Context: an optimization exercise on an open-source flow, tuned for small area, a short achievable clock period and few clock cycles per item. The choices shown serve that exercise and are no tape-out recipe. RTL that was checked went through simulation tests only; none was proved equivalent to the original. Not every run is shown, and edits may drop behaviour that the tests do not exercise. The RTL of runs 2 to 7 was laid out without a check of its function.

## flow/flow/run.sh

```bash
#!/bin/bash
# The standard layout, with plain buf_1 cells as the port buffers instead of the
# delay buffers buffer_ports picks by default. Every port still gets its buffer.
set -euo pipefail
bash standard.sh "BUFFER_PORTS_ARGS=-buffer_cell sky130_fd_sc_hd__buf_1" finish > standard_flow.log 2>&1
```

## flow/standard.sh

```bash
#!/bin/bash
# synth_recipe.tcl (not shown) runs the flow's synth.tcl, then flattens the netlist and writes it again
# the make line also repeats each setting of config.mk as NAME=value (left out here)
make -C /OpenROAD-flow-scripts/flow DESIGN_CONFIG=/design/flow/config.mk WORK_HOME=/design/flow/orfs CLKGATE_MAP_FILE= SYNTH_SCRIPT=/design/flow/synth_recipe.tcl "${@:-finish}"
```

## flow/config.mk

```make
export PLATFORM = sky130hd
export DESIGN_NAME = fbindct_8bit
export DESIGN_NICKNAME = fbindct_8bit
export VERILOG_FILES = /design/flow/design.v
export SDC_FILE = /design/flow/constraint.sdc
export NUM_CORES = 4
export LEC_CHECK = 0
export CAP_MARGIN = 20
export CORE_MARGIN = 2
export CORE_UTILIZATION = 40
export SLEW_MARGIN = 20
export SYNTH_HIERARCHICAL = 1
```

## flow/constraint.sdc

```tcl
create_clock -name core_clock -period 10.0 [get_ports {clk}]
set_input_delay 2.0000 -clock core_clock [delete_from_list [all_inputs] [get_ports {clk}]]
set_output_delay 2.0000 -clock core_clock [all_outputs]
set_load 0.01 [all_outputs]
```

## flow/design.v

```verilog
`timescale 1ns / 1ps
module fbindct_8bit #(
  parameter IN_WIDTH = 8,
  parameter INT_BITS = 6,
  parameter FRAC_BITS = 6,
  parameter INTER_WIDTH = IN_WIDTH + INT_BITS + FRAC_BITS,
  parameter OUT_WIDTH = 20
)(
  input                                        clk,
  input                                        rst,
  input signed [8*IN_WIDTH-1:0]                x_in,
  input                                        ready_in,
  input                                        load,
  output                                       valid_out,
  output signed [8*OUT_WIDTH-1:0]              y_out
);
  wire signed [7:0] x0 = x_in[ 7: 0];
  wire signed [7:0] x1 = x_in[15: 8];
  wire signed [7:0] x2 = x_in[23:16];
  wire signed [7:0] x3 = x_in[31:24];
  wire signed [7:0] x4 = x_in[39:32];
  wire signed [7:0] x5 = x_in[47:40];
  wire signed [7:0] x6 = x_in[55:48];
  wire signed [7:0] x7 = x_in[63:56];
  reg vld;
  always @(posedge clk) begin
    if (rst)
      vld <= 1'b0;
    else if (load)
      vld <= 1'b1;
    else if (ready_in)
      vld <= 1'b0;
  end
  assign valid_out = vld;
  wire signed [8:0] n0 = x0 + x7, n1 = x1 + x6, n2 = x2 + x5, n3 = x3 + x4;
  wire signed [8:0] n4 = x3 - x4, n5 = x2 - x5, n6 = x1 - x6, n7 = x0 - x7;
  wire signed [9:0] nt0 = n0 + n3, nt1 = n1 + n2, nc3 = n0 - n3, nc2 = n1 - n2;
  wire signed [9:0] np = n4 + n5, nz = n4 - n5;
  wire signed [12:0] nu = (n5 <<< 1) + n5 + (n6 <<< 3);
  reg [9:0] t0, t1, p;
  reg [9:1] c3h, c2h, zh;
  reg [12:0] u_n;
  reg [8:0] s7;
  always @(posedge clk) begin
    if (load) begin
      t0 <= nt0; t1 <= nt1; c3h <= ~nc3[9:1]; c2h <= nc2[9:1];
      p <= np; zh <= nz[9:1]; u_n <= ~nu; s7 <= n7;
    end
  end
  wire [9:0] c3_n = {c3h, ~t0[0]}, c2 = {c2h, t1[0]}, z = {zh, p[0]};
  wire [10:0] e0 = + {{1{t0[9]}}, t0} + {{1{t1[9]}}, t1};
  wire [10:0] e4 = + {{1{t0[9]}}, t0} - {{1{t1[9]}}, t1};
  wire w1 = 1'b1 ^ c2[6];
  wire w2 = 1'b1 & c2[6];
  wire w3 = 1'b1 ^ c3_n[0];
  wire w4 = 1'b1 & c3_n[0];
  wire w5 = c3_n[1] ^ c3_n[2];
  wire w6 = c3_n[1] & c3_n[2];
  wire w7s, w7c;
  fbd_fa u7 (.a(c2[0]), .b(c3_n[2]), .c(c3_n[3]), .s(w7s), .co(w7c));
  wire w8s, w8c;
  fbd_fa u8 (.a(c2[1]), .b(c3_n[3]), .c(c3_n[4]), .s(w8s), .co(w8c));
  wire w9s, w9c;
  fbd_fa u9 (.a(c2[2]), .b(c3_n[4]), .c(c3_n[5]), .s(w9s), .co(w9c));
  wire w10s, w10c;
  fbd_fa u10 (.a(c2[3]), .b(c3_n[5]), .c(c3_n[6]), .s(w10s), .co(w10c));
  wire w11s, w11c;
  fbd_fa u11 (.a(c2[4]), .b(c3_n[6]), .c(c3_n[7]), .s(w11s), .co(w11c));
  wire w12s, w12c;
  fbd_fa u12 (.a(c2[5]), .b(c3_n[7]), .c(c3_n[8]), .s(w12s), .co(w12c));
  wire w13s, w13c;
  fbd_fa u13 (.a(c3_n[8]), .b(~c3_n[9]), .c(w1), .s(w13s), .co(w13c));
  wire w14s, w14c;
  fbd_fa u14 (.a(c2[7]), .b(~c3_n[9]), .c(w2), .s(w14s), .co(w14c));
  wire w15 = 1'b1 ^ c2[8];
  wire w16 = 1'b1 & c2[8];
  wire [13:0] e6_a = {1'b1, w16, w14c, w13c, w12c, w11c, w10c, w9c, w8c, w7c, w6, w4, w3, 1'b1};
  wire [13:0] e6_b = {1'b0, ~c2[9], w15, w14s, w13s, w12s, w11s, w10s, w9s, w8s, w7s, w5, c3_n[1], c3_n[0]};
  wire [13:0] e6 = e6_a + e6_b;
  wire w17 = ~c3_n[0] ^ c3_n[3];
  wire w18 = ~c3_n[0] & c3_n[3];
  wire w19s, w19c;
  fbd_fa u19 (.a(~c3_n[1]), .b(c3_n[4]), .c(c3_n[7]), .s(w19s), .co(w19c));
  wire w20s, w20c;
  fbd_fa u20 (.a(~c3_n[2]), .b(c3_n[5]), .c(c3_n[8]), .s(w20s), .co(w20c));
  wire w21 = 1'b1 ^ ~c3_n[3] ^ c3_n[6];
  wire w22 = (1'b1 & ~c3_n[3]) | (1'b1 & c3_n[6]) | (~c3_n[3] & c3_n[6]);
  wire w23 = ~c3_n[9] ^ c2[5];
  wire w24 = ~c3_n[9] & c2[5];
  wire w25 = 1'b1 ^ ~c3_n[4] ^ c3_n[7];
  wire w26 = (1'b1 & ~c3_n[4]) | (1'b1 & c3_n[7]) | (~c3_n[4] & c3_n[7]);
  wire w27 = c2[6] ^ c2[7];
  wire w28 = c2[6] & c2[7];
  wire w29 = 1'b1 ^ ~c3_n[5] ^ c3_n[8];
  wire w30 = (1'b1 & ~c3_n[5]) | (1'b1 & c3_n[8]) | (~c3_n[5] & c3_n[8]);
  wire w31 = c2[7] ^ c2[8];
  wire w32 = c2[7] & c2[8];
  wire w33 = 1'b0 ^ c3_n[6] ^ c3_n[9];
  wire w34 = (1'b0 & c3_n[6]) | (1'b0 & c3_n[9]) | (c3_n[6] & c3_n[9]);
  wire w35 = c2[8] ^ ~c2[9];
  wire w36 = c2[8] & ~c2[9];
  wire w37 = 1'b1 ^ ~c3_n[7];
  wire w38 = 1'b1 & ~c3_n[7];
  wire w39 = 1'b1 ^ c3_n[0];
  wire w40 = 1'b1 & c3_n[0];
  wire w41s, w41c;
  fbd_fa u41 (.a(c3_n[1]), .b(c3_n[4]), .c(c2[0]), .s(w41s), .co(w41c));
  wire w42s, w42c;
  fbd_fa u42 (.a(c3_n[2]), .b(c3_n[5]), .c(c2[1]), .s(w42s), .co(w42c));
  wire w43s, w43c;
  fbd_fa u43 (.a(c3_n[6]), .b(c2[2]), .c(c2[3]), .s(w43s), .co(w43c));
  wire w44s, w44c;
  fbd_fa u44 (.a(c2[3]), .b(c2[4]), .c(w18), .s(w44s), .co(w44c));
  wire w45s, w45c;
  fbd_fa u45 (.a(c2[4]), .b(c2[5]), .c(w19c), .s(w45s), .co(w45c));
  wire w46s, w46c;
  fbd_fa u46 (.a(c2[6]), .b(w23), .c(w20c), .s(w46s), .co(w46c));
  wire w47s, w47c;
  fbd_fa u47 (.a(w24), .b(w27), .c(w22), .s(w47s), .co(w47c));
  wire w48s, w48c;
  fbd_fa u48 (.a(w28), .b(w31), .c(w26), .s(w48s), .co(w48c));
  wire w49s, w49c;
  fbd_fa u49 (.a(w32), .b(w35), .c(w30), .s(w49s), .co(w49c));
  wire w50s, w50c;
  fbd_fa u50 (.a(~c2[9]), .b(w36), .c(w37), .s(w50s), .co(w50c));
  wire w51 = c3_n[3] ^ c2[0];
  wire w52 = c3_n[3] & c2[0];
  wire w53s, w53c;
  fbd_fa u53 (.a(c2[1]), .b(w40), .c(w41s), .s(w53s), .co(w53c));
  wire w54s, w54c;
  fbd_fa u54 (.a(c2[2]), .b(w41c), .c(w42s), .s(w54s), .co(w54c));
  wire w55s, w55c;
  fbd_fa u55 (.a(w17), .b(w42c), .c(w43s), .s(w55s), .co(w55c));
  wire w56s, w56c;
  fbd_fa u56 (.a(w43c), .b(w19s), .c(w44s), .s(w56s), .co(w56c));
  wire w57s, w57c;
  fbd_fa u57 (.a(w20s), .b(w44c), .c(w45s), .s(w57s), .co(w57c));
  wire w58s, w58c;
  fbd_fa u58 (.a(w21), .b(w45c), .c(w46s), .s(w58s), .co(w58c));
  wire w59s, w59c;
  fbd_fa u59 (.a(w25), .b(w46c), .c(w47s), .s(w59s), .co(w59c));
  wire w60s, w60c;
  fbd_fa u60 (.a(w29), .b(w47c), .c(w48s), .s(w60s), .co(w60c));
  wire w61s, w61c;
  fbd_fa u61 (.a(~w33), .b(w48c), .c(w49s), .s(w61s), .co(w61c));
  wire w62s, w62c;
  fbd_fa u62 (.a(~w34), .b(w50s), .c(w49c), .s(w62s), .co(w62c));
  wire w63s, w63c;
  fbd_fa u63 (.a(~c3_n[8]), .b(w38), .c(w50c), .s(w63s), .co(w63c));
  wire [16:0] e2_a = {1'b1, w63c, w62c, w61c, w60c, w59c, w58c, w57c, w56c, w55c, w54c, w53c, w52, w51, c3_n[2], c3_n[1], 1'b1};
  wire [16:0] e2_b = {1'b0, c3_n[9], w63s, w62s, w61s, w60s, w59s, w58s, w57s, w56s, w55s, w54s, w53s, w39, 1'b0, 1'b0, c3_n[0]};
  wire [16:0] e2 = e2_a + e2_b;
  wire w64 = 1'b1 ^ ~u_n[11];
  wire w65 = 1'b1 & ~u_n[11];
  wire [13:0] o1_a = {1'b1, w65, w64, ~u_n[10], ~u_n[9], ~u_n[8], ~u_n[7], ~u_n[6], ~u_n[5], ~u_n[4], ~u_n[3], ~u_n[2], ~u_n[1], ~u_n[0]};
  wire [13:0] o1_b = {1'b0, u_n[12], ~s7[8], s7[7], s7[6], s7[5], s7[4], s7[3], s7[2], s7[1], s7[0], 1'b0, 1'b0, 1'b0};
  wire [13:0] o1 = o1_a + o1_b;
  wire w66 = 1'b1 ^ z[5];
  wire w67 = 1'b1 & z[5];
  wire w68 = 1'b1 ^ z[6];
  wire w69 = 1'b1 & z[6];
  wire w70 = 1'b1 ^ z[7];
  wire w71 = 1'b1 & z[7];
  wire w72 = 1'b1 ^ ~u_n[1];
  wire w73 = 1'b1 & ~u_n[1];
  wire w74 = ~u_n[2] ^ ~s7[1];
  wire w75 = ~u_n[2] & ~s7[1];
  wire w76 = ~u_n[3] ^ ~s7[2];
  wire w77 = ~u_n[3] & ~s7[2];
  wire w78s, w78c;
  fbd_fa u78 (.a(~z[0]), .b(u_n[4]), .c(s7[3]), .s(w78s), .co(w78c));
  wire w79s, w79c;
  fbd_fa u79 (.a(~z[1]), .b(u_n[5]), .c(s7[4]), .s(w79s), .co(w79c));
  wire w80s, w80c;
  fbd_fa u80 (.a(~z[2]), .b(u_n[6]), .c(s7[5]), .s(w80s), .co(w80c));
  wire w81s, w81c;
  fbd_fa u81 (.a(~z[3]), .b(u_n[7]), .c(s7[6]), .s(w81s), .co(w81c));
  wire w82s, w82c;
  fbd_fa u82 (.a(~z[4]), .b(u_n[8]), .c(s7[7]), .s(w82s), .co(w82c));
  wire w83s, w83c;
  fbd_fa u83 (.a(~u_n[9]), .b(s7[8]), .c(w66), .s(w83s), .co(w83c));
  wire w84s, w84c;
  fbd_fa u84 (.a(~u_n[10]), .b(w67), .c(w68), .s(w84s), .co(w84c));
  wire w85s, w85c;
  fbd_fa u85 (.a(~u_n[11]), .b(w69), .c(w70), .s(w85s), .co(w85c));
  wire w86s, w86c;
  fbd_fa u86 (.a(z[8]), .b(u_n[12]), .c(w71), .s(w86s), .co(w86c));
  wire [14:0] o7_a = {1'b1, w86c, w85c, w84c, w83c, ~w82c, ~w81c, ~w80c, ~w79c, ~w78c, w77, w75, w73, w72, ~u_n[0]};
  wire [14:0] o7_b = {1'b0, ~z[9], w86s, w85s, w84s, w83s, ~w82s, ~w81s, ~w80s, ~w79s, ~w78s, w76, w74, ~s7[0], 1'b0};
  wire [14:0] o7 = o7_a + o7_b;
  wire w87 = p[0] ^ u_n[3];
  wire w88 = p[0] & u_n[3];
  wire w89s, w89c;
  fbd_fa u89 (.a(p[1]), .b(u_n[4]), .c(u_n[5]), .s(w89s), .co(w89c));
  wire w90s, w90c;
  fbd_fa u90 (.a(p[2]), .b(u_n[5]), .c(u_n[6]), .s(w90s), .co(w90c));
  wire w91s, w91c;
  fbd_fa u91 (.a(p[3]), .b(u_n[6]), .c(u_n[7]), .s(w91s), .co(w91c));
  wire w92s, w92c;
  fbd_fa u92 (.a(p[4]), .b(u_n[7]), .c(u_n[8]), .s(w92s), .co(w92c));
  wire w93 = 1'b1 ^ p[5] ^ u_n[8];
  wire w94 = (1'b1 & p[5]) | (1'b1 & u_n[8]) | (p[5] & u_n[8]);
  wire w95 = u_n[9] ^ s7[5];
  wire w96 = u_n[9] & s7[5];
  wire w97 = 1'b1 ^ p[6] ^ u_n[9];
  wire w98 = (1'b1 & p[6]) | (1'b1 & u_n[9]) | (p[6] & u_n[9]);
  wire w99 = u_n[10] ^ s7[6];
  wire w100 = u_n[10] & s7[6];
  wire w101 = 1'b1 ^ p[7] ^ u_n[10];
  wire w102 = (1'b1 & p[7]) | (1'b1 & u_n[10]) | (p[7] & u_n[10]);
  wire w103 = u_n[11] ^ s7[7];
  wire w104 = u_n[11] & s7[7];
  wire w105 = 1'b1 ^ p[8] ^ u_n[11];
  wire w106 = (1'b1 & p[8]) | (1'b1 & u_n[11]) | (p[8] & u_n[11]);
  wire w107 = ~u_n[12] ^ ~s7[8];
  wire w108 = ~u_n[12] & ~s7[8];
  wire w109 = 1'b1 ^ u_n[1];
  wire w110 = 1'b1 & u_n[1];
  wire w111 = u_n[2] ^ u_n[3];
  wire w112 = u_n[2] & u_n[3];
  wire w113s, w113c;
  fbd_fa u113 (.a(u_n[4]), .b(s7[0]), .c(~s7[3]), .s(w113s), .co(w113c));
  wire w114s, w114c;
  fbd_fa u114 (.a(s7[1]), .b(w88), .c(w89s), .s(w114s), .co(w114c));
  wire w115s, w115c;
  fbd_fa u115 (.a(s7[2]), .b(w89c), .c(w90s), .s(w115s), .co(w115c));
  wire w116s, w116c;
  fbd_fa u116 (.a(s7[3]), .b(w90c), .c(w91s), .s(w116s), .co(w116c));
  wire w117s, w117c;
  fbd_fa u117 (.a(s7[4]), .b(w91c), .c(w92s), .s(w117s), .co(w117c));
  wire w118s, w118c;
  fbd_fa u118 (.a(s7[8]), .b(w95), .c(w92c), .s(w118s), .co(w118c));
  wire w119s, w119c;
  fbd_fa u119 (.a(w96), .b(w99), .c(w94), .s(w119s), .co(w119c));
  wire w120s, w120c;
  fbd_fa u120 (.a(w100), .b(w103), .c(w98), .s(w120s), .co(w120c));
  wire w121s, w121c;
  fbd_fa u121 (.a(w104), .b(w107), .c(w102), .s(w121s), .co(w121c));
  wire w122s, w122c;
  fbd_fa u122 (.a(p[9]), .b(u_n[12]), .c(~w108), .s(w122s), .co(w122c));
  wire w123 = u_n[0] ^ u_n[1];
  wire w124 = u_n[0] & u_n[1];
  wire w125s, w125c;
  fbd_fa u125 (.a(u_n[2]), .b(~s7[1]), .c(w109), .s(w125s), .co(w125c));
  wire w126s, w126c;
  fbd_fa u126 (.a(~s7[2]), .b(w110), .c(w111), .s(w126s), .co(w126c));
  wire w127s, w127c;
  fbd_fa u127 (.a(w112), .b(w87), .c(w113s), .s(w127s), .co(w127c));
  wire w128s, w128c;
  fbd_fa u128 (.a(~s7[4]), .b(w113c), .c(w114s), .s(w128s), .co(w128c));
  wire w129s, w129c;
  fbd_fa u129 (.a(~s7[5]), .b(w114c), .c(w115s), .s(w129s), .co(w129c));
  wire w130s, w130c;
  fbd_fa u130 (.a(~s7[6]), .b(w115c), .c(w116s), .s(w130s), .co(w130c));
  wire w131s, w131c;
  fbd_fa u131 (.a(~s7[7]), .b(w116c), .c(w117s), .s(w131s), .co(w131c));
  wire w132s, w132c;
  fbd_fa u132 (.a(w93), .b(w117c), .c(w118s), .s(w132s), .co(w132c));
  wire w133s, w133c;
  fbd_fa u133 (.a(w97), .b(w118c), .c(w119s), .s(w133s), .co(w133c));
  wire w134s, w134c;
  fbd_fa u134 (.a(w101), .b(w119c), .c(w120s), .s(w134s), .co(w134c));
  wire w135s, w135c;
  fbd_fa u135 (.a(w105), .b(w120c), .c(w121s), .s(w135s), .co(w135c));
  wire w136s, w136c;
  fbd_fa u136 (.a(w106), .b(~w122s), .c(w121c), .s(w136s), .co(w136c));
  wire [14:0] o5_a = {w136c, w135c, w134c, w133c, w132c, w131c, w130c, w129c, w128c, w127c, w126c, w125c, w124, w123, 1'b1};
  wire [14:0] o5_b = {~w122c, w136s, w135s, w134s, w133s, w132s, w131s, w130s, w129s, w128s, w127s, w126s, w125s, ~s7[0], u_n[0]};
  wire [14:0] o5 = o5_a + o5_b;
  wire w137 = 1'b1 ^ ~p[0];
  wire w138 = 1'b1 & ~p[0];
  wire w139 = ~p[1] ^ u_n[5];
  wire w140 = ~p[1] & u_n[5];
  wire w141 = ~p[2] ^ u_n[6];
  wire w142 = ~p[2] & u_n[6];
  wire w143 = ~p[3] ^ u_n[7];
  wire w144 = ~p[3] & u_n[7];
  wire w145 = ~p[4] ^ u_n[8];
  wire w146 = ~p[4] & u_n[8];
  wire w147 = 1'b1 ^ ~p[5] ^ u_n[9];
  wire w148 = (1'b1 & ~p[5]) | (1'b1 & u_n[9]) | (~p[5] & u_n[9]);
  wire w149 = 1'b1 ^ ~p[6];
  wire w150 = 1'b1 & ~p[6];
  wire w151 = 1'b1 ^ ~p[7];
  wire w152 = 1'b1 & ~p[7];
  wire w153 = 1'b1 ^ ~p[8];
  wire w154 = 1'b1 & ~p[8];
  wire w155 = u_n[4] ^ s7[0];
  wire w156 = u_n[4] & s7[0];
  wire w157s, w157c;
  fbd_fa u157 (.a(s7[1]), .b(s7[4]), .c(w138), .s(w157s), .co(w157c));
  wire w158s, w158c;
  fbd_fa u158 (.a(s7[2]), .b(s7[5]), .c(w140), .s(w158s), .co(w158c));
  wire w159s, w159c;
  fbd_fa u159 (.a(s7[3]), .b(s7[6]), .c(w142), .s(w159s), .co(w159c));
  wire w160s, w160c;
  fbd_fa u160 (.a(s7[4]), .b(s7[7]), .c(w144), .s(w160s), .co(w160c));
  wire w161s, w161c;
  fbd_fa u161 (.a(s7[5]), .b(~s7[8]), .c(w146), .s(w161s), .co(w161c));
  wire w162s, w162c;
  fbd_fa u162 (.a(u_n[10]), .b(s7[6]), .c(w149), .s(w162s), .co(w162c));
  wire w163s, w163c;
  fbd_fa u163 (.a(u_n[11]), .b(s7[7]), .c(w150), .s(w163s), .co(w163c));
  wire w164s, w164c;
  fbd_fa u164 (.a(u_n[12]), .b(s7[8]), .c(~w152), .s(w164s), .co(w164c));
  wire w165 = 1'b1 ^ p[9];
  wire w166 = 1'b1 & p[9];
  wire w167 = s7[3] ^ w155;
  wire w168 = s7[3] & w155;
  wire w169s, w169c;
  fbd_fa u169 (.a(w156), .b(w139), .c(w157s), .s(w169s), .co(w169c));
  wire w170s, w170c;
  fbd_fa u170 (.a(w141), .b(w157c), .c(w158s), .s(w170s), .co(w170c));
  wire w171s, w171c;
  fbd_fa u171 (.a(w143), .b(w158c), .c(w159s), .s(w171s), .co(w171c));
  wire w172s, w172c;
  fbd_fa u172 (.a(w145), .b(w159c), .c(w160s), .s(w172s), .co(w172c));
  wire w173s, w173c;
  fbd_fa u173 (.a(w147), .b(w160c), .c(w161s), .s(w173s), .co(w173c));
  wire w174s, w174c;
  fbd_fa u174 (.a(w148), .b(w161c), .c(w162s), .s(w174s), .co(w174c));
  wire w175s, w175c;
  fbd_fa u175 (.a(w151), .b(w162c), .c(w163s), .s(w175s), .co(w175c));
  wire w176s, w176c;
  fbd_fa u176 (.a(w153), .b(w163c), .c(~w164s), .s(w176s), .co(w176c));
  wire w177s, w177c;
  fbd_fa u177 (.a(w154), .b(w165), .c(~w164c), .s(w177s), .co(w177c));
  wire [14:0] o3_a = {w177c, w176c, w175c, w174c, w173c, w172c, w171c, w170c, w169c, w168, w167, u_n[3], u_n[2], u_n[1], 1'b1};
  wire [14:0] o3_b = {w166, w177s, w176s, w175s, w174s, w173s, w172s, w171s, w170s, w169s, w137, s7[2], s7[1], s7[0], u_n[0]};
  wire [14:0] o3 = o3_a + o3_b;
  assign y_out[19:0] = {{3{e0[10]}}, e0, 6'b0};
  assign y_out[39:20] = {{3{o1[13]}}, o1, 3'b0};
  assign y_out[59:40] = {{3{e2[16]}}, e2};
  assign y_out[79:60] = {{4{o3[14]}}, o3, 1'b0};
  assign y_out[99:80] = {{4{e4[10]}}, e4, 5'b0};
  assign y_out[119:100] = {{3{o5[14]}}, o5, 2'b0};
  assign y_out[139:120] = {{3{e6[13]}}, e6, 3'b0};
  assign y_out[159:140] = {{3{o7[14]}}, o7, 2'b0};
endmodule
module fbd_fa (
  input  a,
  input  b,
  input  c,
  output s,
  output co
);
  assign s  = a ^ b ^ c;
  assign co = (a & b) | (a & c) | (b & c);
endmodule
```

==> impl_metrics.json, run 1 <==
{
  "yosys.area_share.simple_pct": 8.85,
  "synth_largest_area_cell": "ha_1",
  "clock-sinks": 80,
  "r2r_end": "vld$_SDFFE_PP0P_",
  "fmax_mhz": 160,
  "fin_crit_ns": 6.25,
  "slew_headroom_pct": 49.6,
  "crit_fanout": 5,
  "drive_gt1_share_pct": 2.34,
  "path_cells": "fa_1 > fa_1 > fa_1 > ha_1 > inv_1 > o22ai_1 > a21oi_1 > o21ai_0 > a21oi_1 > o21ai_0 > a31oi_1 > buf_1",
  "syn-mean-instance-area_um2": 9.13,
  "hpwl_mm": 30.5,
  "crit_family": "adder cells",
  "dr_wl_met3_mm": 1.11,
  "grt_pass1_vias": 10800,
  "drc_errors": 0,
  "hold_depth": 2,
  "layout.comb_gates.multi_input": 1178,
  "multi_input_area_um2": 10600,
  "crit_end": "y_out[59]",
  "reg2reg_depth": 2,
  "nClkBuffers": 9,
  "fp.dieW_um": 194,
  "grt_overflow": 0,
  "clockBufferDepth": 2,
  "min_from": "vld$_SDFFE_PP0P_",
  "seq_cell_count": 80,
  "largest_reg_flops": 13,
  "hold_end": "vld$_SDFFE_PP0P_",
  "synth_top_area_share_pct": 22.2,
  "ys_top_cells_by_count": "inv_1 (270), ha_1 (256), xnor2_1 (121)",
  "ys_dominant_reg_cell": "edfxtp_1",
  "outcome": "no timing/DRC/antenna violations",
  "num-nonclk-buffers": 207,
  "r2r_slack_ns": 9.42,
  "post-route-period-util_pct": 62.5,
  "cts-root-buf": "clkbuf_16",
  "initial_core_util_pct": 40.6,
  "diodes": 2,
  "critPathLaunch": "c3h[4]$_DFFE_PP_",
  "use_met1_pct": 25.2,
  "cpMostUsedCell": "fa_1",
  "route.met2.wl_mm": 16.7,
  "clk_share_pct": 2.00,
  "htree_levels": 3,
  "multi_input_area_share_pct": 67.6,
  "post_dp_cell_area_um2": 15400,
  "synth_top_family_by_area": "adder cells",
  "layout_commonest_cell": "inv_1",
  "ios": 229,
  "required_ns": 8.00,
  "num_tap_cells": 461,
  "stdcell_count": 2214,
  "synth_area_leaders": "ha_1 (22%), edfxtp_1 (16%), fa_1 (15%)",
  "hold_buffers": 0,
  "syn_area_um2": 14400,
  "worstMarginPinSlew_ns": 0.756,
  "fin_setup_tns_ns": 0,
  "grt_start_max_net_pins": 59,
  "clk_latency_ns": 0.34,
  "mostFrequentLayoutCells": "inv_1 (270), ha_1 (256), buf_1 (205)",
  "dieArea_um2": 37600,
  "inverters": 270,
  "yosysMostFrequentCell": "inv_1",
  "cts_buffers": 9
}
Testbench counts for the RTL of run 1, summed over its fixed seeds: cycles 4,096, rows 2,048.
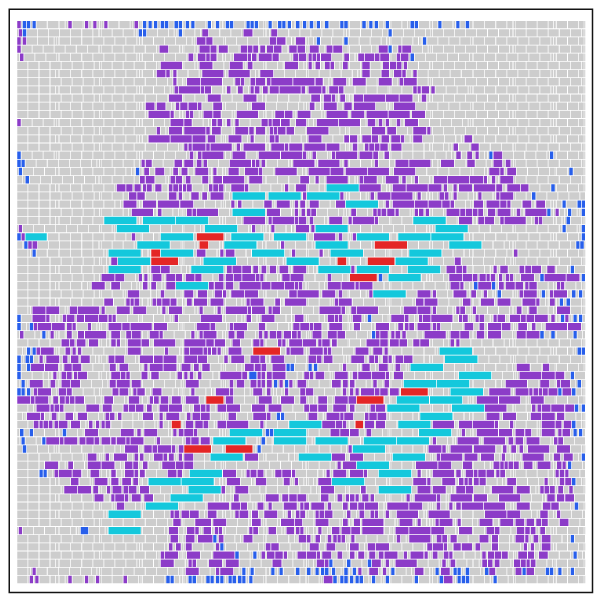
Fig. 1. Cell classes on the final placement (run 1).
(3 px per µm) Fill, decap, tap and diode cells in gray.
color	class	cells	share of their area
cyan	flops	80	16%
blue	other buffers and delay cells	207	5.2%
red	clock drivers and dummy loads	16	2.1%
purple	all other logic	1448	77%
final core utilization: 44.1%
register share of the cell area: 15.3%
row cnt: 69
Design Area, Final: 15700 µm²
core region area: 35600 µm²

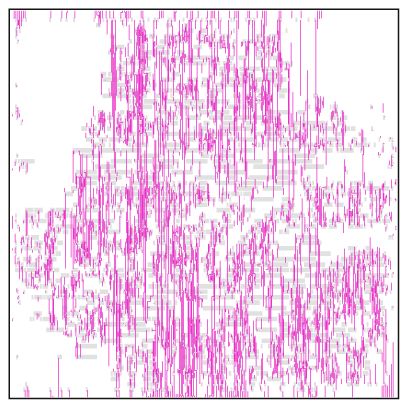
Fig. 2. Signal wires on met2 (run 1).
(2 px per µm) Cells faint in the background.
nets with wire on the layer	1854
share of all routed wire	48%
longest straight run	73.1 µm
GR Util met2: 31.8%
Via Count: 11100
DRT Wirelength: 35.0 mm

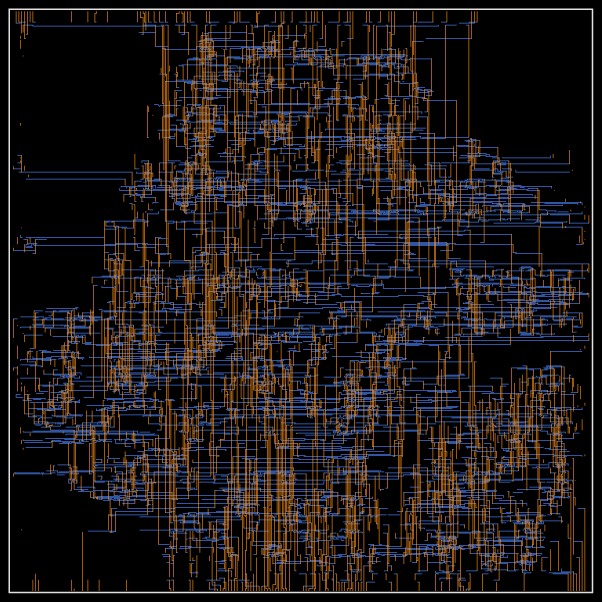
Fig. 3. Routed metal, one color a layer (run 1).
(3 px per µm) Only two layers are drawn.
color	layer	wire length
blue	met1	16600 µm
orange	met2	16700 µm
total track usage: 18.6%
WL per Instance: 15.8 µm

--- run 2 (diff from run 1) ---
==> flow/design.v (replaced) <==
`timescale 1ns / 1ps
module fbindct_8bit #(
  parameter IN_WIDTH = 8,
  parameter INT_BITS = 6,
  parameter FRAC_BITS = 6,
  parameter INTER_WIDTH = IN_WIDTH + INT_BITS + FRAC_BITS,
  parameter OUT_WIDTH = 20
)(
  input                                        clk,
  input                                        rst,
  input signed [8*IN_WIDTH-1:0]                x_in,
  input                                        ready_in,
  input                                        load,
  output                                       valid_out,
  output signed [8*OUT_WIDTH-1:0]              y_out
);
  wire signed [7:0] x0 = x_in[ 7: 0];
  wire signed [7:0] x1 = x_in[15: 8];
  wire signed [7:0] x2 = x_in[23:16];
  wire signed [7:0] x3 = x_in[31:24];
  wire signed [7:0] x4 = x_in[39:32];
  wire signed [7:0] x5 = x_in[47:40];
  wire signed [7:0] x6 = x_in[55:48];
  wire signed [7:0] x7 = x_in[63:56];
  reg signed [8:0] s0, s1, s2, s3, s4, s5, s6, s7;
  reg              vld;
  always @(posedge clk) begin
    if (load) begin
      s0 <= x0 + x7;  s7 <= x0 - x7;
      s1 <= x1 + x6;  s6 <= x1 - x6;
      s2 <= x2 + x5;  s5 <= x2 - x5;
      s3 <= x3 + x4;  s4 <= x3 - x4;
    end
  end
  always @(posedge clk) begin
    if (rst)
      vld <= 1'b0;
    else if (load)
      vld <= 1'b1;
    else if (ready_in)
      vld <= 1'b0;
  end
  assign valid_out = vld;
  wire signed [9:0]  t0 = s0 + s3;
  wire signed [9:0]  t1 = s1 + s2;
  wire signed [9:0]  c3 = s0 - s3;
  wire signed [9:0]  c2 = s1 - s2;
  wire signed [10:0] e0 = t0 + t1;
  wire signed [10:0] e4 = t0 - t1;
  wire signed [11:0] h3 = (c3 <<< 1) + c3;
  wire signed [13:0] e6 = (c2 <<< 3) - h3;
  wire signed [16:0] e2 = (c3 <<< 6) + (e6 <<< 1) + e6;
  wire signed [12:0] u  = (s5 <<< 1) + s5 + (s6 <<< 3);
  wire signed [9:0]  p  = s4 + s5;
  wire signed [9:0]  z  = s4 - s5;
  wire signed [13:0] o1 = u + (s7 <<< 3);
  wire signed [14:0] o7 = (z <<< 4) + u - (s7 <<< 1);
  wire signed [14:0] o5 = (p <<< 4) - (u <<< 1) - u + (s7 <<< 4) - (s7 <<< 1);
  wire signed [14:0] o3 = (s7 <<< 4) + (s7 <<< 1) - (p <<< 4) - u;
  assign y_out[ 19:  0] = {{3{e0[10]}}, e0, 6'b0};
  assign y_out[ 39: 20] = {{3{o1[13]}}, o1, 3'b0};
  assign y_out[ 59: 40] = {{3{e2[16]}}, e2};
  assign y_out[ 79: 60] = {{4{o3[14]}}, o3, 1'b0};
  assign y_out[ 99: 80] = {{4{e4[10]}}, e4, 5'b0};
  assign y_out[119:100] = {{3{o5[14]}}, o5, 2'b0};
  assign y_out[139:120] = {{3{e6[13]}}, e6, 3'b0};
  assign y_out[159:140] = {{3{o7[14]}}, o7, 2'b0};
endmodule
==> flow/run.sh (new file) <==
#!/bin/bash
# synth_recipe.tcl (not shown) runs the flow's synth.tcl, then flattens the netlist and writes it again
# the make line also repeats each setting of config.mk as NAME=value (left out here)
make -C /OpenROAD-flow-scripts/flow DESIGN_CONFIG=/design/flow/config.mk WORK_HOME=/design/flow/orfs CLKGATE_MAP_FILE= SYNTH_SCRIPT=/design/flow/synth_recipe.tcl finish
--- a/flow/config.mk
+++ b/flow/config.mk
@@ -9,4 +9,3 @@
 export CORE_MARGIN = 2
 export CORE_UTILIZATION = 40
 export SLEW_MARGIN = 20
-export SYNTH_HIERARCHICAL = 1
removed: flow/flow/run.sh
removed: flow/standard.sh
==> impl_metrics.json, run 2 <==
{
  "async_reset_ff_share_pct": 0,
  "crit_end": "y_out[58]",
  "setup_viol": 0,
  "top_usage_layer": "met2",
  "seq_area_um2": 2060,
  "use_met2_pct": 32.2,
  "dieArea_um2": 36200,
  "critPathMaxStageDelay_ns": 0.60,
  "critPathLaunch": "s0[0]$_DFFE_PP_",
  "critPathSlowestCell": "clkdlybuf4s50_1",
  "cts_tree": "done",
  "syn_area_um2": 13900,
  "hold_depth": 2,
  "largest_class": "multi-input combinational cells",
  "htree_levels": 3,
  "cts_buffers": 9,
  "wl_met1_mm": 15.6,
  "seq_cell_count": 69,
  "layout.comb_gates.multi_input": 1199,
  "grt_start_max_net_pins": 66,
  "reg2reg_depth": 2,
  "critPathArrivalTime_ns": 7.44,
  "hold_violations": 0,
  "cp-start-kind": "flip-flop",
  "initial_core_util_pct": 40.4,
  "drtIter0Drc": 570,
  "synth_area_leaders": "ha_1 (23%), edfxtp_1 (15%), fa_1 (14%)",
  "drc_errors": 0,
  "cts-root-buf": "clkbuf_16",
  "mostFrequentLayoutCells": "inv_1 (266), ha_1 (251), clkdlybuf4s50_1 (205)",
  "grt_use_met3_pct": 2.12,
  "fmax_mhz": 106,
  "fin_setup_tns_ns": 0,
  "grt_pass1_wl_mm": 53.8,
  "ios": 229,
  "synth_cells": 1586,
  "clock-sinks": 69,
  "outcome": "no timing/DRC/antenna violations",
  "r2r_end": "vld$_SDFFE_PP0P_",
  "placed_cells": 2197,
  "slew_headroom_pct": 36.0,
  "synth_top_family_by_area": "adder cells",
  "path_depth": 26,
  "hold_ws_ns": 0.507,
  "yosysMostFrequentCell": "inv_1",
  "crit_buf_inv": 4,
  "io_buffers": 206,
  "layout_commonest_cell": "inv_1",
  "crit_type": "flip-flop to output port",
  "grt_pass1_vias": 10600,
  "hold_buffers": 0,
  "post-cts-setup-buffers": 0,
  "min_from": "vld$_SDFFE_PP0P_",
  "fp.dieW_um": 190,
  "post-route-period-util_pct": 94.4,
  "grt_overflow": 0,
  "use_met1_pct": 25.1,
  "finClkSkew_ns": 0,
  "crit_fanout": 7,
  "nets": 2168,
  "ys_seq_area_share_pct": 14.8,
  "fill_cells": 3322,
  "routabilityCongestion": 0.868,
  "post-place-ws_ns": 0.766,
  "ys_top_cells_by_count": "inv_1 (266), ha_1 (251), xnor2_1 (114)",
  "core_um2": 34400,
  "num_tap_cells": 455,
  "r2r_slack_ns": 9.41,
  "yosys_warnings": 1,
  "required_ns": 8.00,
  "multi_input_area_share_pct": 63.5,
  "routed.top_layer": "met4",
  "cpMostUsedCell": "o21ai_0",
  "hpwl_mm": 29.1,
  "inverters": 266,
  "dr_wl_met3_mm": 1.29,
  "synthToLayoutAreaGrowth_pct": 18.3,
  "yosys.area_share.simple_pct": 10.9,
  "synthMuxAreaShare_pct": 0.360,
  "synthAdderAreaFrac_pct": 36.1,
  "fin_crit_ns": 9.44,
  "grt_setup_unrepaired": "no",
  "vias_per_cell": 4.96,
  "regToRegStartpoint": "vld$_SDFFE_PP0P_",
  "multi_input_area_um2": 10400,
  "diodes": 0,
  "buf_share_pct": 12.7,
  "crit_family": "adder cells",
  "seq-cell-share_pct": 12.5,
  "synth-edff-count": 68,
  "worstMarginPinSlew_ns": 0.960,
  "clk_share_pct": 1.73,
  "firstDrtPassIters": 7,
  "synth_xor_area_share_pct": 11.3,
  "hold_end": "vld$_SDFFE_PP0P_",
  "ys_dominant_reg_cell": "edfxtp_1",
  "die_h_um": 190,
  "cp-end-kind": "output port",
  "post_dp_cell_area_um2": 16100,
  "drtAntennaViolNets": 0,
  "post_cts_resized": 0,
  "finalWorstSetupSlack_ns": 0.556,
  "drive_gt1_share_pct": 1.93,
  "rows": 68,
  "drv_cap": 0,
  "clk_pin_slew_ns": 0.06,
  "syn-mean-instance-area_um2": 8.76,
  "num-nonclk-buffers": 210,
  "synth-compound-area-share_pct": 15.9,
  "slew_viol_final": 0,
  "synth_largest_area_cell": "ha_1",
  "ys_types": 69,
  "stdcell_count": 2215,
  "antenna_found_initial": 0,
  "clockBufferDepth": 2,
  "route.met2.wl_mm": 16.4,
  "synth_top_area_share_pct": 22.6,
  "synth-seq-cells": 69,
  "clk_latency_ns": 0.34,
  "hp-class": "flip-flop to flip-flop",
  "nClkBuffers": 11
}
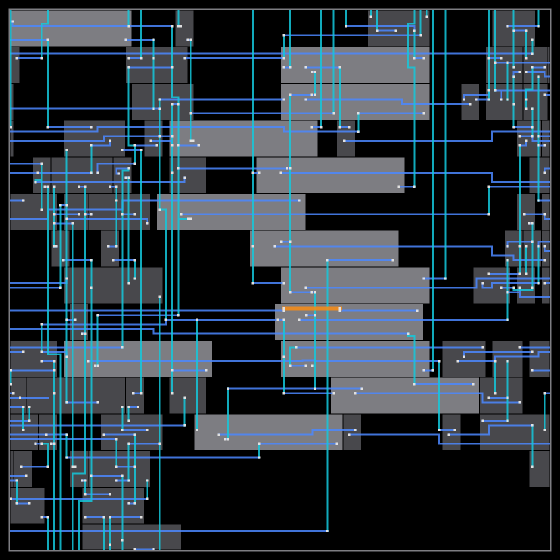
Fig. 4. A small window of the routed layout (run 2).
Region (123, 28) to (163, 68) µm. Cells in gray, sequential cells in the stronger gray; small squares are vias.
color	layer
cyan	met2
orange	met3
blue	met1
most frequent	inv_1 (16), edfxtp_1 (13), ha_1 (12)
cells with their middle in the window	62
netlist names of flops here include	s7 (6), s0 (5)
sequential cells in the window	13

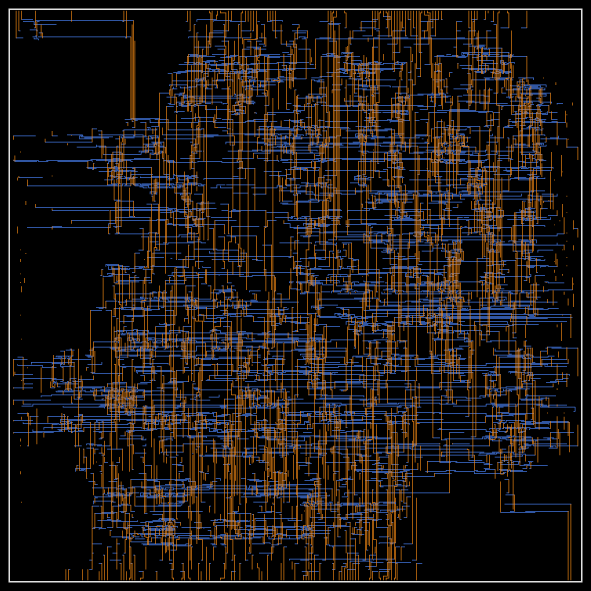
Fig. 5. Routed metal, one color a layer (run 2).
(3 px per µm) Only two layers are drawn.
color	layer	wire length
orange	met2	16400 µm
blue	met1	15600 µm
DRT Wirelength: 33.9 mm
WL per Instance: 15.3 µm
Via Count: 11000
total track usage: 18.7%

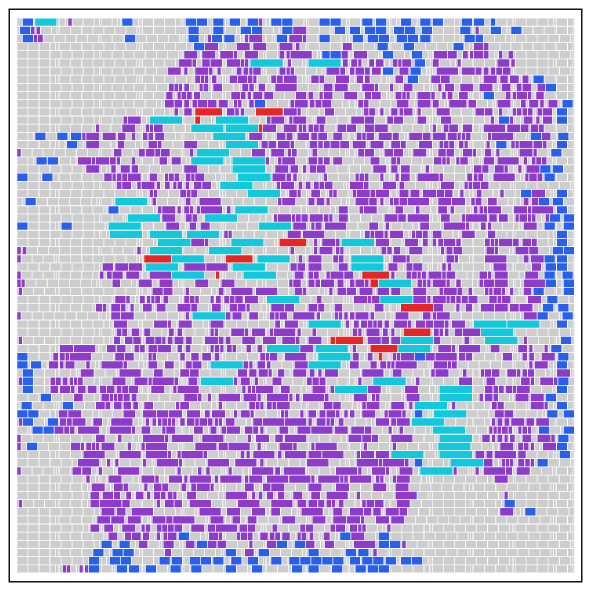
Fig. 6. Cell classes on the final placement (run 2).
(3 px per µm) Fill, decap, tap and diode cells in gray.
color	class	cells	share of their area
red	clock drivers and dummy loads	16	1.8%
purple	all other logic	1465	72%
cyan	flops	69	13%
blue	other buffers and delay cells	210	13%
Design Area, Final: 16400 µm²
final core utilization: 47.8%

--- run 3 (diff from run 2) ---
--- a/flow/config.mk
+++ b/flow/config.mk
@@ -8,4 +8,5 @@
 export CAP_MARGIN = 20
 export CORE_MARGIN = 2
 export CORE_UTILIZATION = 40
+export SETUP_SLACK_MARGIN = 5
 export SLEW_MARGIN = 20
==> impl_metrics.json, run 3 <==
{
  "r2r_end": "vld$_SDFFE_PP0P_",
  "htree_levels": 3,
  "ys_seq_area_share_pct": 14.8,
  "path_cells": "ha_4 > fa_2 > or2b_1 > a21oi_2 > o31ai_2 > a21oi_2 > xnor2_2 > inv_1 > fa_1 > ha_4 > a21o_1 > a21oi_1 > o21ai_1 > or3b_4 > xor2_4 > xor2_1 > ha_2 > ha_4 > or3_1 > o221a_4 > o21ai_4 > xor2_2 > buf_2",
  "cts_tree": "done",
  "nets": 2366,
  "fin_crit_ns": 8.01,
  "multi_input_area_share_pct": 63.8,
  "synth_xor_area_share_pct": 11.3,
  "clk_share_pct": 1.61,
  "use_met1_pct": 27.3,
  "cp-end-kind": "output port",
  "drv_cap": 0,
  "drtAntennaViolNets": 0,
  "drtIter0Drc": 446,
  "initial_core_util_pct": 40.4,
  "fin_util_pct": 59.5,
  "post_cts_resized": 702,
  "synth-edff-count": 68,
  "top_usage_layer": "met2",
  "buf_share_pct": 16.7,
  "post-cts-setup-buffers": 150,
  "routabilityCongestion": 0.848,
  "cts-root-buf": "clkbuf_16",
  "reg2reg_depth": 2,
  "critPathMaxStageDelay_ns": 0.56,
  "hold_violations": 0,
  "antenna_found_initial": 3,
  "crit_buf_inv": 2,
  "ys_dominant_reg_cell": "edfxtp_1",
  "nClkBuffers": 9,
  "grt_use_met3_pct": 2.74,
  "min_from": "vld$_SDFFE_PP0P_",
  "hp-class": "flip-flop to flip-flop",
  "post_dp_cell_area_um2": 17100,
  "setup_viol": 0,
  "rows": 68,
  "clk_pin_slew_ns": 0.06,
  "grt_pass1_vias": 12100,
  "cpMostUsedCell": "ha_4",
  "regToRegStartpoint": "vld$_SDFFE_PP0P_",
  "synthAdderAreaFrac_pct": 36.1,
  "crit_fanout": 6,
  "layout.comb_gates.multi_input": 1199,
  "synthMuxAreaShare_pct": 0.360,
  "crit_type": "flip-flop to output port",
  "synth_cells": 1586,
  "required_ns": 8.00,
  "fmax_mhz": 125,
  "finalWorstSetupSlack_ns": 1.99,
  "finClkSkew_ns": 0,
  "critPathLaunch": "s4[0]$_DFFE_PP_",
  "num_tap_cells": 455,
  "io_buffers": 206,
  "post-place-ws_ns": 1.20,
  "hpwl_mm": 29.8,
  "wl_per_cell_um": 16.4,
  "hold_buffers": 0,
  "synth_top_area_share_pct": 22.6,
  "vias_per_cell": 4.98,
  "yosys.area_share.simple_pct": 10.9,
  "r2r_slack_ns": 9.42,
  "synth_top_family_by_area": "adder cells",
  "outcome": "no timing/DRC/antenna violations",
  "route.met2.wl_mm": 19.7,
  "seq_area_um2": 2060,
  "synth-compound-area-share_pct": 15.9,
  "hold_depth": 2,
  "clock-sinks": 69,
  "synthToLayoutAreaGrowth_pct": 47.2,
  "hold_end": "vld$_SDFFE_PP0P_",
  "inverters": 266,
  "grt_usage_pct": 21.2,
  "multi_input_area_um2": 13100,
  "slew_viol_final": 0,
  "grt_overflow": 0,
  "slew_headroom_pct": 38.5,
  "crit_family": "adder cells",
  "syn-mean-instance-area_um2": 8.76,
  "fp.dieW_um": 190,
  "synth-seq-cells": 69,
  "diodes": 2,
  "drc_errors": 0,
  "critPathArrivalTime_ns": 6.01,
  "yosys_warnings": 1,
  "largest_class": "multi-input combinational cells",
  "fin_setup_tns_ns": 0,
  "synth_area_leaders": "ha_1 (23%), edfxtp_1 (15%), fa_1 (14%)",
  "crit_end": "y_out[59]",
  "grt_setup_unrepaired": "yes",
  "ys_top_cells_by_count": "inv_1 (266), ha_1 (251), xnor2_1 (114)",
  "clk_latency_ns": 0.34,
  "clockBufferDepth": 2,
  "via_count": 12000,
  "mostFrequentLayoutCells": "inv_1 (230), ha_1 (169), buf_4 (144)",
  "ys_types": 69,
  "path_depth": 23,
  "placed_cells": 2197,
  "worstMarginPinSlew_ns": 0.923,
  "routed.top_layer": "met5",
  "grt_start_max_net_pins": 70,
  "yosysMostFrequentCell": "inv_1",
  "die_h_um": 190,
  "dieArea_um2": 36200,
  "design_area_um2": 20500,
  "hold_ws_ns": 0.492,
  "grt_pass1_wl_mm": 61.3,
  "synth_largest_area_cell": "ha_1",
  "cp-start-kind": "flip-flop",
  "layout_commonest_cell": "inv_1",
  "post-route-period-util_pct": 80.1,
  "dr_wl_met3_mm": 1.45,
  "cts_buffers": 9,
  "ios": 229,
  "drive_gt1_share_pct": 35.4,
  "num-nonclk-buffers": 408,
  "critPathSlowestCell": "fa_1",
  "async_reset_ff_share_pct": 0,
  "syn_area_um2": 13900,
  "wl_met1_mm": 17.6,
  "firstDrtPassIters": 6
}
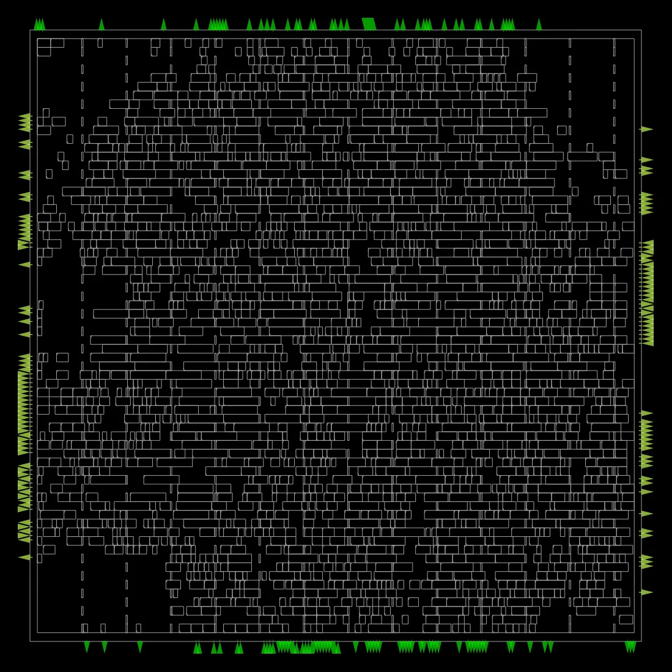
Fig. 7. Placed standard cells (run 3).
Seq cells: 69
core region area: 34400 µm²
register share of the cell area: 10.1%
fill cell count: 2876
Post-Layout Cell Count: 2415

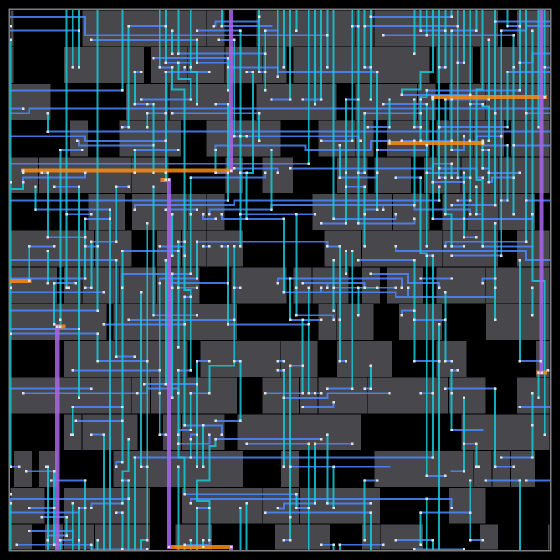
Fig. 8. A small window of the routed layout (run 3).
Region (123, 28) to (163, 68) µm. Cells in gray, sequential cells in the stronger gray; small squares are vias.
color	layer
orange	met3
cyan	met2
purple	met4
blue	met1
most frequent	buf_4 (17), inv_1 (10), ha_4 (8)
cells with their middle in the window	115
sequential cells in the window	0

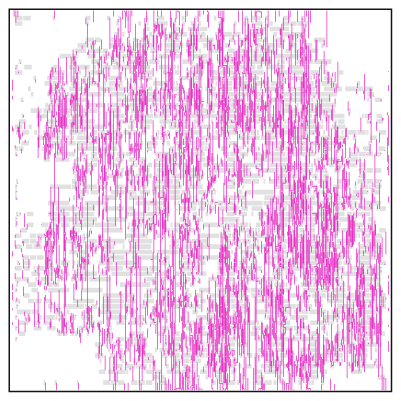
Fig. 9. Signal wires on met2 (run 3).
(2 px per µm) Cells faint in the background.
main direction	vertical
share of all routed wire	50%
GR Util met2: 37.9%
DRT Wirelength: 39.6 mm

==> run 4: a larger rewrite; changed files in full <==
==> flow/design.v <==
`timescale 1ns / 1ps
module fbindct_8bit #(
  parameter IN_WIDTH = 8,                                  
  parameter INT_BITS = 6,                                  
  parameter FRAC_BITS = 6,                                 
  parameter INTER_WIDTH = IN_WIDTH + INT_BITS + FRAC_BITS, 
  parameter OUT_WIDTH = 20                                 
)(
  input                                        clk,
  input                                        rst,
  input signed [8*IN_WIDTH-1:0]                x_in,         
  input                                        ready_in,     
  input                                        load,         
  output                                       valid_out,    
  output signed [8*OUT_WIDTH-1:0]              y_out         
);
parameter [1:0] IDLE = 2'b00;
parameter [1:0] WAIT = 2'b01;
parameter [1:0] SEND = 2'b10;
reg [1:0] state;
parameter [1:0] STAGE1 = 2'b00;
parameter [1:0] STAGE2 = 2'b01;
parameter [1:0] STAGE3 = 2'b10;
parameter [1:0] STAGE4 = 2'b11;
reg [1:0] stage;
reg signed [IN_WIDTH-1:0] x_reg_0, x_reg_1, x_reg_2, x_reg_3, x_reg_4, x_reg_5, x_reg_6, x_reg_7;
reg done;
assign valid_out = done;
always @(posedge clk) begin : state_machine
  if (rst) begin
    state <= IDLE;
    stage <= STAGE1;
    done <= 1'b0;
    x_reg_0 <= 0;
    x_reg_1 <= 0;
    x_reg_2 <= 0;
    x_reg_3 <= 0;
    x_reg_4 <= 0;
    x_reg_5 <= 0;
    x_reg_6 <= 0;
    x_reg_7 <= 0;
  end else begin
    case (state)
      IDLE: begin
        if(load) begin
          x_reg_0 <= x_in[1*IN_WIDTH-1:0*IN_WIDTH];
          x_reg_1 <= x_in[2*IN_WIDTH-1:1*IN_WIDTH];
          x_reg_2 <= x_in[3*IN_WIDTH-1:2*IN_WIDTH];
          x_reg_3 <= x_in[4*IN_WIDTH-1:3*IN_WIDTH];
          x_reg_4 <= x_in[5*IN_WIDTH-1:4*IN_WIDTH];
          x_reg_5 <= x_in[6*IN_WIDTH-1:5*IN_WIDTH];
          x_reg_6 <= x_in[7*IN_WIDTH-1:6*IN_WIDTH];
          x_reg_7 <= x_in[8*IN_WIDTH-1:7*IN_WIDTH];
          state <= WAIT;
        end
      end
      WAIT: begin
        case (stage)
          STAGE1: begin 
            stage <= STAGE2;
            done <= 1'b0;
          end
          STAGE2: stage <= STAGE3;
          STAGE3: stage <= STAGE4;
          STAGE4: begin 
            state <= SEND;
            stage <= STAGE1;
            done <= 1'b1;
          end
          default : begin 
            stage <= STAGE1;
          end
        endcase
      end
      SEND: begin
        if(ready_in) begin
          state <= IDLE;
          done <= 1'b0;
        end
      end
      default: state <= IDLE;
    endcase
  end
end
reg signed [INTER_WIDTH-1:0] a_reg_0, a_reg_1, a_reg_2, a_reg_3, a_reg_4, a_reg_5, a_reg_6, a_reg_7;
wire signed [INTER_WIDTH-1:0] a_wire_0, a_wire_1, a_wire_2, a_wire_3, a_wire_4, a_wire_5, a_wire_6, a_wire_7;
assign a_wire_0 = (x_reg_0 + x_reg_7) << FRAC_BITS;
assign a_wire_1 = (x_reg_1 + x_reg_6) << FRAC_BITS;
assign a_wire_2 = (x_reg_2 + x_reg_5) << FRAC_BITS;
assign a_wire_3 = (x_reg_3 + x_reg_4) << FRAC_BITS;
assign a_wire_4 = (x_reg_3 - x_reg_4) << FRAC_BITS;
assign a_wire_5 = (x_reg_2 - x_reg_5) << FRAC_BITS;
assign a_wire_6 = (x_reg_1 - x_reg_6) << FRAC_BITS;
assign a_wire_7 = (x_reg_0 - x_reg_7) << FRAC_BITS;
always @(posedge clk) begin : stage1
  if(rst) begin
    a_reg_0 <= 0;
    a_reg_1 <= 0;
    a_reg_2 <= 0;
    a_reg_3 <= 0;
    a_reg_4 <= 0;
    a_reg_5 <= 0;
    a_reg_6 <= 0;
    a_reg_7 <= 0;
  end else if(stage == STAGE1) begin
    a_reg_0 <= a_wire_0;
    a_reg_1 <= a_wire_1;
    a_reg_2 <= a_wire_2;
    a_reg_3 <= a_wire_3;
    a_reg_4 <= a_wire_4;
    a_reg_5 <= a_wire_5;
    a_reg_6 <= a_wire_6;
    a_reg_7 <= a_wire_7;
  end
end
reg signed [INTER_WIDTH-1:0] b_reg_0, b_reg_1;
wire signed [INTER_WIDTH-1:0] b_wire_0, b_wire_1;
assign b_wire_0 = (a_reg_5>>>2) + (a_reg_5>>>3) + a_reg_6;             
assign b_wire_1 = (b_wire_0>>>1) + (b_wire_0>>>3) - a_reg_5;           
always @(posedge clk) begin : stage2
  if(rst) begin
    b_reg_0 <= 0;
    b_reg_1 <= 0;
  end else if(stage == STAGE2) begin
    b_reg_0 <= b_wire_0;
    b_reg_1 <= b_wire_1;
  end
end
reg signed [INTER_WIDTH-1:0] c_reg_0, c_reg_1, c_reg_2, c_reg_3, c_reg_4, c_reg_5, c_reg_6, c_reg_7;
wire signed [INTER_WIDTH-1:0] c_wire_0, c_wire_1, c_wire_2, c_wire_3, c_wire_4, c_wire_5, c_wire_6, c_wire_7;
assign c_wire_0 = a_reg_0 + a_reg_3;
assign c_wire_1 = a_reg_2 + a_reg_1;
assign c_wire_2 = a_reg_1 - a_reg_2;
assign c_wire_3 = a_reg_0 - a_reg_3;
assign c_wire_4 = a_reg_4 + b_reg_1;
assign c_wire_5 = a_reg_4 - b_reg_1;
assign c_wire_6 = a_reg_7 - b_reg_0;
assign c_wire_7 = b_reg_0 + a_reg_7;
always @(posedge clk) begin : stage3 
  if(rst) begin
    c_reg_0 <= 0;
    c_reg_1 <= 0;
    c_reg_2 <= 0;
    c_reg_3 <= 0;
    c_reg_4 <= 0;
    c_reg_5 <= 0;
    c_reg_6 <= 0;
    c_reg_7 <= 0;
  end else if(stage == STAGE3) begin
    c_reg_0 <= c_wire_0;
    c_reg_1 <= c_wire_1;
    c_reg_2 <= c_wire_2;
    c_reg_3 <= c_wire_3;
    c_reg_4 <= c_wire_4;
    c_reg_5 <= c_wire_5;
    c_reg_6 <= c_wire_6;
    c_reg_7 <= c_wire_7;
  end
end
reg signed [INTER_WIDTH-1:0] d_reg_0, d_reg_1, d_reg_2, d_reg_3, d_reg_4, d_reg_5, d_reg_6;
wire signed [INTER_WIDTH-1:0] d_wire_0, d_wire_1, d_wire_2, d_wire_3, d_wire_4, d_wire_5, d_wire_6;
assign d_wire_0 = c_reg_0 + c_reg_1;                                          
assign d_wire_1 = (d_wire_0>>>1) - c_reg_1;                                   
assign d_wire_2 = c_reg_2 - ((c_reg_3>>>2) + (c_reg_3>>>3));                 
assign d_wire_3 = c_reg_3 + (d_wire_2>>>2) + (d_wire_2>>>3);                 
assign d_wire_4 = c_reg_4 - (c_reg_7>>>3);                                    
assign d_wire_5 = c_reg_5 + (c_reg_6>>>1) + (c_reg_6>>>2) + (c_reg_6>>>3);  
assign d_wire_6 = c_reg_6 - (d_wire_5>>>1);                                   
always @(posedge clk) begin : stage4 
  if(rst) begin
    d_reg_0 <= 0;
    d_reg_1 <= 0;
    d_reg_2 <= 0;
    d_reg_3 <= 0;
    d_reg_4 <= 0;
    d_reg_5 <= 0;
    d_reg_6 <= 0;
  end else if(stage == STAGE4) begin
    d_reg_0 <= d_wire_0;
    d_reg_1 <= d_wire_1;
    d_reg_2 <= d_wire_2;
    d_reg_3 <= d_wire_3;
    d_reg_4 <= d_wire_4;
    d_reg_5 <= d_wire_5;
    d_reg_6 <= d_wire_6;
  end
end
reg [INTER_WIDTH-1:0] c_reg7_delay;
always @(posedge clk) begin : delay_c_reg
  if (rst) begin
    c_reg7_delay <= 1'b0;
  end else begin
    c_reg7_delay <= c_reg_7;
  end
end
assign y_out[1*OUT_WIDTH-1:0*OUT_WIDTH] = d_reg_0;
assign y_out[2*OUT_WIDTH-1:1*OUT_WIDTH] = c_reg7_delay;
assign y_out[3*OUT_WIDTH-1:2*OUT_WIDTH] = d_reg_3;
assign y_out[4*OUT_WIDTH-1:3*OUT_WIDTH] = d_reg_6;
assign y_out[5*OUT_WIDTH-1:4*OUT_WIDTH] = d_reg_1;
assign y_out[6*OUT_WIDTH-1:5*OUT_WIDTH] = d_reg_5;
assign y_out[7*OUT_WIDTH-1:6*OUT_WIDTH] = d_reg_2;
assign y_out[8*OUT_WIDTH-1:7*OUT_WIDTH] = d_reg_4;
endmodule
==> flow/config.mk <==
export PLATFORM = sky130hd
export DESIGN_NAME = fbindct_8bit
export DESIGN_NICKNAME = fbindct_8bit
export VERILOG_FILES = /design/flow/design.v
export SDC_FILE = /design/flow/constraint.sdc
export NUM_CORES = 4
export LEC_CHECK = 0
export CAP_MARGIN = 20
export CORE_MARGIN = 2
export CORE_UTILIZATION = 40
export SLEW_MARGIN = 20
==> impl_metrics.json, run 4 <==
{
  "grt_overflow": 0,
  "grt_use_met3_pct": 2.57,
  "wl_met1_mm": 38.6,
  "grt_setup_unrepaired": "no",
  "rows": 98,
  "hold_ws_ns": 0.459,
  "ios": 229,
  "num-nonclk-buffers": 219,
  "clk_pin_slew_ns": 0.06,
  "syn_area_um2": 29000,
  "dr_wl_met3_mm": 3.01,
  "min_from": "c_reg_7[4]$_SDFFE_PP0P_",
  "finClkSkew_ns": 0.0285,
  "fmax_mhz": 164,
  "largest_class": "multi-input combinational cells",
  "post_dp_cell_area_um2": 31700,
  "cp-start-kind": "flip-flop",
  "ys_types": 67,
  "cpMostUsedCell": "o21ai_0",
  "hpwl_mm": 57.6,
  "yosysMostFrequentCell": "nor2_1",
  "async_reset_ff_share_pct": 0,
  "drtAntennaViolNets": 0,
  "ys_dominant_reg_cell": "dfxtp_1",
  "outcome": "no timing/DRC/antenna violations",
  "placed_cells": 4480,
  "synth_xor_area_share_pct": 7.26,
  "grt_pass1_wl_mm": 117,
  "synthToLayoutAreaGrowth_pct": 15.6,
  "use_met1_pct": 29.2,
  "cts_buffers": 49,
  "post-place-ws_ns": 3.95,
  "drv_cap": 0,
  "r2r_end": "d_reg_6[18]$_SDFFE_PP0P_",
  "antenna_found_initial": 0,
  "diodes": 0,
  "yosys_warnings": 1,
  "worstMarginPinSlew_ns": 1.09,
  "synth_largest_area_cell": "dfxtp_1",
  "hold_buffers": 0,
  "r2r_slack_ns": 3.89,
  "path_depth": 22,
  "ys_seq_area_share_pct": 29.9,
  "multi_input_area_um2": 18400,
  "hold_end": "c_reg7_delay[4]$_SDFF_PP0_",
  "grt_usage_pct": 19.6,
  "synthAdderAreaFrac_pct": 20.0,
  "grt_start_max_net_pins": 221,
  "dieArea_um2": 74600,
  "hold_violations": 0,
  "layout_commonest_cell": "nor2_1",
  "required_ns": 10.51,
  "synth_area_leaders": "dfxtp_1 (30%), ha_1 (13%), nor2_1 (6.2%)",
  "critPathSlowestCell": "dfxtp_1",
  "yosys.area_share.simple_pct": 13.9
}
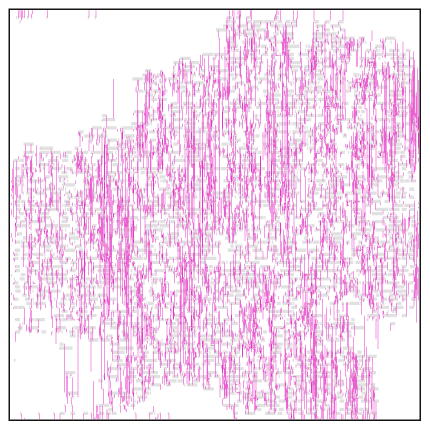
Fig. 10. Signal wires on met2 (run 4).
(1.5 px per µm) Cells faint in the background.
GR Util met2: 29.8%
DRT Wirelength: 74.2 mm
Via Count: 22800

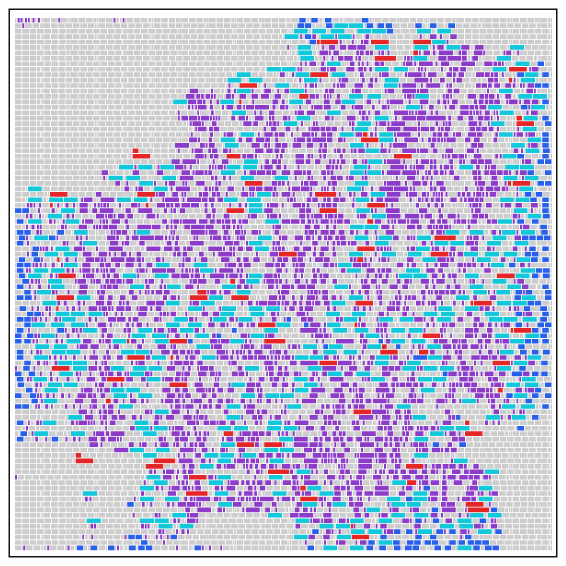
Fig. 11. Cell classes on the final placement (run 4).
(2 px per µm) Fill, decap, tap and diode cells in gray.
color	class	cells	share of their area
purple	all other logic	2879	61%
cyan	flops	432	27%
red	clock drivers and dummy loads	90	5.3%
blue	other buffers and delay cells	219	6.8%
final core utilization: 46.7%
register share of the cell area: 25.8%

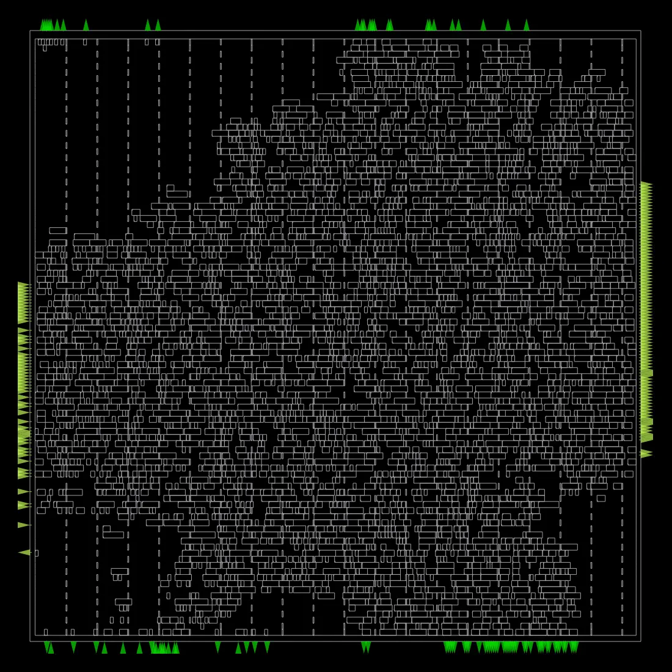
Fig. 12. Placed standard cells (run 4).
Seq cells: 432
Post-Layout Cell Count: 4570
core region area: 71600 µm²

--- run 5 (changed files replaced; the others as in run 4) ---
removed: flow/run.sh
==> flow/design.v <==
`timescale 1ns / 1ps
module fbindct_8bit #(
  parameter IN_WIDTH = 8,
  parameter INT_BITS = 6,
  parameter FRAC_BITS = 6,
  parameter INTER_WIDTH = IN_WIDTH + INT_BITS + FRAC_BITS,
  parameter OUT_WIDTH = 20
)(
  input                                        clk,
  input                                        rst,
  input signed [8*IN_WIDTH-1:0]                x_in,
  input                                        ready_in,
  input                                        load,
  output                                       valid_out,
  output signed [8*OUT_WIDTH-1:0]              y_out
);
  wire signed [7:0] x0 = x_in[ 7: 0];
  wire signed [7:0] x1 = x_in[15: 8];
  wire signed [7:0] x2 = x_in[23:16];
  wire signed [7:0] x3 = x_in[31:24];
  wire signed [7:0] x4 = x_in[39:32];
  wire signed [7:0] x5 = x_in[47:40];
  wire signed [7:0] x6 = x_in[55:48];
  wire signed [7:0] x7 = x_in[63:56];
  reg vld;
  always @(posedge clk) begin
    if (rst)
      vld <= 1'b0;
    else if (load)
      vld <= 1'b1;
    else if (ready_in)
      vld <= 1'b0;
  end
  assign valid_out = vld;
  wire signed [8:0] n0 = x0 + x7, n1 = x1 + x6, n2 = x2 + x5, n3 = x3 + x4;
  wire signed [8:0] n4 = x3 - x4, n5 = x2 - x5, n6 = x1 - x6, n7 = x0 - x7;
  wire signed [9:0] nt0 = n0 + n3, nt1 = n1 + n2, nc3 = n0 - n3, nc2 = n1 - n2;
  wire signed [9:0] np = n4 + n5, nz = n4 - n5;
  wire signed [12:0] nu = (n5 <<< 1) + n5 + (n6 <<< 3);
  reg [9:0] t0, t1, p;
  reg [9:1] c3h, c2h, zh;
  reg [12:0] u;
  reg [8:0] s7;
  always @(posedge clk) begin
    if (load) begin
      t0 <= nt0; t1 <= nt1; c3h <= nc3[9:1]; c2h <= nc2[9:1];
      p <= np; zh <= nz[9:1]; u <= nu; s7 <= n7;
    end
  end
  wire [9:0] c3 = {c3h, t0[0]}, c2 = {c2h, t1[0]}, z = {zh, p[0]};
  wire signed [10:0] e0 = + $signed(t0) + $signed(t1);
  wire signed [10:0] e4 = + $signed(t0) - $signed(t1);
  wire w1 = 1'b1 ^ c2[6];
  wire w2 = 1'b1 & c2[6];
  wire w3 = 1'b1 ^ ~c3[0];
  wire w4 = 1'b1 & ~c3[0];
  wire w5 = ~c3[1] ^ ~c3[2];
  wire w6 = ~c3[1] & ~c3[2];
  wire w7s, w7c;
  fbd_fa u7 (.a(~c2[0]), .b(c3[2]), .c(c3[3]), .s(w7s), .co(w7c));
  wire w8s, w8c;
  fbd_fa u8 (.a(~c2[1]), .b(c3[3]), .c(c3[4]), .s(w8s), .co(w8c));
  wire w9s, w9c;
  fbd_fa u9 (.a(~c2[2]), .b(c3[4]), .c(c3[5]), .s(w9s), .co(w9c));
  wire w10s, w10c;
  fbd_fa u10 (.a(~c2[3]), .b(c3[5]), .c(c3[6]), .s(w10s), .co(w10c));
  wire w11s, w11c;
  fbd_fa u11 (.a(~c2[4]), .b(c3[6]), .c(c3[7]), .s(w11s), .co(w11c));
  wire w12s, w12c;
  fbd_fa u12 (.a(~c2[5]), .b(c3[7]), .c(c3[8]), .s(w12s), .co(w12c));
  wire w13s, w13c;
  fbd_fa u13 (.a(~c3[8]), .b(c3[9]), .c(w1), .s(w13s), .co(w13c));
  wire w14s, w14c;
  fbd_fa u14 (.a(c2[7]), .b(c3[9]), .c(w2), .s(w14s), .co(w14c));
  wire w15 = 1'b1 ^ c2[8];
  wire w16 = 1'b1 & c2[8];
  wire [13:0] e6_a = {1'b1, w16, w14c, w13c, ~w12c, ~w11c, ~w10c, ~w9c, ~w8c, ~w7c, w6, w4, w3, 1'b1};
  wire [13:0] e6_b = {1'b0, ~c2[9], w15, w14s, w13s, ~w12s, ~w11s, ~w10s, ~w9s, ~w8s, ~w7s, w5, ~c3[1], ~c3[0]};
  wire [13:0] e6 = e6_a + e6_b;
  wire w17 = c3[0] ^ ~c3[3];
  wire w18 = c3[0] & ~c3[3];
  wire w19s, w19c;
  fbd_fa u19 (.a(c3[1]), .b(c2[3]), .c(c2[4]), .s(w19s), .co(w19c));
  wire w20s, w20c;
  fbd_fa u20 (.a(c3[2]), .b(c2[4]), .c(c2[5]), .s(w20s), .co(w20c));
  wire w21 = 1'b1 ^ c3[3] ^ ~c3[6];
  wire w22 = (1'b1 & c3[3]) | (1'b1 & ~c3[6]) | (c3[3] & ~c3[6]);
  wire w23 = c3[9] ^ c2[5];
  wire w24 = c3[9] & c2[5];
  wire w25 = 1'b1 ^ c3[4] ^ ~c3[7];
  wire w26 = (1'b1 & c3[4]) | (1'b1 & ~c3[7]) | (c3[4] & ~c3[7]);
  wire w27 = c2[6] ^ c2[7];
  wire w28 = c2[6] & c2[7];
  wire w29 = 1'b1 ^ c3[5] ^ ~c3[8];
  wire w30 = (1'b1 & c3[5]) | (1'b1 & ~c3[8]) | (c3[5] & ~c3[8]);
  wire w31 = c2[7] ^ c2[8];
  wire w32 = c2[7] & c2[8];
  wire w33 = 1'b1 ^ c3[6] ^ c3[9];
  wire w34 = (1'b1 & c3[6]) | (1'b1 & c3[9]) | (c3[6] & c3[9]);
  wire w35 = c2[8] ^ ~c2[9];
  wire w36 = c2[8] & ~c2[9];
  wire w37 = 1'b1 ^ c3[7];
  wire w38 = 1'b1 & c3[7];
  wire w39 = 1'b1 ^ ~c3[0];
  wire w40 = 1'b1 & ~c3[0];
  wire w41s, w41c;
  fbd_fa u41 (.a(c3[1]), .b(c3[4]), .c(~c2[0]), .s(w41s), .co(w41c));
  wire w42s, w42c;
  fbd_fa u42 (.a(c3[2]), .b(c3[5]), .c(~c2[1]), .s(w42s), .co(w42c));
  wire w43s, w43c;
  fbd_fa u43 (.a(~c3[6]), .b(c2[2]), .c(c2[3]), .s(w43s), .co(w43c));
  wire w44s, w44c;
  fbd_fa u44 (.a(c3[4]), .b(c3[7]), .c(~w18), .s(w44s), .co(w44c));
  wire w45s, w45c;
  fbd_fa u45 (.a(c3[5]), .b(c3[8]), .c(~w19c), .s(w45s), .co(w45c));
  wire w46s, w46c;
  fbd_fa u46 (.a(c2[6]), .b(w23), .c(w20c), .s(w46s), .co(w46c));
  wire w47s, w47c;
  fbd_fa u47 (.a(w24), .b(w27), .c(w22), .s(w47s), .co(w47c));
  wire w48s, w48c;
  fbd_fa u48 (.a(w28), .b(w31), .c(w26), .s(w48s), .co(w48c));
  wire w49s, w49c;
  fbd_fa u49 (.a(w32), .b(w35), .c(w33), .s(w49s), .co(w49c));
  wire w50s, w50c;
  fbd_fa u50 (.a(~c2[9]), .b(w36), .c(w37), .s(w50s), .co(w50c));
  wire w51 = ~c3[3] ^ c2[0];
  wire w52 = ~c3[3] & c2[0];
  wire w53s, w53c;
  fbd_fa u53 (.a(c2[1]), .b(w40), .c(~w41s), .s(w53s), .co(w53c));
  wire w54s, w54c;
  fbd_fa u54 (.a(~c2[2]), .b(w41c), .c(w42s), .s(w54s), .co(w54c));
  wire w55s, w55c;
  fbd_fa u55 (.a(w17), .b(~w42c), .c(w43s), .s(w55s), .co(w55c));
  wire w56s, w56c;
  fbd_fa u56 (.a(w19s), .b(w43c), .c(~w44s), .s(w56s), .co(w56c));
  wire w57s, w57c;
  fbd_fa u57 (.a(~w20s), .b(w44c), .c(w45s), .s(w57s), .co(w57c));
  wire w58s, w58c;
  fbd_fa u58 (.a(w21), .b(w46s), .c(~w45c), .s(w58s), .co(w58c));
  wire w59s, w59c;
  fbd_fa u59 (.a(w25), .b(w46c), .c(w47s), .s(w59s), .co(w59c));
  wire w60s, w60c;
  fbd_fa u60 (.a(w29), .b(w47c), .c(w48s), .s(w60s), .co(w60c));
  wire w61s, w61c;
  fbd_fa u61 (.a(w30), .b(w48c), .c(w49s), .s(w61s), .co(w61c));
  wire w62s, w62c;
  fbd_fa u62 (.a(w34), .b(w50s), .c(w49c), .s(w62s), .co(w62c));
  wire w63s, w63c;
  fbd_fa u63 (.a(c3[8]), .b(w38), .c(w50c), .s(w63s), .co(w63c));
  wire [16:0] e2_a = {1'b1, w63c, w62c, w61c, w60c, w59c, w58c, ~w57c, w56c, w55c, ~w54c, w53c, w52, w51, ~c3[2], ~c3[1], 1'b1};
  wire [16:0] e2_b = {1'b0, ~c3[9], w63s, w62s, w61s, w60s, w59s, w58s, ~w57s, w56s, w55s, ~w54s, w53s, w39, 1'b0, 1'b0, ~c3[0]};
  wire [16:0] e2 = e2_a + e2_b;
  wire signed [13:0] o1 = + $signed(u) + ($signed(s7) <<< 3);
  wire w64 = 1'b1 ^ z[5];
  wire w65 = 1'b1 & z[5];
  wire w66 = 1'b1 ^ z[6];
  wire w67 = 1'b1 & z[6];
  wire w68 = 1'b1 ^ z[7];
  wire w69 = 1'b1 & z[7];
  wire w70 = 1'b1 ^ u[1];
  wire w71 = 1'b1 & u[1];
  wire w72 = u[2] ^ ~s7[1];
  wire w73 = u[2] & ~s7[1];
  wire w74 = u[3] ^ ~s7[2];
  wire w75 = u[3] & ~s7[2];
  wire w76s, w76c;
  fbd_fa u76 (.a(z[0]), .b(u[4]), .c(~s7[3]), .s(w76s), .co(w76c));
  wire w77s, w77c;
  fbd_fa u77 (.a(z[1]), .b(u[5]), .c(~s7[4]), .s(w77s), .co(w77c));
  wire w78s, w78c;
  fbd_fa u78 (.a(z[2]), .b(u[6]), .c(~s7[5]), .s(w78s), .co(w78c));
  wire w79s, w79c;
  fbd_fa u79 (.a(z[3]), .b(u[7]), .c(~s7[6]), .s(w79s), .co(w79c));
  wire w80s, w80c;
  fbd_fa u80 (.a(z[4]), .b(u[8]), .c(~s7[7]), .s(w80s), .co(w80c));
  wire w81s, w81c;
  fbd_fa u81 (.a(u[9]), .b(s7[8]), .c(w64), .s(w81s), .co(w81c));
  wire w82s, w82c;
  fbd_fa u82 (.a(u[10]), .b(w65), .c(w66), .s(w82s), .co(w82c));
  wire w83s, w83c;
  fbd_fa u83 (.a(u[11]), .b(w67), .c(w68), .s(w83s), .co(w83c));
  wire w84s, w84c;
  fbd_fa u84 (.a(z[8]), .b(~u[12]), .c(w69), .s(w84s), .co(w84c));
  wire [14:0] o7_a = {1'b1, w84c, w83c, w82c, w81c, w80c, w79c, w78c, w77c, w76c, w75, w73, w71, w70, u[0]};
  wire [14:0] o7_b = {1'b0, ~z[9], w84s, w83s, w82s, w81s, w80s, w79s, w78s, w77s, w76s, w74, w72, ~s7[0], 1'b0};
  wire [14:0] o7 = o7_a + o7_b;
  wire w85 = p[0] ^ ~u[3];
  wire w86 = p[0] & ~u[3];
  wire w87s, w87c;
  fbd_fa u87 (.a(~p[1]), .b(u[4]), .c(u[5]), .s(w87s), .co(w87c));
  wire w88s, w88c;
  fbd_fa u88 (.a(~p[2]), .b(u[5]), .c(u[6]), .s(w88s), .co(w88c));
  wire w89s, w89c;
  fbd_fa u89 (.a(~p[3]), .b(u[6]), .c(u[7]), .s(w89s), .co(w89c));
  wire w90s, w90c;
  fbd_fa u90 (.a(~p[4]), .b(u[7]), .c(u[8]), .s(w90s), .co(w90c));
  wire w91 = 1'b1 ^ p[5] ^ ~u[8];
  wire w92 = (1'b1 & p[5]) | (1'b1 & ~u[8]) | (p[5] & ~u[8]);
  wire w93 = ~u[9] ^ s7[5];
  wire w94 = ~u[9] & s7[5];
  wire w95 = 1'b1 ^ p[6] ^ ~u[9];
  wire w96 = (1'b1 & p[6]) | (1'b1 & ~u[9]) | (p[6] & ~u[9]);
  wire w97 = ~u[10] ^ s7[6];
  wire w98 = ~u[10] & s7[6];
  wire w99 = 1'b1 ^ p[7] ^ ~u[10];
  wire w100 = (1'b1 & p[7]) | (1'b1 & ~u[10]) | (p[7] & ~u[10]);
  wire w101 = ~u[11] ^ s7[7];
  wire w102 = ~u[11] & s7[7];
  wire w103 = 1'b1 ^ p[8] ^ ~u[11];
  wire w104 = (1'b1 & p[8]) | (1'b1 & ~u[11]) | (p[8] & ~u[11]);
  wire w105 = u[12] ^ ~s7[8];
  wire w106 = u[12] & ~s7[8];
  wire w107 = 1'b1 ^ ~u[1];
  wire w108 = 1'b1 & ~u[1];
  wire w109 = ~u[2] ^ ~u[3];
  wire w110 = ~u[2] & ~u[3];
  wire w111s, w111c;
  fbd_fa u111 (.a(u[4]), .b(~s7[0]), .c(s7[3]), .s(w111s), .co(w111c));
  wire w112s, w112c;
  fbd_fa u112 (.a(s7[1]), .b(~s7[4]), .c(w86), .s(w112s), .co(w112c));
  wire w113s, w113c;
  fbd_fa u113 (.a(~s7[2]), .b(s7[5]), .c(w87c), .s(w113s), .co(w113c));
  wire w114s, w114c;
  fbd_fa u114 (.a(~s7[3]), .b(s7[6]), .c(w88c), .s(w114s), .co(w114c));
  wire w115s, w115c;
  fbd_fa u115 (.a(~s7[4]), .b(s7[7]), .c(w89c), .s(w115s), .co(w115c));
  wire w116s, w116c;
  fbd_fa u116 (.a(s7[8]), .b(w93), .c(w91), .s(w116s), .co(w116c));
  wire w117s, w117c;
  fbd_fa u117 (.a(w94), .b(w97), .c(w92), .s(w117s), .co(w117c));
  wire w118s, w118c;
  fbd_fa u118 (.a(w98), .b(w101), .c(w96), .s(w118s), .co(w118c));
  wire w119s, w119c;
  fbd_fa u119 (.a(w102), .b(w105), .c(w100), .s(w119s), .co(w119c));
  wire w120s, w120c;
  fbd_fa u120 (.a(~p[9]), .b(u[12]), .c(w106), .s(w120s), .co(w120c));
  wire w121 = ~u[0] ^ ~u[1];
  wire w122 = ~u[0] & ~u[1];
  wire w123s, w123c;
  fbd_fa u123 (.a(u[2]), .b(s7[1]), .c(~w107), .s(w123s), .co(w123c));
  wire w124s, w124c;
  fbd_fa u124 (.a(~s7[2]), .b(w108), .c(w109), .s(w124s), .co(w124c));
  wire w125s, w125c;
  fbd_fa u125 (.a(w110), .b(w85), .c(~w111s), .s(w125s), .co(w125c));
  wire w126s, w126c;
  fbd_fa u126 (.a(w111c), .b(w87s), .c(~w112s), .s(w126s), .co(w126c));
  wire w127s, w127c;
  fbd_fa u127 (.a(w88s), .b(~w112c), .c(w113s), .s(w127s), .co(w127c));
  wire w128s, w128c;
  fbd_fa u128 (.a(w89s), .b(w113c), .c(w114s), .s(w128s), .co(w128c));
  wire w129s, w129c;
  fbd_fa u129 (.a(w90s), .b(w114c), .c(w115s), .s(w129s), .co(w129c));
  wire w130s, w130c;
  fbd_fa u130 (.a(w90c), .b(w115c), .c(~w116s), .s(w130s), .co(w130c));
  wire w131s, w131c;
  fbd_fa u131 (.a(w95), .b(w116c), .c(w117s), .s(w131s), .co(w131c));
  wire w132s, w132c;
  fbd_fa u132 (.a(w99), .b(w117c), .c(w118s), .s(w132s), .co(w132c));
  wire w133s, w133c;
  fbd_fa u133 (.a(w103), .b(w118c), .c(w119s), .s(w133s), .co(w133c));
  wire w134s, w134c;
  fbd_fa u134 (.a(w104), .b(w120s), .c(w119c), .s(w134s), .co(w134c));
  wire [14:0] o5_a = {w134c, w133c, w132c, w131c, ~w130c, ~w129c, ~w128c, ~w127c, ~w126c, w125c, w124c, ~w123c, w122, w121, 1'b1};
  wire [14:0] o5_b = {w120c, w134s, w133s, w132s, w131s, ~w130s, ~w129s, ~w128s, ~w127s, ~w126s, w125s, w124s, ~w123s, ~s7[0], ~u[0]};
  wire [14:0] o5 = o5_a + o5_b;
  wire w135 = 1'b1 ^ ~p[0];
  wire w136 = 1'b1 & ~p[0];
  wire w137 = ~p[1] ^ ~u[5];
  wire w138 = ~p[1] & ~u[5];
  wire w139 = ~p[2] ^ ~u[6];
  wire w140 = ~p[2] & ~u[6];
  wire w141 = ~p[3] ^ ~u[7];
  wire w142 = ~p[3] & ~u[7];
  wire w143 = ~p[4] ^ ~u[8];
  wire w144 = ~p[4] & ~u[8];
  wire w145 = 1'b0 ^ p[5] ^ u[9];
  wire w146 = (1'b0 & p[5]) | (1'b0 & u[9]) | (p[5] & u[9]);
  wire w147 = 1'b1 ^ ~p[6];
  wire w148 = 1'b1 & ~p[6];
  wire w149 = 1'b1 ^ ~p[7];
  wire w150 = 1'b1 & ~p[7];
  wire w151 = 1'b1 ^ ~p[8];
  wire w152 = 1'b1 & ~p[8];
  wire w153 = ~u[4] ^ s7[0];
  wire w154 = ~u[4] & s7[0];
  wire w155s, w155c;
  fbd_fa u155 (.a(s7[1]), .b(s7[4]), .c(w136), .s(w155s), .co(w155c));
  wire w156s, w156c;
  fbd_fa u156 (.a(s7[2]), .b(s7[5]), .c(w138), .s(w156s), .co(w156c));
  wire w157s, w157c;
  fbd_fa u157 (.a(s7[3]), .b(s7[6]), .c(w140), .s(w157s), .co(w157c));
  wire w158s, w158c;
  fbd_fa u158 (.a(s7[4]), .b(s7[7]), .c(w142), .s(w158s), .co(w158c));
  wire w159s, w159c;
  fbd_fa u159 (.a(s7[5]), .b(~s7[8]), .c(w144), .s(w159s), .co(w159c));
  wire w160s, w160c;
  fbd_fa u160 (.a(~u[10]), .b(s7[6]), .c(w147), .s(w160s), .co(w160c));
  wire w161s, w161c;
  fbd_fa u161 (.a(~u[11]), .b(s7[7]), .c(w148), .s(w161s), .co(w161c));
  wire w162s, w162c;
  fbd_fa u162 (.a(u[12]), .b(w150), .c(w151), .s(w162s), .co(w162c));
  wire w163 = 1'b1 ^ p[9];
  wire w164 = 1'b1 & p[9];
  wire w165 = s7[3] ^ w153;
  wire w166 = s7[3] & w153;
  wire w167s, w167c;
  fbd_fa u167 (.a(w154), .b(w137), .c(w155s), .s(w167s), .co(w167c));
  wire w168s, w168c;
  fbd_fa u168 (.a(w139), .b(w155c), .c(w156s), .s(w168s), .co(w168c));
  wire w169s, w169c;
  fbd_fa u169 (.a(w141), .b(w156c), .c(w157s), .s(w169s), .co(w169c));
  wire w170s, w170c;
  fbd_fa u170 (.a(w143), .b(w157c), .c(w158s), .s(w170s), .co(w170c));
  wire w171s, w171c;
  fbd_fa u171 (.a(~w145), .b(w158c), .c(w159s), .s(w171s), .co(w171c));
  wire w172s, w172c;
  fbd_fa u172 (.a(~w146), .b(w159c), .c(w160s), .s(w172s), .co(w172c));
  wire w173s, w173c;
  fbd_fa u173 (.a(w149), .b(w160c), .c(w161s), .s(w173s), .co(w173c));
  wire w174s, w174c;
  fbd_fa u174 (.a(~s7[8]), .b(w161c), .c(w162s), .s(w174s), .co(w174c));
  wire w175s, w175c;
  fbd_fa u175 (.a(w152), .b(w163), .c(w162c), .s(w175s), .co(w175c));
  wire [14:0] o3_a = {w175c, w174c, w173c, w172c, w171c, w170c, w169c, w168c, w167c, w166, w165, ~u[3], ~u[2], ~u[1], 1'b1};
  wire [14:0] o3_b = {w164, w175s, w174s, w173s, w172s, w171s, w170s, w169s, w168s, w167s, w135, s7[2], s7[1], s7[0], ~u[0]};
  wire [14:0] o3 = o3_a + o3_b;
  assign y_out[19:0] = {{3{e0[10]}}, e0, 6'b0};
  assign y_out[39:20] = {{3{o1[13]}}, o1, 3'b0};
  assign y_out[59:40] = {{3{e2[16]}}, e2};
  assign y_out[79:60] = {{4{o3[14]}}, o3, 1'b0};
  assign y_out[99:80] = {{4{e4[10]}}, e4, 5'b0};
  assign y_out[119:100] = {{3{o5[14]}}, o5, 2'b0};
  assign y_out[139:120] = {{3{e6[13]}}, e6, 3'b0};
  assign y_out[159:140] = {{3{o7[14]}}, o7, 2'b0};
endmodule
module fbd_fa (
  input  a,
  input  b,
  input  c,
  output s,
  output co
);
  assign s  = a ^ b ^ c;
  assign co = (a & b) | (a & c) | (b & c);
endmodule
==> flow/flow/run.sh <==
#!/bin/bash
# The standard layout, with plain buf_1 cells as the port buffers instead of the
# delay buffers buffer_ports picks by default. Every port still gets its buffer.
set -euo pipefail
bash standard.sh "BUFFER_PORTS_ARGS=-buffer_cell sky130_fd_sc_hd__buf_1" finish > standard_flow.log 2>&1
==> flow/standard.sh <==
#!/bin/bash
# synth_recipe.tcl (not shown) runs the flow's synth.tcl, then flattens the netlist and writes it again
# the make line also repeats each setting of config.mk as NAME=value (left out here)
make -C /OpenROAD-flow-scripts/flow DESIGN_CONFIG=/design/flow/config.mk WORK_HOME=/design/flow/orfs CLKGATE_MAP_FILE= SYNTH_SCRIPT=/design/flow/synth_recipe.tcl "${@:-finish}"
==> flow/config.mk <==
export PLATFORM = sky130hd
export DESIGN_NAME = fbindct_8bit
export DESIGN_NICKNAME = fbindct_8bit
export VERILOG_FILES = /design/flow/design.v
export SDC_FILE = /design/flow/constraint.sdc
export NUM_CORES = 4
export LEC_CHECK = 0
export CAP_MARGIN = 20
export CORE_MARGIN = 2
export CORE_UTILIZATION = 40
export SLEW_MARGIN = 20
export SYNTH_HIERARCHICAL = 1
==> impl_metrics.json, run 5 <==
{
  "outcome": "no timing/DRC/antenna violations",
  "worstMarginPinSlew_ns": 0.982,
  "synth-seq-cells": 80,
  "critPathLaunch": "c3h[2]$_DFFE_PP_",
  "largest_class": "multi-input combinational cells",
  "hold_end": "vld$_SDFFE_PP0P_",
  "layout.comb_gates.multi_input": 1196,
  "die_h_um": 195,
  "ys_dominant_reg_cell": "edfxtp_1",
  "placed_cells": 2239,
  "fp.dieW_um": 195,
  "grt_setup_unrepaired": "no",
  "multi_input_area_share_pct": 67.7,
  "crit_fanout": 7,
  "post-place-ws_ns": 4.04,
  "slew_viol_final": 0,
  "use_met1_pct": 26.3,
  "design_area_um2": 15900,
  "yosysMostFrequentCell": "inv_1",
  "buf_share_pct": 4.94,
  "dieArea_um2": 38200,
  "vias_per_cell": 4.98,
  "hold_violations": 0,
  "post-route-period-util_pct": 62.2,
  "critPathMaxStageDelay_ns": 0.56,
  "synth_xor_area_share_pct": 9.87,
  "crit_type": "flip-flop to output port",
  "grt_overflow": 0,
  "wl_met1_mm": 17.2,
  "cts_buffers": 9,
  "cts-root-buf": "clkbuf_16",
  "seq-cell-share_pct": 15.1,
  "min_from": "vld$_SDFFE_PP0P_",
  "regToRegStartpoint": "vld$_SDFFE_PP0P_",
  "ys_top_cells_by_count": "inv_1 (288), ha_1 (256), xnor2_1 (121)",
  "num-nonclk-buffers": 207,
  "synth-edff-count": 79,
  "fin_setup_tns_ns": 0,
  "post_cts_resized": 0,
  "drtIter0Drc": 609,
  "routed.top_layer": "met4",
  "crit_end": "y_out[57]",
  "critPathArrivalTime_ns": 4.22,
  "largest_reg_flops": 13,
  "path_depth": 11,
  "clk_pin_slew_ns": 0.07,
  "synth_largest_area_cell": "ha_1",
  "hold_depth": 2,
  "required_ns": 8.00,
  "post_dp_cell_area_um2": 15600,
  "synthToLayoutAreaGrowth_pct": 8.41,
  "crit_buf_inv": 1,
  "cts_tree": "done",
  "drv_cap": 0,
  "hp-class": "flip-flop to flip-flop",
  "synth-compound-area-share_pct": 16.3,
  "reg2reg_depth": 2,
  "synthAdderAreaFrac_pct": 36.5,
  "clk_latency_ns": 0.34,
  "syn_area_um2": 14600,
  "hpwl_mm": 30.7,
  "synth_top_family_by_area": "adder cells",
  "route.met2.wl_mm": 16.8,
  "synthMuxAreaShare_pct": 0.478,
  "syn-mean-instance-area_um2": 9.05,
  "inverters": 288,
  "r2r_slack_ns": 9.41,
  "initial_core_util_pct": 40.3,
  "fin_crit_ns": 6.22,
  "nClkBuffers": 11,
  "routabilityCongestion": 0.898,
  "fmax_mhz": 161,
  "hold_ws_ns": 0.500,
  "finClkSkew_ns": 0,
  "clockBufferDepth": 2,
  "layout_commonest_cell": "inv_1",
  "finalWorstSetupSlack_ns": 3.78,
  "synth_top_area_share_pct": 21.9,
  "cp-end-kind": "output port",
  "stdcell_count": 2256,
  "multi_input_area_um2": 10700,
  "crit_family": "adder cells",
  "seq_area_um2": 2390,
  "drive_gt1_share_pct": 2.24,
  "clock-sinks": 80,
  "mostFrequentLayoutCells": "inv_1 (288), ha_1 (256), buf_1 (205)",
  "num_tap_cells": 468,
  "path_cells": "fa_1 > fa_1 > fa_1 > ha_1 > a21o_1 > a21o_1 > or4_1 > a21oi_1 > o31ai_1 > a21oi_1 > buf_1",
  "setup_viol": 0,
  "clk_share_pct": 1.82,
  "synth_area_leaders": "ha_1 (22%), edfxtp_1 (16%), fa_1 (15%)",
  "rows": 70,
  "grt_pass1_wl_mm": 57.5,
  "yosys.area_share.simple_pct": 9.62,
  "post-cts-setup-buffers": 0,
  "seq_cell_count": 80,
  "antenna_found_initial": 1,
  "io_buffers": 206,
  "grt_pass1_vias": 11300,
  "firstDrtPassIters": 5,
  "dr_wl_met3_mm": 1.12,
  "cpMostUsedCell": "fa_1",
  "core_um2": 36300,
  "htree_levels": 3,
  "fin_util_pct": 43.7,
  "hold_buffers": 0,
  "slew_headroom_pct": 34.5,
  "yosys_warnings": 7,
  "async_reset_ff_share_pct": 0,
  "drtAntennaViolNets": 0,
  "cp-start-kind": "flip-flop",
  "drc_errors": 0,
  "ys_seq_area_share_pct": 16.3,
  "ys_types": 74
}
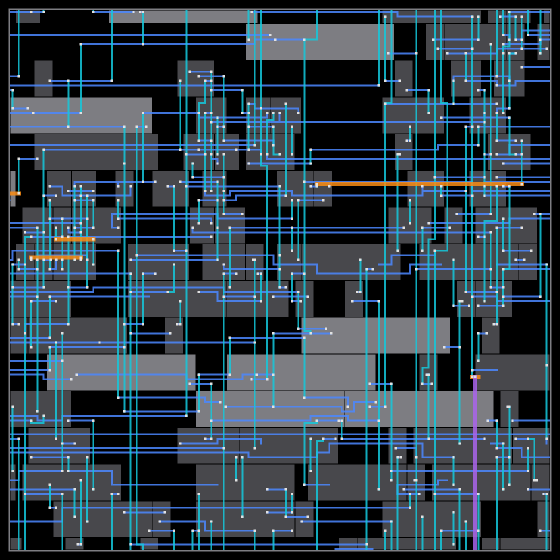
Fig. 13. A small window of the routed layout (run 5).
Region (127, 29) to (167, 69) µm. Cells in gray, sequential cells in the stronger gray; small squares are vias.
color	layer
purple	met4
cyan	met2
blue	met1
orange	met3
netlist names of flops here include	c3h (4), c2h (3)
sequential cells in the window	7
most frequent	inv_1 (18), fa_1 (15), ha_1 (8)
cells with their middle in the window	85

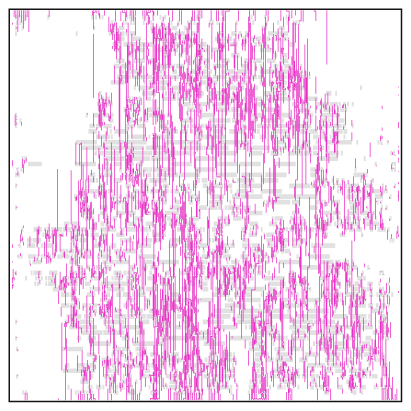
Fig. 14. Signal wires on met2 (run 5).
(2 px per µm) Cells faint in the background.
DRT Wirelength: 35.5 mm
GR Util met2: 32.0%
Via Count: 11200

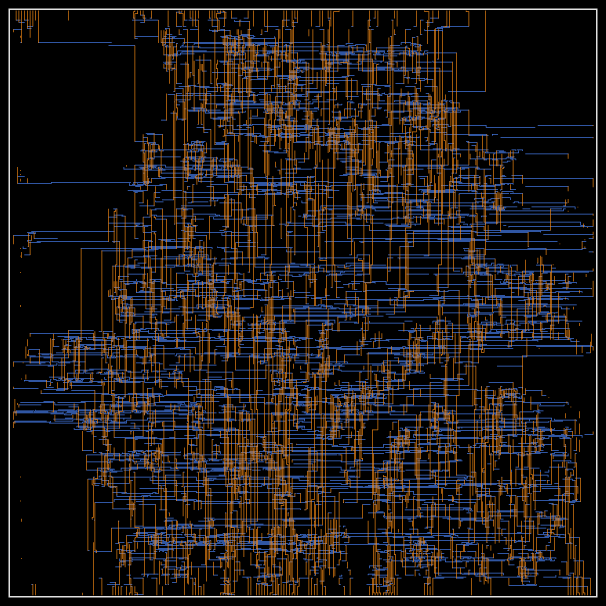
Fig. 15. Routed metal, one color a layer (run 5).
(3 px per µm) Only two layers are drawn.
color	layer	wire length
orange	met2	16800 µm
blue	met1	17200 µm
WL per Instance: 15.7 µm
total track usage: 18.9%

## Run 6: large edit since run 5, in outline
flow/design.v: 345 -> 736 lines; modules unchanged: 1
  fbindct_8bit: edited, 334 -> 725 lines
==> impl_metrics.json, run 6 <==
{
  "stdcell_count": 2260,
  "top_usage_layer": "met2",
  "drive_gt1_share_pct": 1.95,
  "die_h_um": 202,
  "regToRegStartpoint": "vld$_SDFFE_PP0P_",
  "inverters": 272,
  "clockBufferDepth": 2,
  "slew_viol_final": 0,
  "hold_buffers": 0,
  "cts_buffers": 9,
  "syn-mean-instance-area_um2": 10.1,
  "routabilityCongestion": 0.873,
  "vias_per_cell": 5.05,
  "use_met2_pct": 32.6,
  "htree_levels": 3,
  "diodes": 0,
  "post-cts-setup-buffers": 0,
  "dr_wl_met3_mm": 1.93,
  "route.met2.wl_mm": 18.7,
  "hold_depth": 2,
  "seq_area_um2": 2060,
  "synthAdderAreaFrac_pct": 50.1,
  "critPathLaunch": "s0[0]$_DFFE_PP_",
  "critPathSlowestCell": "edfxtp_1",
  "drv_cap": 0,
  "num_tap_cells": 518,
  "drtIter0Drc": 687,
  "path_cells": "inv_1 > ha_1 > inv_1 > fa_1 > fa_1 > inv_1 > fa_1 > inv_1 > fa_1 > ha_1 > nand4_1 > nor2_1 > a311oi_2 > and2b_1 > o2111ai_1 > or3b_1 > buf_1",
  "synth-compound-area-share_pct": 11.8,
  "synth_top_area_share_pct": 33.0,
  "hold_end": "vld$_SDFFE_PP0P_",
  "buf_share_pct": 4.60,
  "hold_ws_ns": 0.501,
  "fmax_mhz": 135,
  "synth_cells": 1561,
  "setup_viol": 0,
  "fin_crit_ns": 7.38,
  "cp-start-kind": "flip-flop",
  "initial_core_util_pct": 40.7,
  "use_met1_pct": 30.0,
  "antenna_found_initial": 0,
  "num-nonclk-buffers": 208,
  "yosys_warnings": 7,
  "path_depth": 17,
  "layout.comb_gates.multi_input": 1177,
  "fill_cells": 3781,
  "cts_tree": "done",
  "nClkBuffers": 9,
  "mostFrequentLayoutCells": "inv_1 (272), fa_1 (260), ha_1 (215)",
  "clk_share_pct": 1.83,
  "crit_family": "adder cells",
  "hold_violations": 0,
  "yosysMostFrequentCell": "inv_1",
  "r2r_end": "vld$_SDFFE_PP0P_",
  "largest_class": "multi-input combinational cells",
  "seq_cell_count": 69,
  "ys_seq_area_share_pct": 13.1,
  "critPathMaxStageDelay_ns": 0.65,
  "grt_overflow": 0,
  "cts-root-buf": "clkbuf_16",
  "fin_setup_tns_ns": 0,
  "nets": 2280,
  "grt_use_met3_pct": 2.60,
  "min_from": "vld$_SDFFE_PP0P_",
  "clk_pin_slew_ns": 0.06,
  "grt_setup_unrepaired": "no",
  "cp-end-kind": "output port",
  "ys_types": 69,
  "async_reset_ff_share_pct": 0,
  "drtAntennaViolNets": 0,
  "dieArea_um2": 41000,
  "crit_buf_inv": 5,
  "clock-sinks": 69,
  "synth_largest_area_cell": "fa_1",
  "post_cts_resized": 0,
  "ys_dominant_reg_cell": "edfxtp_1",
  "fp.dieW_um": 202,
  "r2r_slack_ns": 9.41,
  "multi_input_area_share_pct": 71.8,
  "post-place-ws_ns": 2.98,
  "grt_pass1_wl_mm": 64.5,
  "post_dp_cell_area_um2": 16800,
  "yosys.area_share.simple_pct": 8.92,
  "finClkSkew_ns": 0,
  "reg2reg_depth": 2,
  "hpwl_mm": 35.2,
  "finalWorstSetupSlack_ns": 2.62,
  "synth-edff-count": 68,
  "synthMuxAreaShare_pct": 0.516,
  "routed.top_layer": "met4",
  "layout_commonest_cell": "inv_1",
  "synth_xor_area_share_pct": 6.28,
  "grt_pass1_vias": 11700,
  "synthToLayoutAreaGrowth_pct": 8.80,
  "synth-seq-cells": 69,
  "synth_area_leaders": "fa_1 (33%), ha_1 (17%), edfxtp_1 (13%)",
  "firstDrtPassIters": 5,
  "outcome": "no timing/DRC/antenna violations",
  "required_ns": 8.00,
  "io_buffers": 206,
  "critPathArrivalTime_ns": 5.38,
  "placed_cells": 2244,
  "grt_start_max_net_pins": 70,
  "multi_input_area_um2": 12300,
  "wl_met1_mm": 19.6,
  "crit_type": "flip-flop to output port",
  "ios": 229,
  "drc_errors": 0,
  "crit_end": "y_out[55]",
  "ys_top_cells_by_count": "inv_1 (272), fa_1 (260), ha_1 (215)",
  "clk_latency_ns": 0.33,
  "hp-class": "flip-flop to flip-flop",
  "syn_area_um2": 15800,
  "post-route-period-util_pct": 73.8,
  "crit_fanout": 10,
  "synth_top_family_by_area": "adder cells",
  "worstMarginPinSlew_ns": 0.929,
  "slew_headroom_pct": 38.0
}
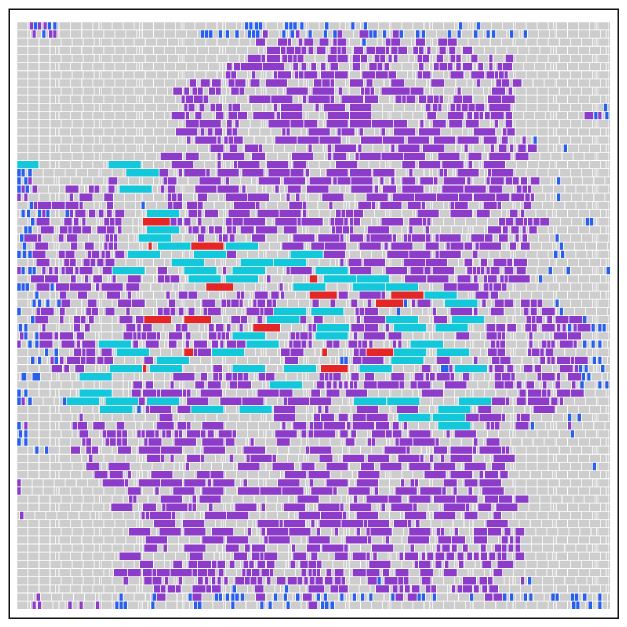
Fig. 16. Cell classes on the final placement (run 6).
(3 px per µm) Fill, decap, tap and diode cells in gray.
color	class	cells	share of their area
cyan	flops	69	12%
purple	all other logic	1449	81%
blue	other buffers and delay cells	208	4.8%
red	clock drivers and dummy loads	16	1.9%
register share of the cell area: 12.0%
row cnt: 72
core region area: 38700 µm²
Design Area, Final: 17100 µm²
final core utilization: 44.3%

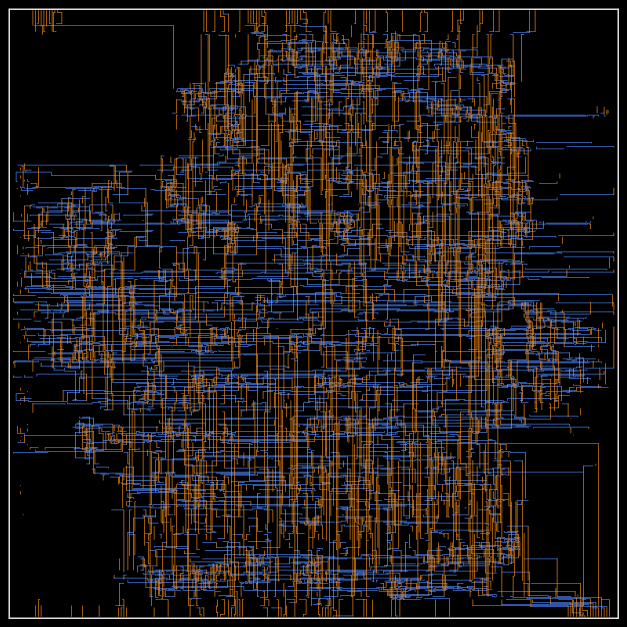
Fig. 17. Routed metal, one color a layer (run 6).
(3 px per µm) Only two layers are drawn.
color	layer	wire length
orange	met2	18700 µm
blue	met1	19600 µm
WL per Instance: 18.0 µm
total track usage: 20.3%
Via Count: 11400
DRT Wirelength: 40.7 mm

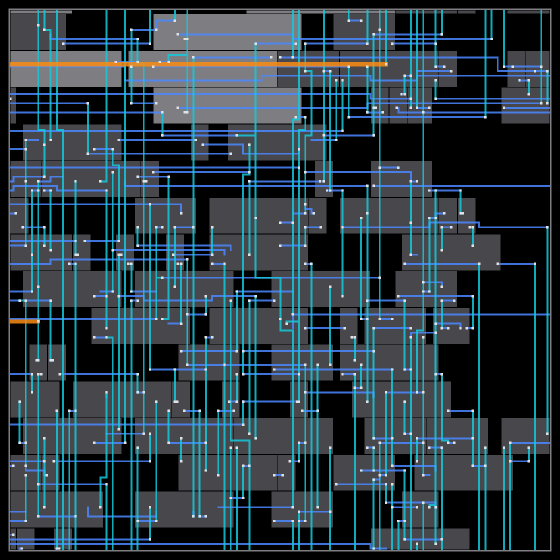
Fig. 18. A small window of the routed layout (run 6).
Region (132, 31) to (172, 71) µm. Cells in gray, sequential cells in the stronger gray; small squares are vias.

--- run 7 (diff from run 6) ---
==> flow/run.sh (new file) <==
#!/bin/bash
# synth_recipe.tcl (not shown) runs the flow's synth.tcl, then flattens the netlist and writes it again
# the make line also repeats each setting of config.mk as NAME=value (left out here)
make -C /OpenROAD-flow-scripts/flow DESIGN_CONFIG=/design/flow/config.mk WORK_HOME=/design/flow/orfs CLKGATE_MAP_FILE= SYNTH_SCRIPT=/design/flow/synth_recipe.tcl finish
removed: flow/flow/run.sh
removed: flow/standard.sh
==> impl_metrics.json, run 7 <==
{
  "crit_type": "flip-flop to output port",
  "syn-mean-instance-area_um2": 10.1,
  "crit_fanout": 10,
  "drv_cap": 0,
  "drc_errors": 0,
  "ys_dominant_reg_cell": "edfxtp_1",
  "multi_input_area_share_pct": 66.7,
  "slew_viol_final": 0,
  "outcome": "no timing/DRC/antenna violations",
  "hold_buffers": 0,
  "fin_crit_ns": 7.70,
  "grt_pass1_vias": 11700,
  "synth_largest_area_cell": "fa_1",
  "ys_top_cells_by_count": "inv_1 (272), fa_1 (260), ha_1 (215)",
  "hpwl_mm": 35.1,
  "clk_share_pct": 1.84,
  "path_depth": 17,
  "async_reset_ff_share_pct": 0,
  "cp-end-kind": "output port",
  "route.met2.wl_mm": 18.2,
  "synth-edff-count": 68,
  "critPathSlowestCell": "edfxtp_1",
  "nClkBuffers": 9,
  "synth_cells": 1561,
  "post-route-period-util_pct": 77.0,
  "die_h_um": 202,
  "dr_wl_met3_mm": 2.29,
  "drtIter0Drc": 704,
  "synth_area_leaders": "fa_1 (33%), ha_1 (17%), edfxtp_1 (13%)",
  "clock-sinks": 69,
  "stdcell_count": 2260,
  "critPathMaxStageDelay_ns": 0.64,
  "yosys_warnings": 7,
  "synthMuxAreaShare_pct": 0.516,
  "path_cells": "inv_1 > ha_1 > inv_1 > fa_1 > fa_1 > inv_1 > fa_1 > inv_1 > fa_1 > ha_1 > nand4_1 > nor2_1 > a311oi_2 > and2b_1 > o2111ai_1 > or3b_1 > clkdlybuf4s50_1",
  "grt_setup_unrepaired": "no",
  "mostFrequentLayoutCells": "inv_1 (272), fa_1 (260), ha_1 (215)",
  "ys_seq_area_share_pct": 13.1,
  "cp-start-kind": "flip-flop",
  "crit_family": "adder cells",
  "diodes": 0,
  "fin_setup_tns_ns": 0,
  "firstDrtPassIters": 5,
  "finalWorstSetupSlack_ns": 2.30,
  "drtAntennaViolNets": 0,
  "r2r_end": "vld$_SDFFE_PP0P_",
  "nets": 2280,
  "cts-root-buf": "clkbuf_16",
  "fmax_mhz": 130,
  "rows": 72,
  "crit_buf_inv": 5,
  "grt_use_met3_pct": 3.00,
  "grt_start_max_net_pins": 70,
  "synth_xor_area_share_pct": 6.28,
  "routed.top_layer": "met4",
  "hold_depth": 2,
  "wl_met1_mm": 19.5,
  "synth_top_area_share_pct": 33.0,
  "hold_ws_ns": 0.495,
  "use_met1_pct": 30.5,
  "crit_end": "y_out[55]",
  "ys_types": 69,
  "finClkSkew_ns": 0,
  "clk_pin_slew_ns": 0.06,
  "synth-seq-cells": 69,
  "io_buffers": 206,
  "syn_area_um2": 15800,
  "critPathLaunch": "s0[0]$_DFFE_PP_",
  "layout.comb_gates.multi_input": 1177,
  "setup_viol": 0,
  "hold_violations": 0,
  "post_cts_resized": 0,
  "top_usage_layer": "met2",
  "cts_buffers": 9,
  "inverters": 272,
  "num-nonclk-buffers": 208,
  "yosys.area_share.simple_pct": 8.92,
  "slew_headroom_pct": 40.2,
  "vias_per_cell": 5.07,
  "hp-class": "flip-flop to flip-flop",
  "seq-cell-share_pct": 11.2,
  "seq_area_um2": 2060,
  "largest_class": "multi-input combinational cells",
  "synth_top_family_by_area": "adder cells",
  "post-place-ws_ns": 2.65,
  "cts_tree": "done",
  "drive_gt1_share_pct": 1.95,
  "post_dp_cell_area_um2": 18100,
  "hold_end": "vld$_SDFFE_PP0P_",
  "reg2reg_depth": 2
}
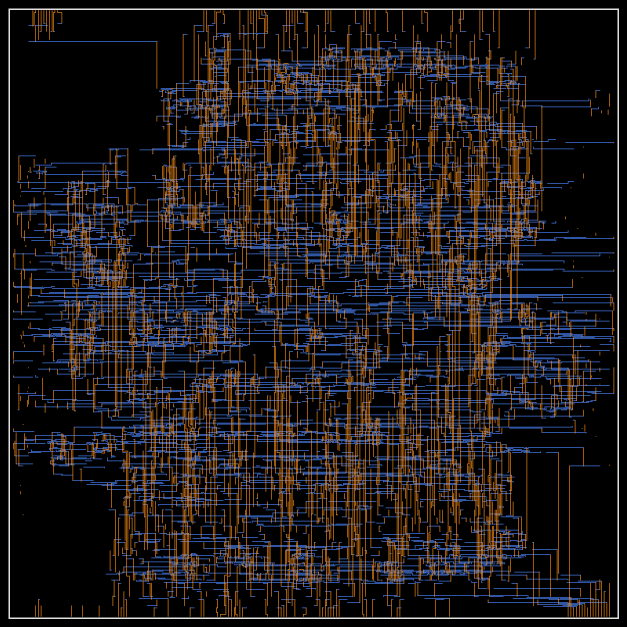
Fig. 19. Routed metal, one color a layer (run 7).
(3 px per µm) Only two layers are drawn.
color	layer	wire length
orange	met2	18200 µm
blue	met1	19500 µm
DRT Wirelength: 40.5 mm
total track usage: 20.3%

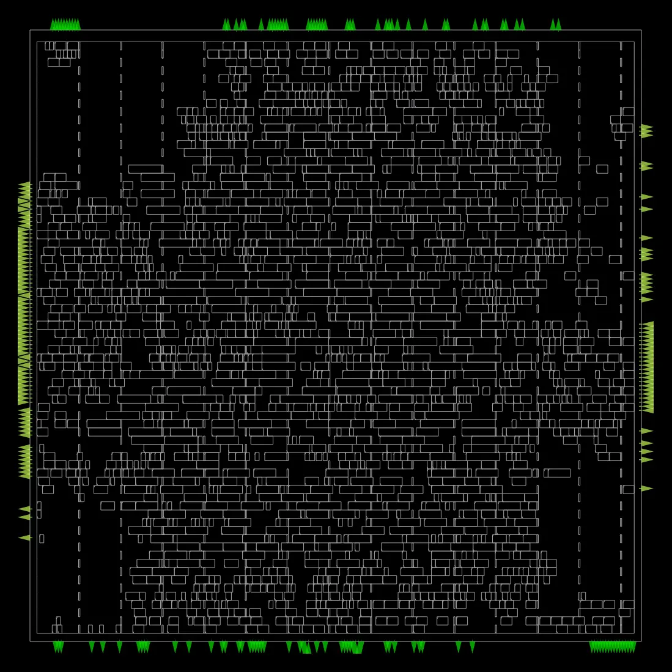
Fig. 20. Placed standard cells (run 7).
Seq cells: 69
n_taps: 518
final core utilization: 47.6%

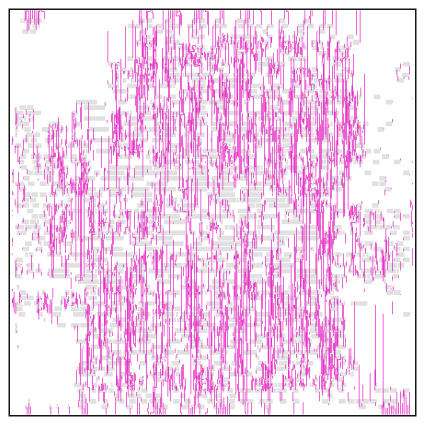
Fig. 21. Signal wires on met2 (run 7).
(2 px per µm) Cells faint in the background.
wire length on this layer	18200 µm
nets with wire on the layer	1947
GR Util met2: 32.1%
Via Count: 11500

==> run 8: too many edits to list; what changed since run 7 <==
flow/design.v: 736 -> 1191 lines; modules unchanged: 1
  fbindct_8bit: edited, 725 -> 1180 lines
==> flow/flow/run.sh (new file) <==
#!/bin/bash
# The standard layout, with plain buf_1 cells as the port buffers instead of the
# delay buffers buffer_ports picks by default. Every port still gets its buffer.
set -euo pipefail
bash standard.sh "BUFFER_PORTS_ARGS=-buffer_cell sky130_fd_sc_hd__buf_1" finish > standard_flow.log 2>&1
==> flow/standard.sh (new file) <==
#!/bin/bash
# synth_recipe.tcl (not shown) runs the flow's synth.tcl, then flattens the netlist and writes it again
# the make line also repeats each setting of config.mk as NAME=value (left out here)
make -C /OpenROAD-flow-scripts/flow DESIGN_CONFIG=/design/flow/config.mk WORK_HOME=/design/flow/orfs CLKGATE_MAP_FILE= SYNTH_SCRIPT=/design/flow/synth_recipe.tcl "${@:-finish}"
removed: flow/run.sh
==> impl_metrics.json, run 8 <==
{
  "clk_pin_slew_ns": 0.07,
  "required_ns": 8.00,
  "r2r_end": "vld$_SDFFE_PP0P_",
  "crit_family": "adder cells",
  "use_met1_pct": 22.8,
  "layout.comb_gates.multi_input": 824,
  "synth-compound-area-share_pct": 9.19,
  "hold_ws_ns": 0.495,
  "multi_input_area_um2": 9520,
  "crit_buf_inv": 1,
  "hold_depth": 2,
  "clock-sinks": 80,
  "ios": 229,
  "largest_class": "multi-input combinational cells",
  "cp-start-kind": "flip-flop",
  "synth_xor_area_share_pct": 6.42,
  "drtIter0Drc": 349,
  "drv_cap": 0,
  "synth_area_leaders": "fa_1 (30%), ha_1 (22%), edfxtp_1 (18%)",
  "fin_crit_ns": 6.33,
  "inverters": 284,
  "wl_met1_mm": 13.0,
  "ys_dominant_reg_cell": "edfxtp_1",
  "crit_type": "flip-flop to output port",
  "grt_overflow": 0,
  "outcome": "no timing/DRC/antenna violations",
  "num-nonclk-buffers": 207,
  "critPathLaunch": "u_n[4]$_DFFE_PP_",
  "path_cells": "fa_1 > fa_1 > fa_1 > ha_1 > a21oi_1 > nor2_1 > a211oi_1 > a211o_1 > nand2_1 > fa_1 > xor2_1 > buf_1",
  "grt_setup_unrepaired": "no",
  "post-place-ws_ns": 3.42,
  "routabilityCongestion": 0.819,
  "hp-class": "flip-flop to flip-flop",
  "ys_types": 47,
  "seq-cell-share_pct": 16.3,
  "async_reset_ff_share_pct": 0,
  "diodes": 5,
  "placed_cells": 1837,
  "multi_input_area_share_pct": 64.9,
  "cts-root-buf": "clkbuf_16",
  "top_usage_layer": "met2",
  "drc_errors": 0,
  "grt_use_met3_pct": 3.18,
  "synth_top_family_by_area": "adder cells",
  "finalWorstSetupSlack_ns": 3.67,
  "cp-end-kind": "output port",
  "route.met2.wl_mm": 13.5,
  "cts_buffers": 9,
  "syn-mean-instance-area_um2": 10.8,
  "drive_gt1_share_pct": 2.41,
  "htree_levels": 3,
  "synth_cells": 1233,
  "r2r_slack_ns": 9.42,
  "crit_fanout": 5,
  "seq_area_um2": 2390,
  "ys_top_cells_by_count": "inv_1 (284), ha_1 (231), fa_1 (202)",
  "drtAntennaViolNets": 0,
  "largest_reg_flops": 13,
  "slew_viol_final": 0,
  "grt_pass1_wl_mm": 46.5,
  "clockBufferDepth": 2,
  "finClkSkew_ns": 0,
  "dr_wl_met3_mm": 1.34,
  "die_h_um": 187,
  "yosys_warnings": 7,
  "routed.top_layer": "met5",
  "critPathSlowestCell": "edfxtp_1",
  "design_area_um2": 14700,
  "hold_buffers": 0,
  "worstMarginPinSlew_ns": 0.965,
  "fin_setup_tns_ns": 0,
  "clk_share_pct": 2.35,
  "vias_per_cell": 4.57,
  "reg2reg_depth": 2,
  "antenna_found_initial": 6,
  "synth_largest_area_cell": "fa_1",
  "fp.dieW_um": 187,
  "regToRegStartpoint": "vld$_SDFFE_PP0P_",
  "post-route-period-util_pct": 63.3,
  "grt_usage_pct": 16.9,
  "post_dp_cell_area_um2": 14300,
  "ys_seq_area_share_pct": 17.9,
  "hpwl_mm": 25.1,
  "layout_commonest_cell": "inv_1",
  "nets": 1907,
  "critPathMaxStageDelay_ns": 0.52,
  "grt_start_max_net_pins": 75,
  "dieArea_um2": 34900,
  "fmax_mhz": 158,
  "crit_end": "y_out[115]",
  "stdcell_count": 1858,
  "synthMuxAreaShare_pct": 0.159,
  "path_depth": 12,
  "fin_util_pct": 44.9,
  "cpMostUsedCell": "fa_1",
  "hold_end": "vld$_SDFFE_PP0P_",
  "synth-edff-count": 79,
  "slew_headroom_pct": 35.6,
  "post-cts-setup-buffers": 0,
  "synthAdderAreaFrac_pct": 51.9
}
Testbench counts for the RTL of run 8, summed over its fixed seeds: cycles 4,096, rows 2,048.
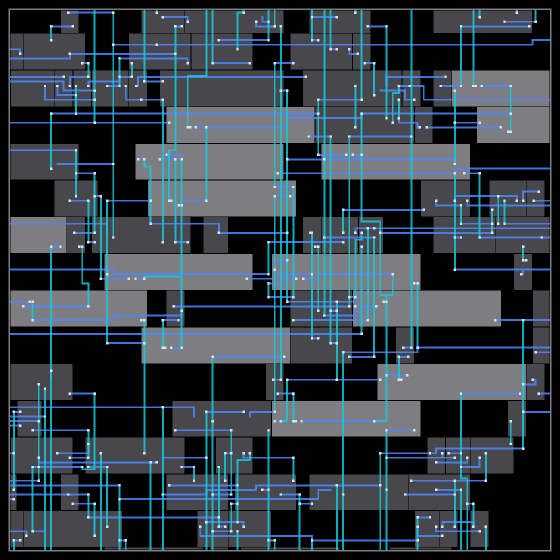
Fig. 22. A small window of the routed layout (run 8).
Region (120, 27) to (160, 67) µm. Cells in gray, sequential cells in the stronger gray; small squares are vias.

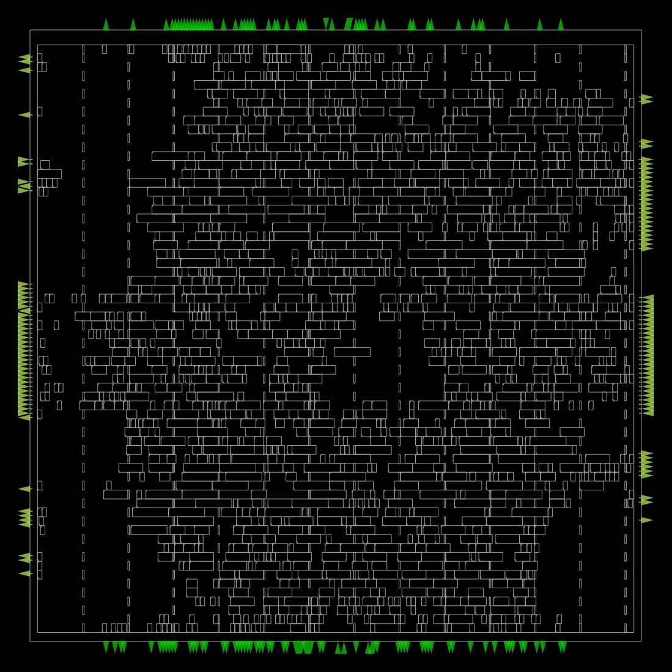
Fig. 23. Placed standard cells (run 8).
core region area: 32700 µm²
row cnt: 66
fill cell count: 3150
n_taps: 442
Seq cells: 80

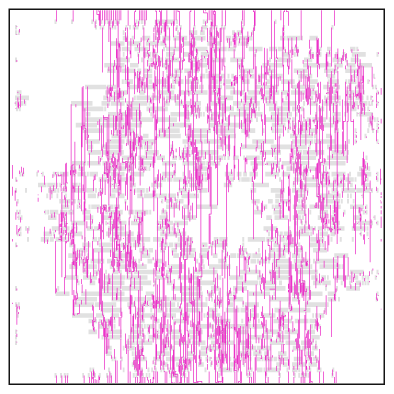
Fig. 24. Signal wires on met2 (run 8).
(2 px per µm) Cells faint in the background.
nets with wire on the layer	1580
main direction	vertical
wire length on this layer	13500 µm
GR Util met2: 28.7%
DRT Wirelength: 28.0 mm

[port drivers added, routing unchanged]
The results above use ideal ports. As a check the final layouts listed here were re-extracted and re-timed, cells and wires unchanged.
Step 1, drivers: a clkbuf_16 drives clk and a buf_2 each remaining input, both assumed.
Step 2 adds t to the input delays and takes it off the output delays; t is the mean of the earliest and latest rising clock arrival at the registers after step 1. Input paths then give back, and output paths get back, about the clock's delay inside the block.
a / b / c = no drivers / after step 1 / after step 2; a / b = the first two.
run	t (ns)	setup slack, ns	worst setup path after step 2
run 1	0.391	3.746 / 3.700 / 3.859	input to register
run 2	0.382	0.556 / 0.506 / 0.888	register to output
run 3	0.378	1.989 / 1.945 / 2.323	register to output
run 4	0.643	3.895 / 3.895 / 3.895	register to register
run 5	0.393	3.776 / 3.728 / 3.998	input to register
run 6	0.367	2.619 / 2.579 / 2.946	register to output
run 7	0.366	2.304 / 2.263 / 2.629	register to output
run 8	0.391	3.672 / 3.626 / 3.421	input to register
After both steps setup and hold are still met in every run listed. The setup slack of run 8, which loses most, moves by -0.046 ns with the drivers and by -0.251 ns with both steps.
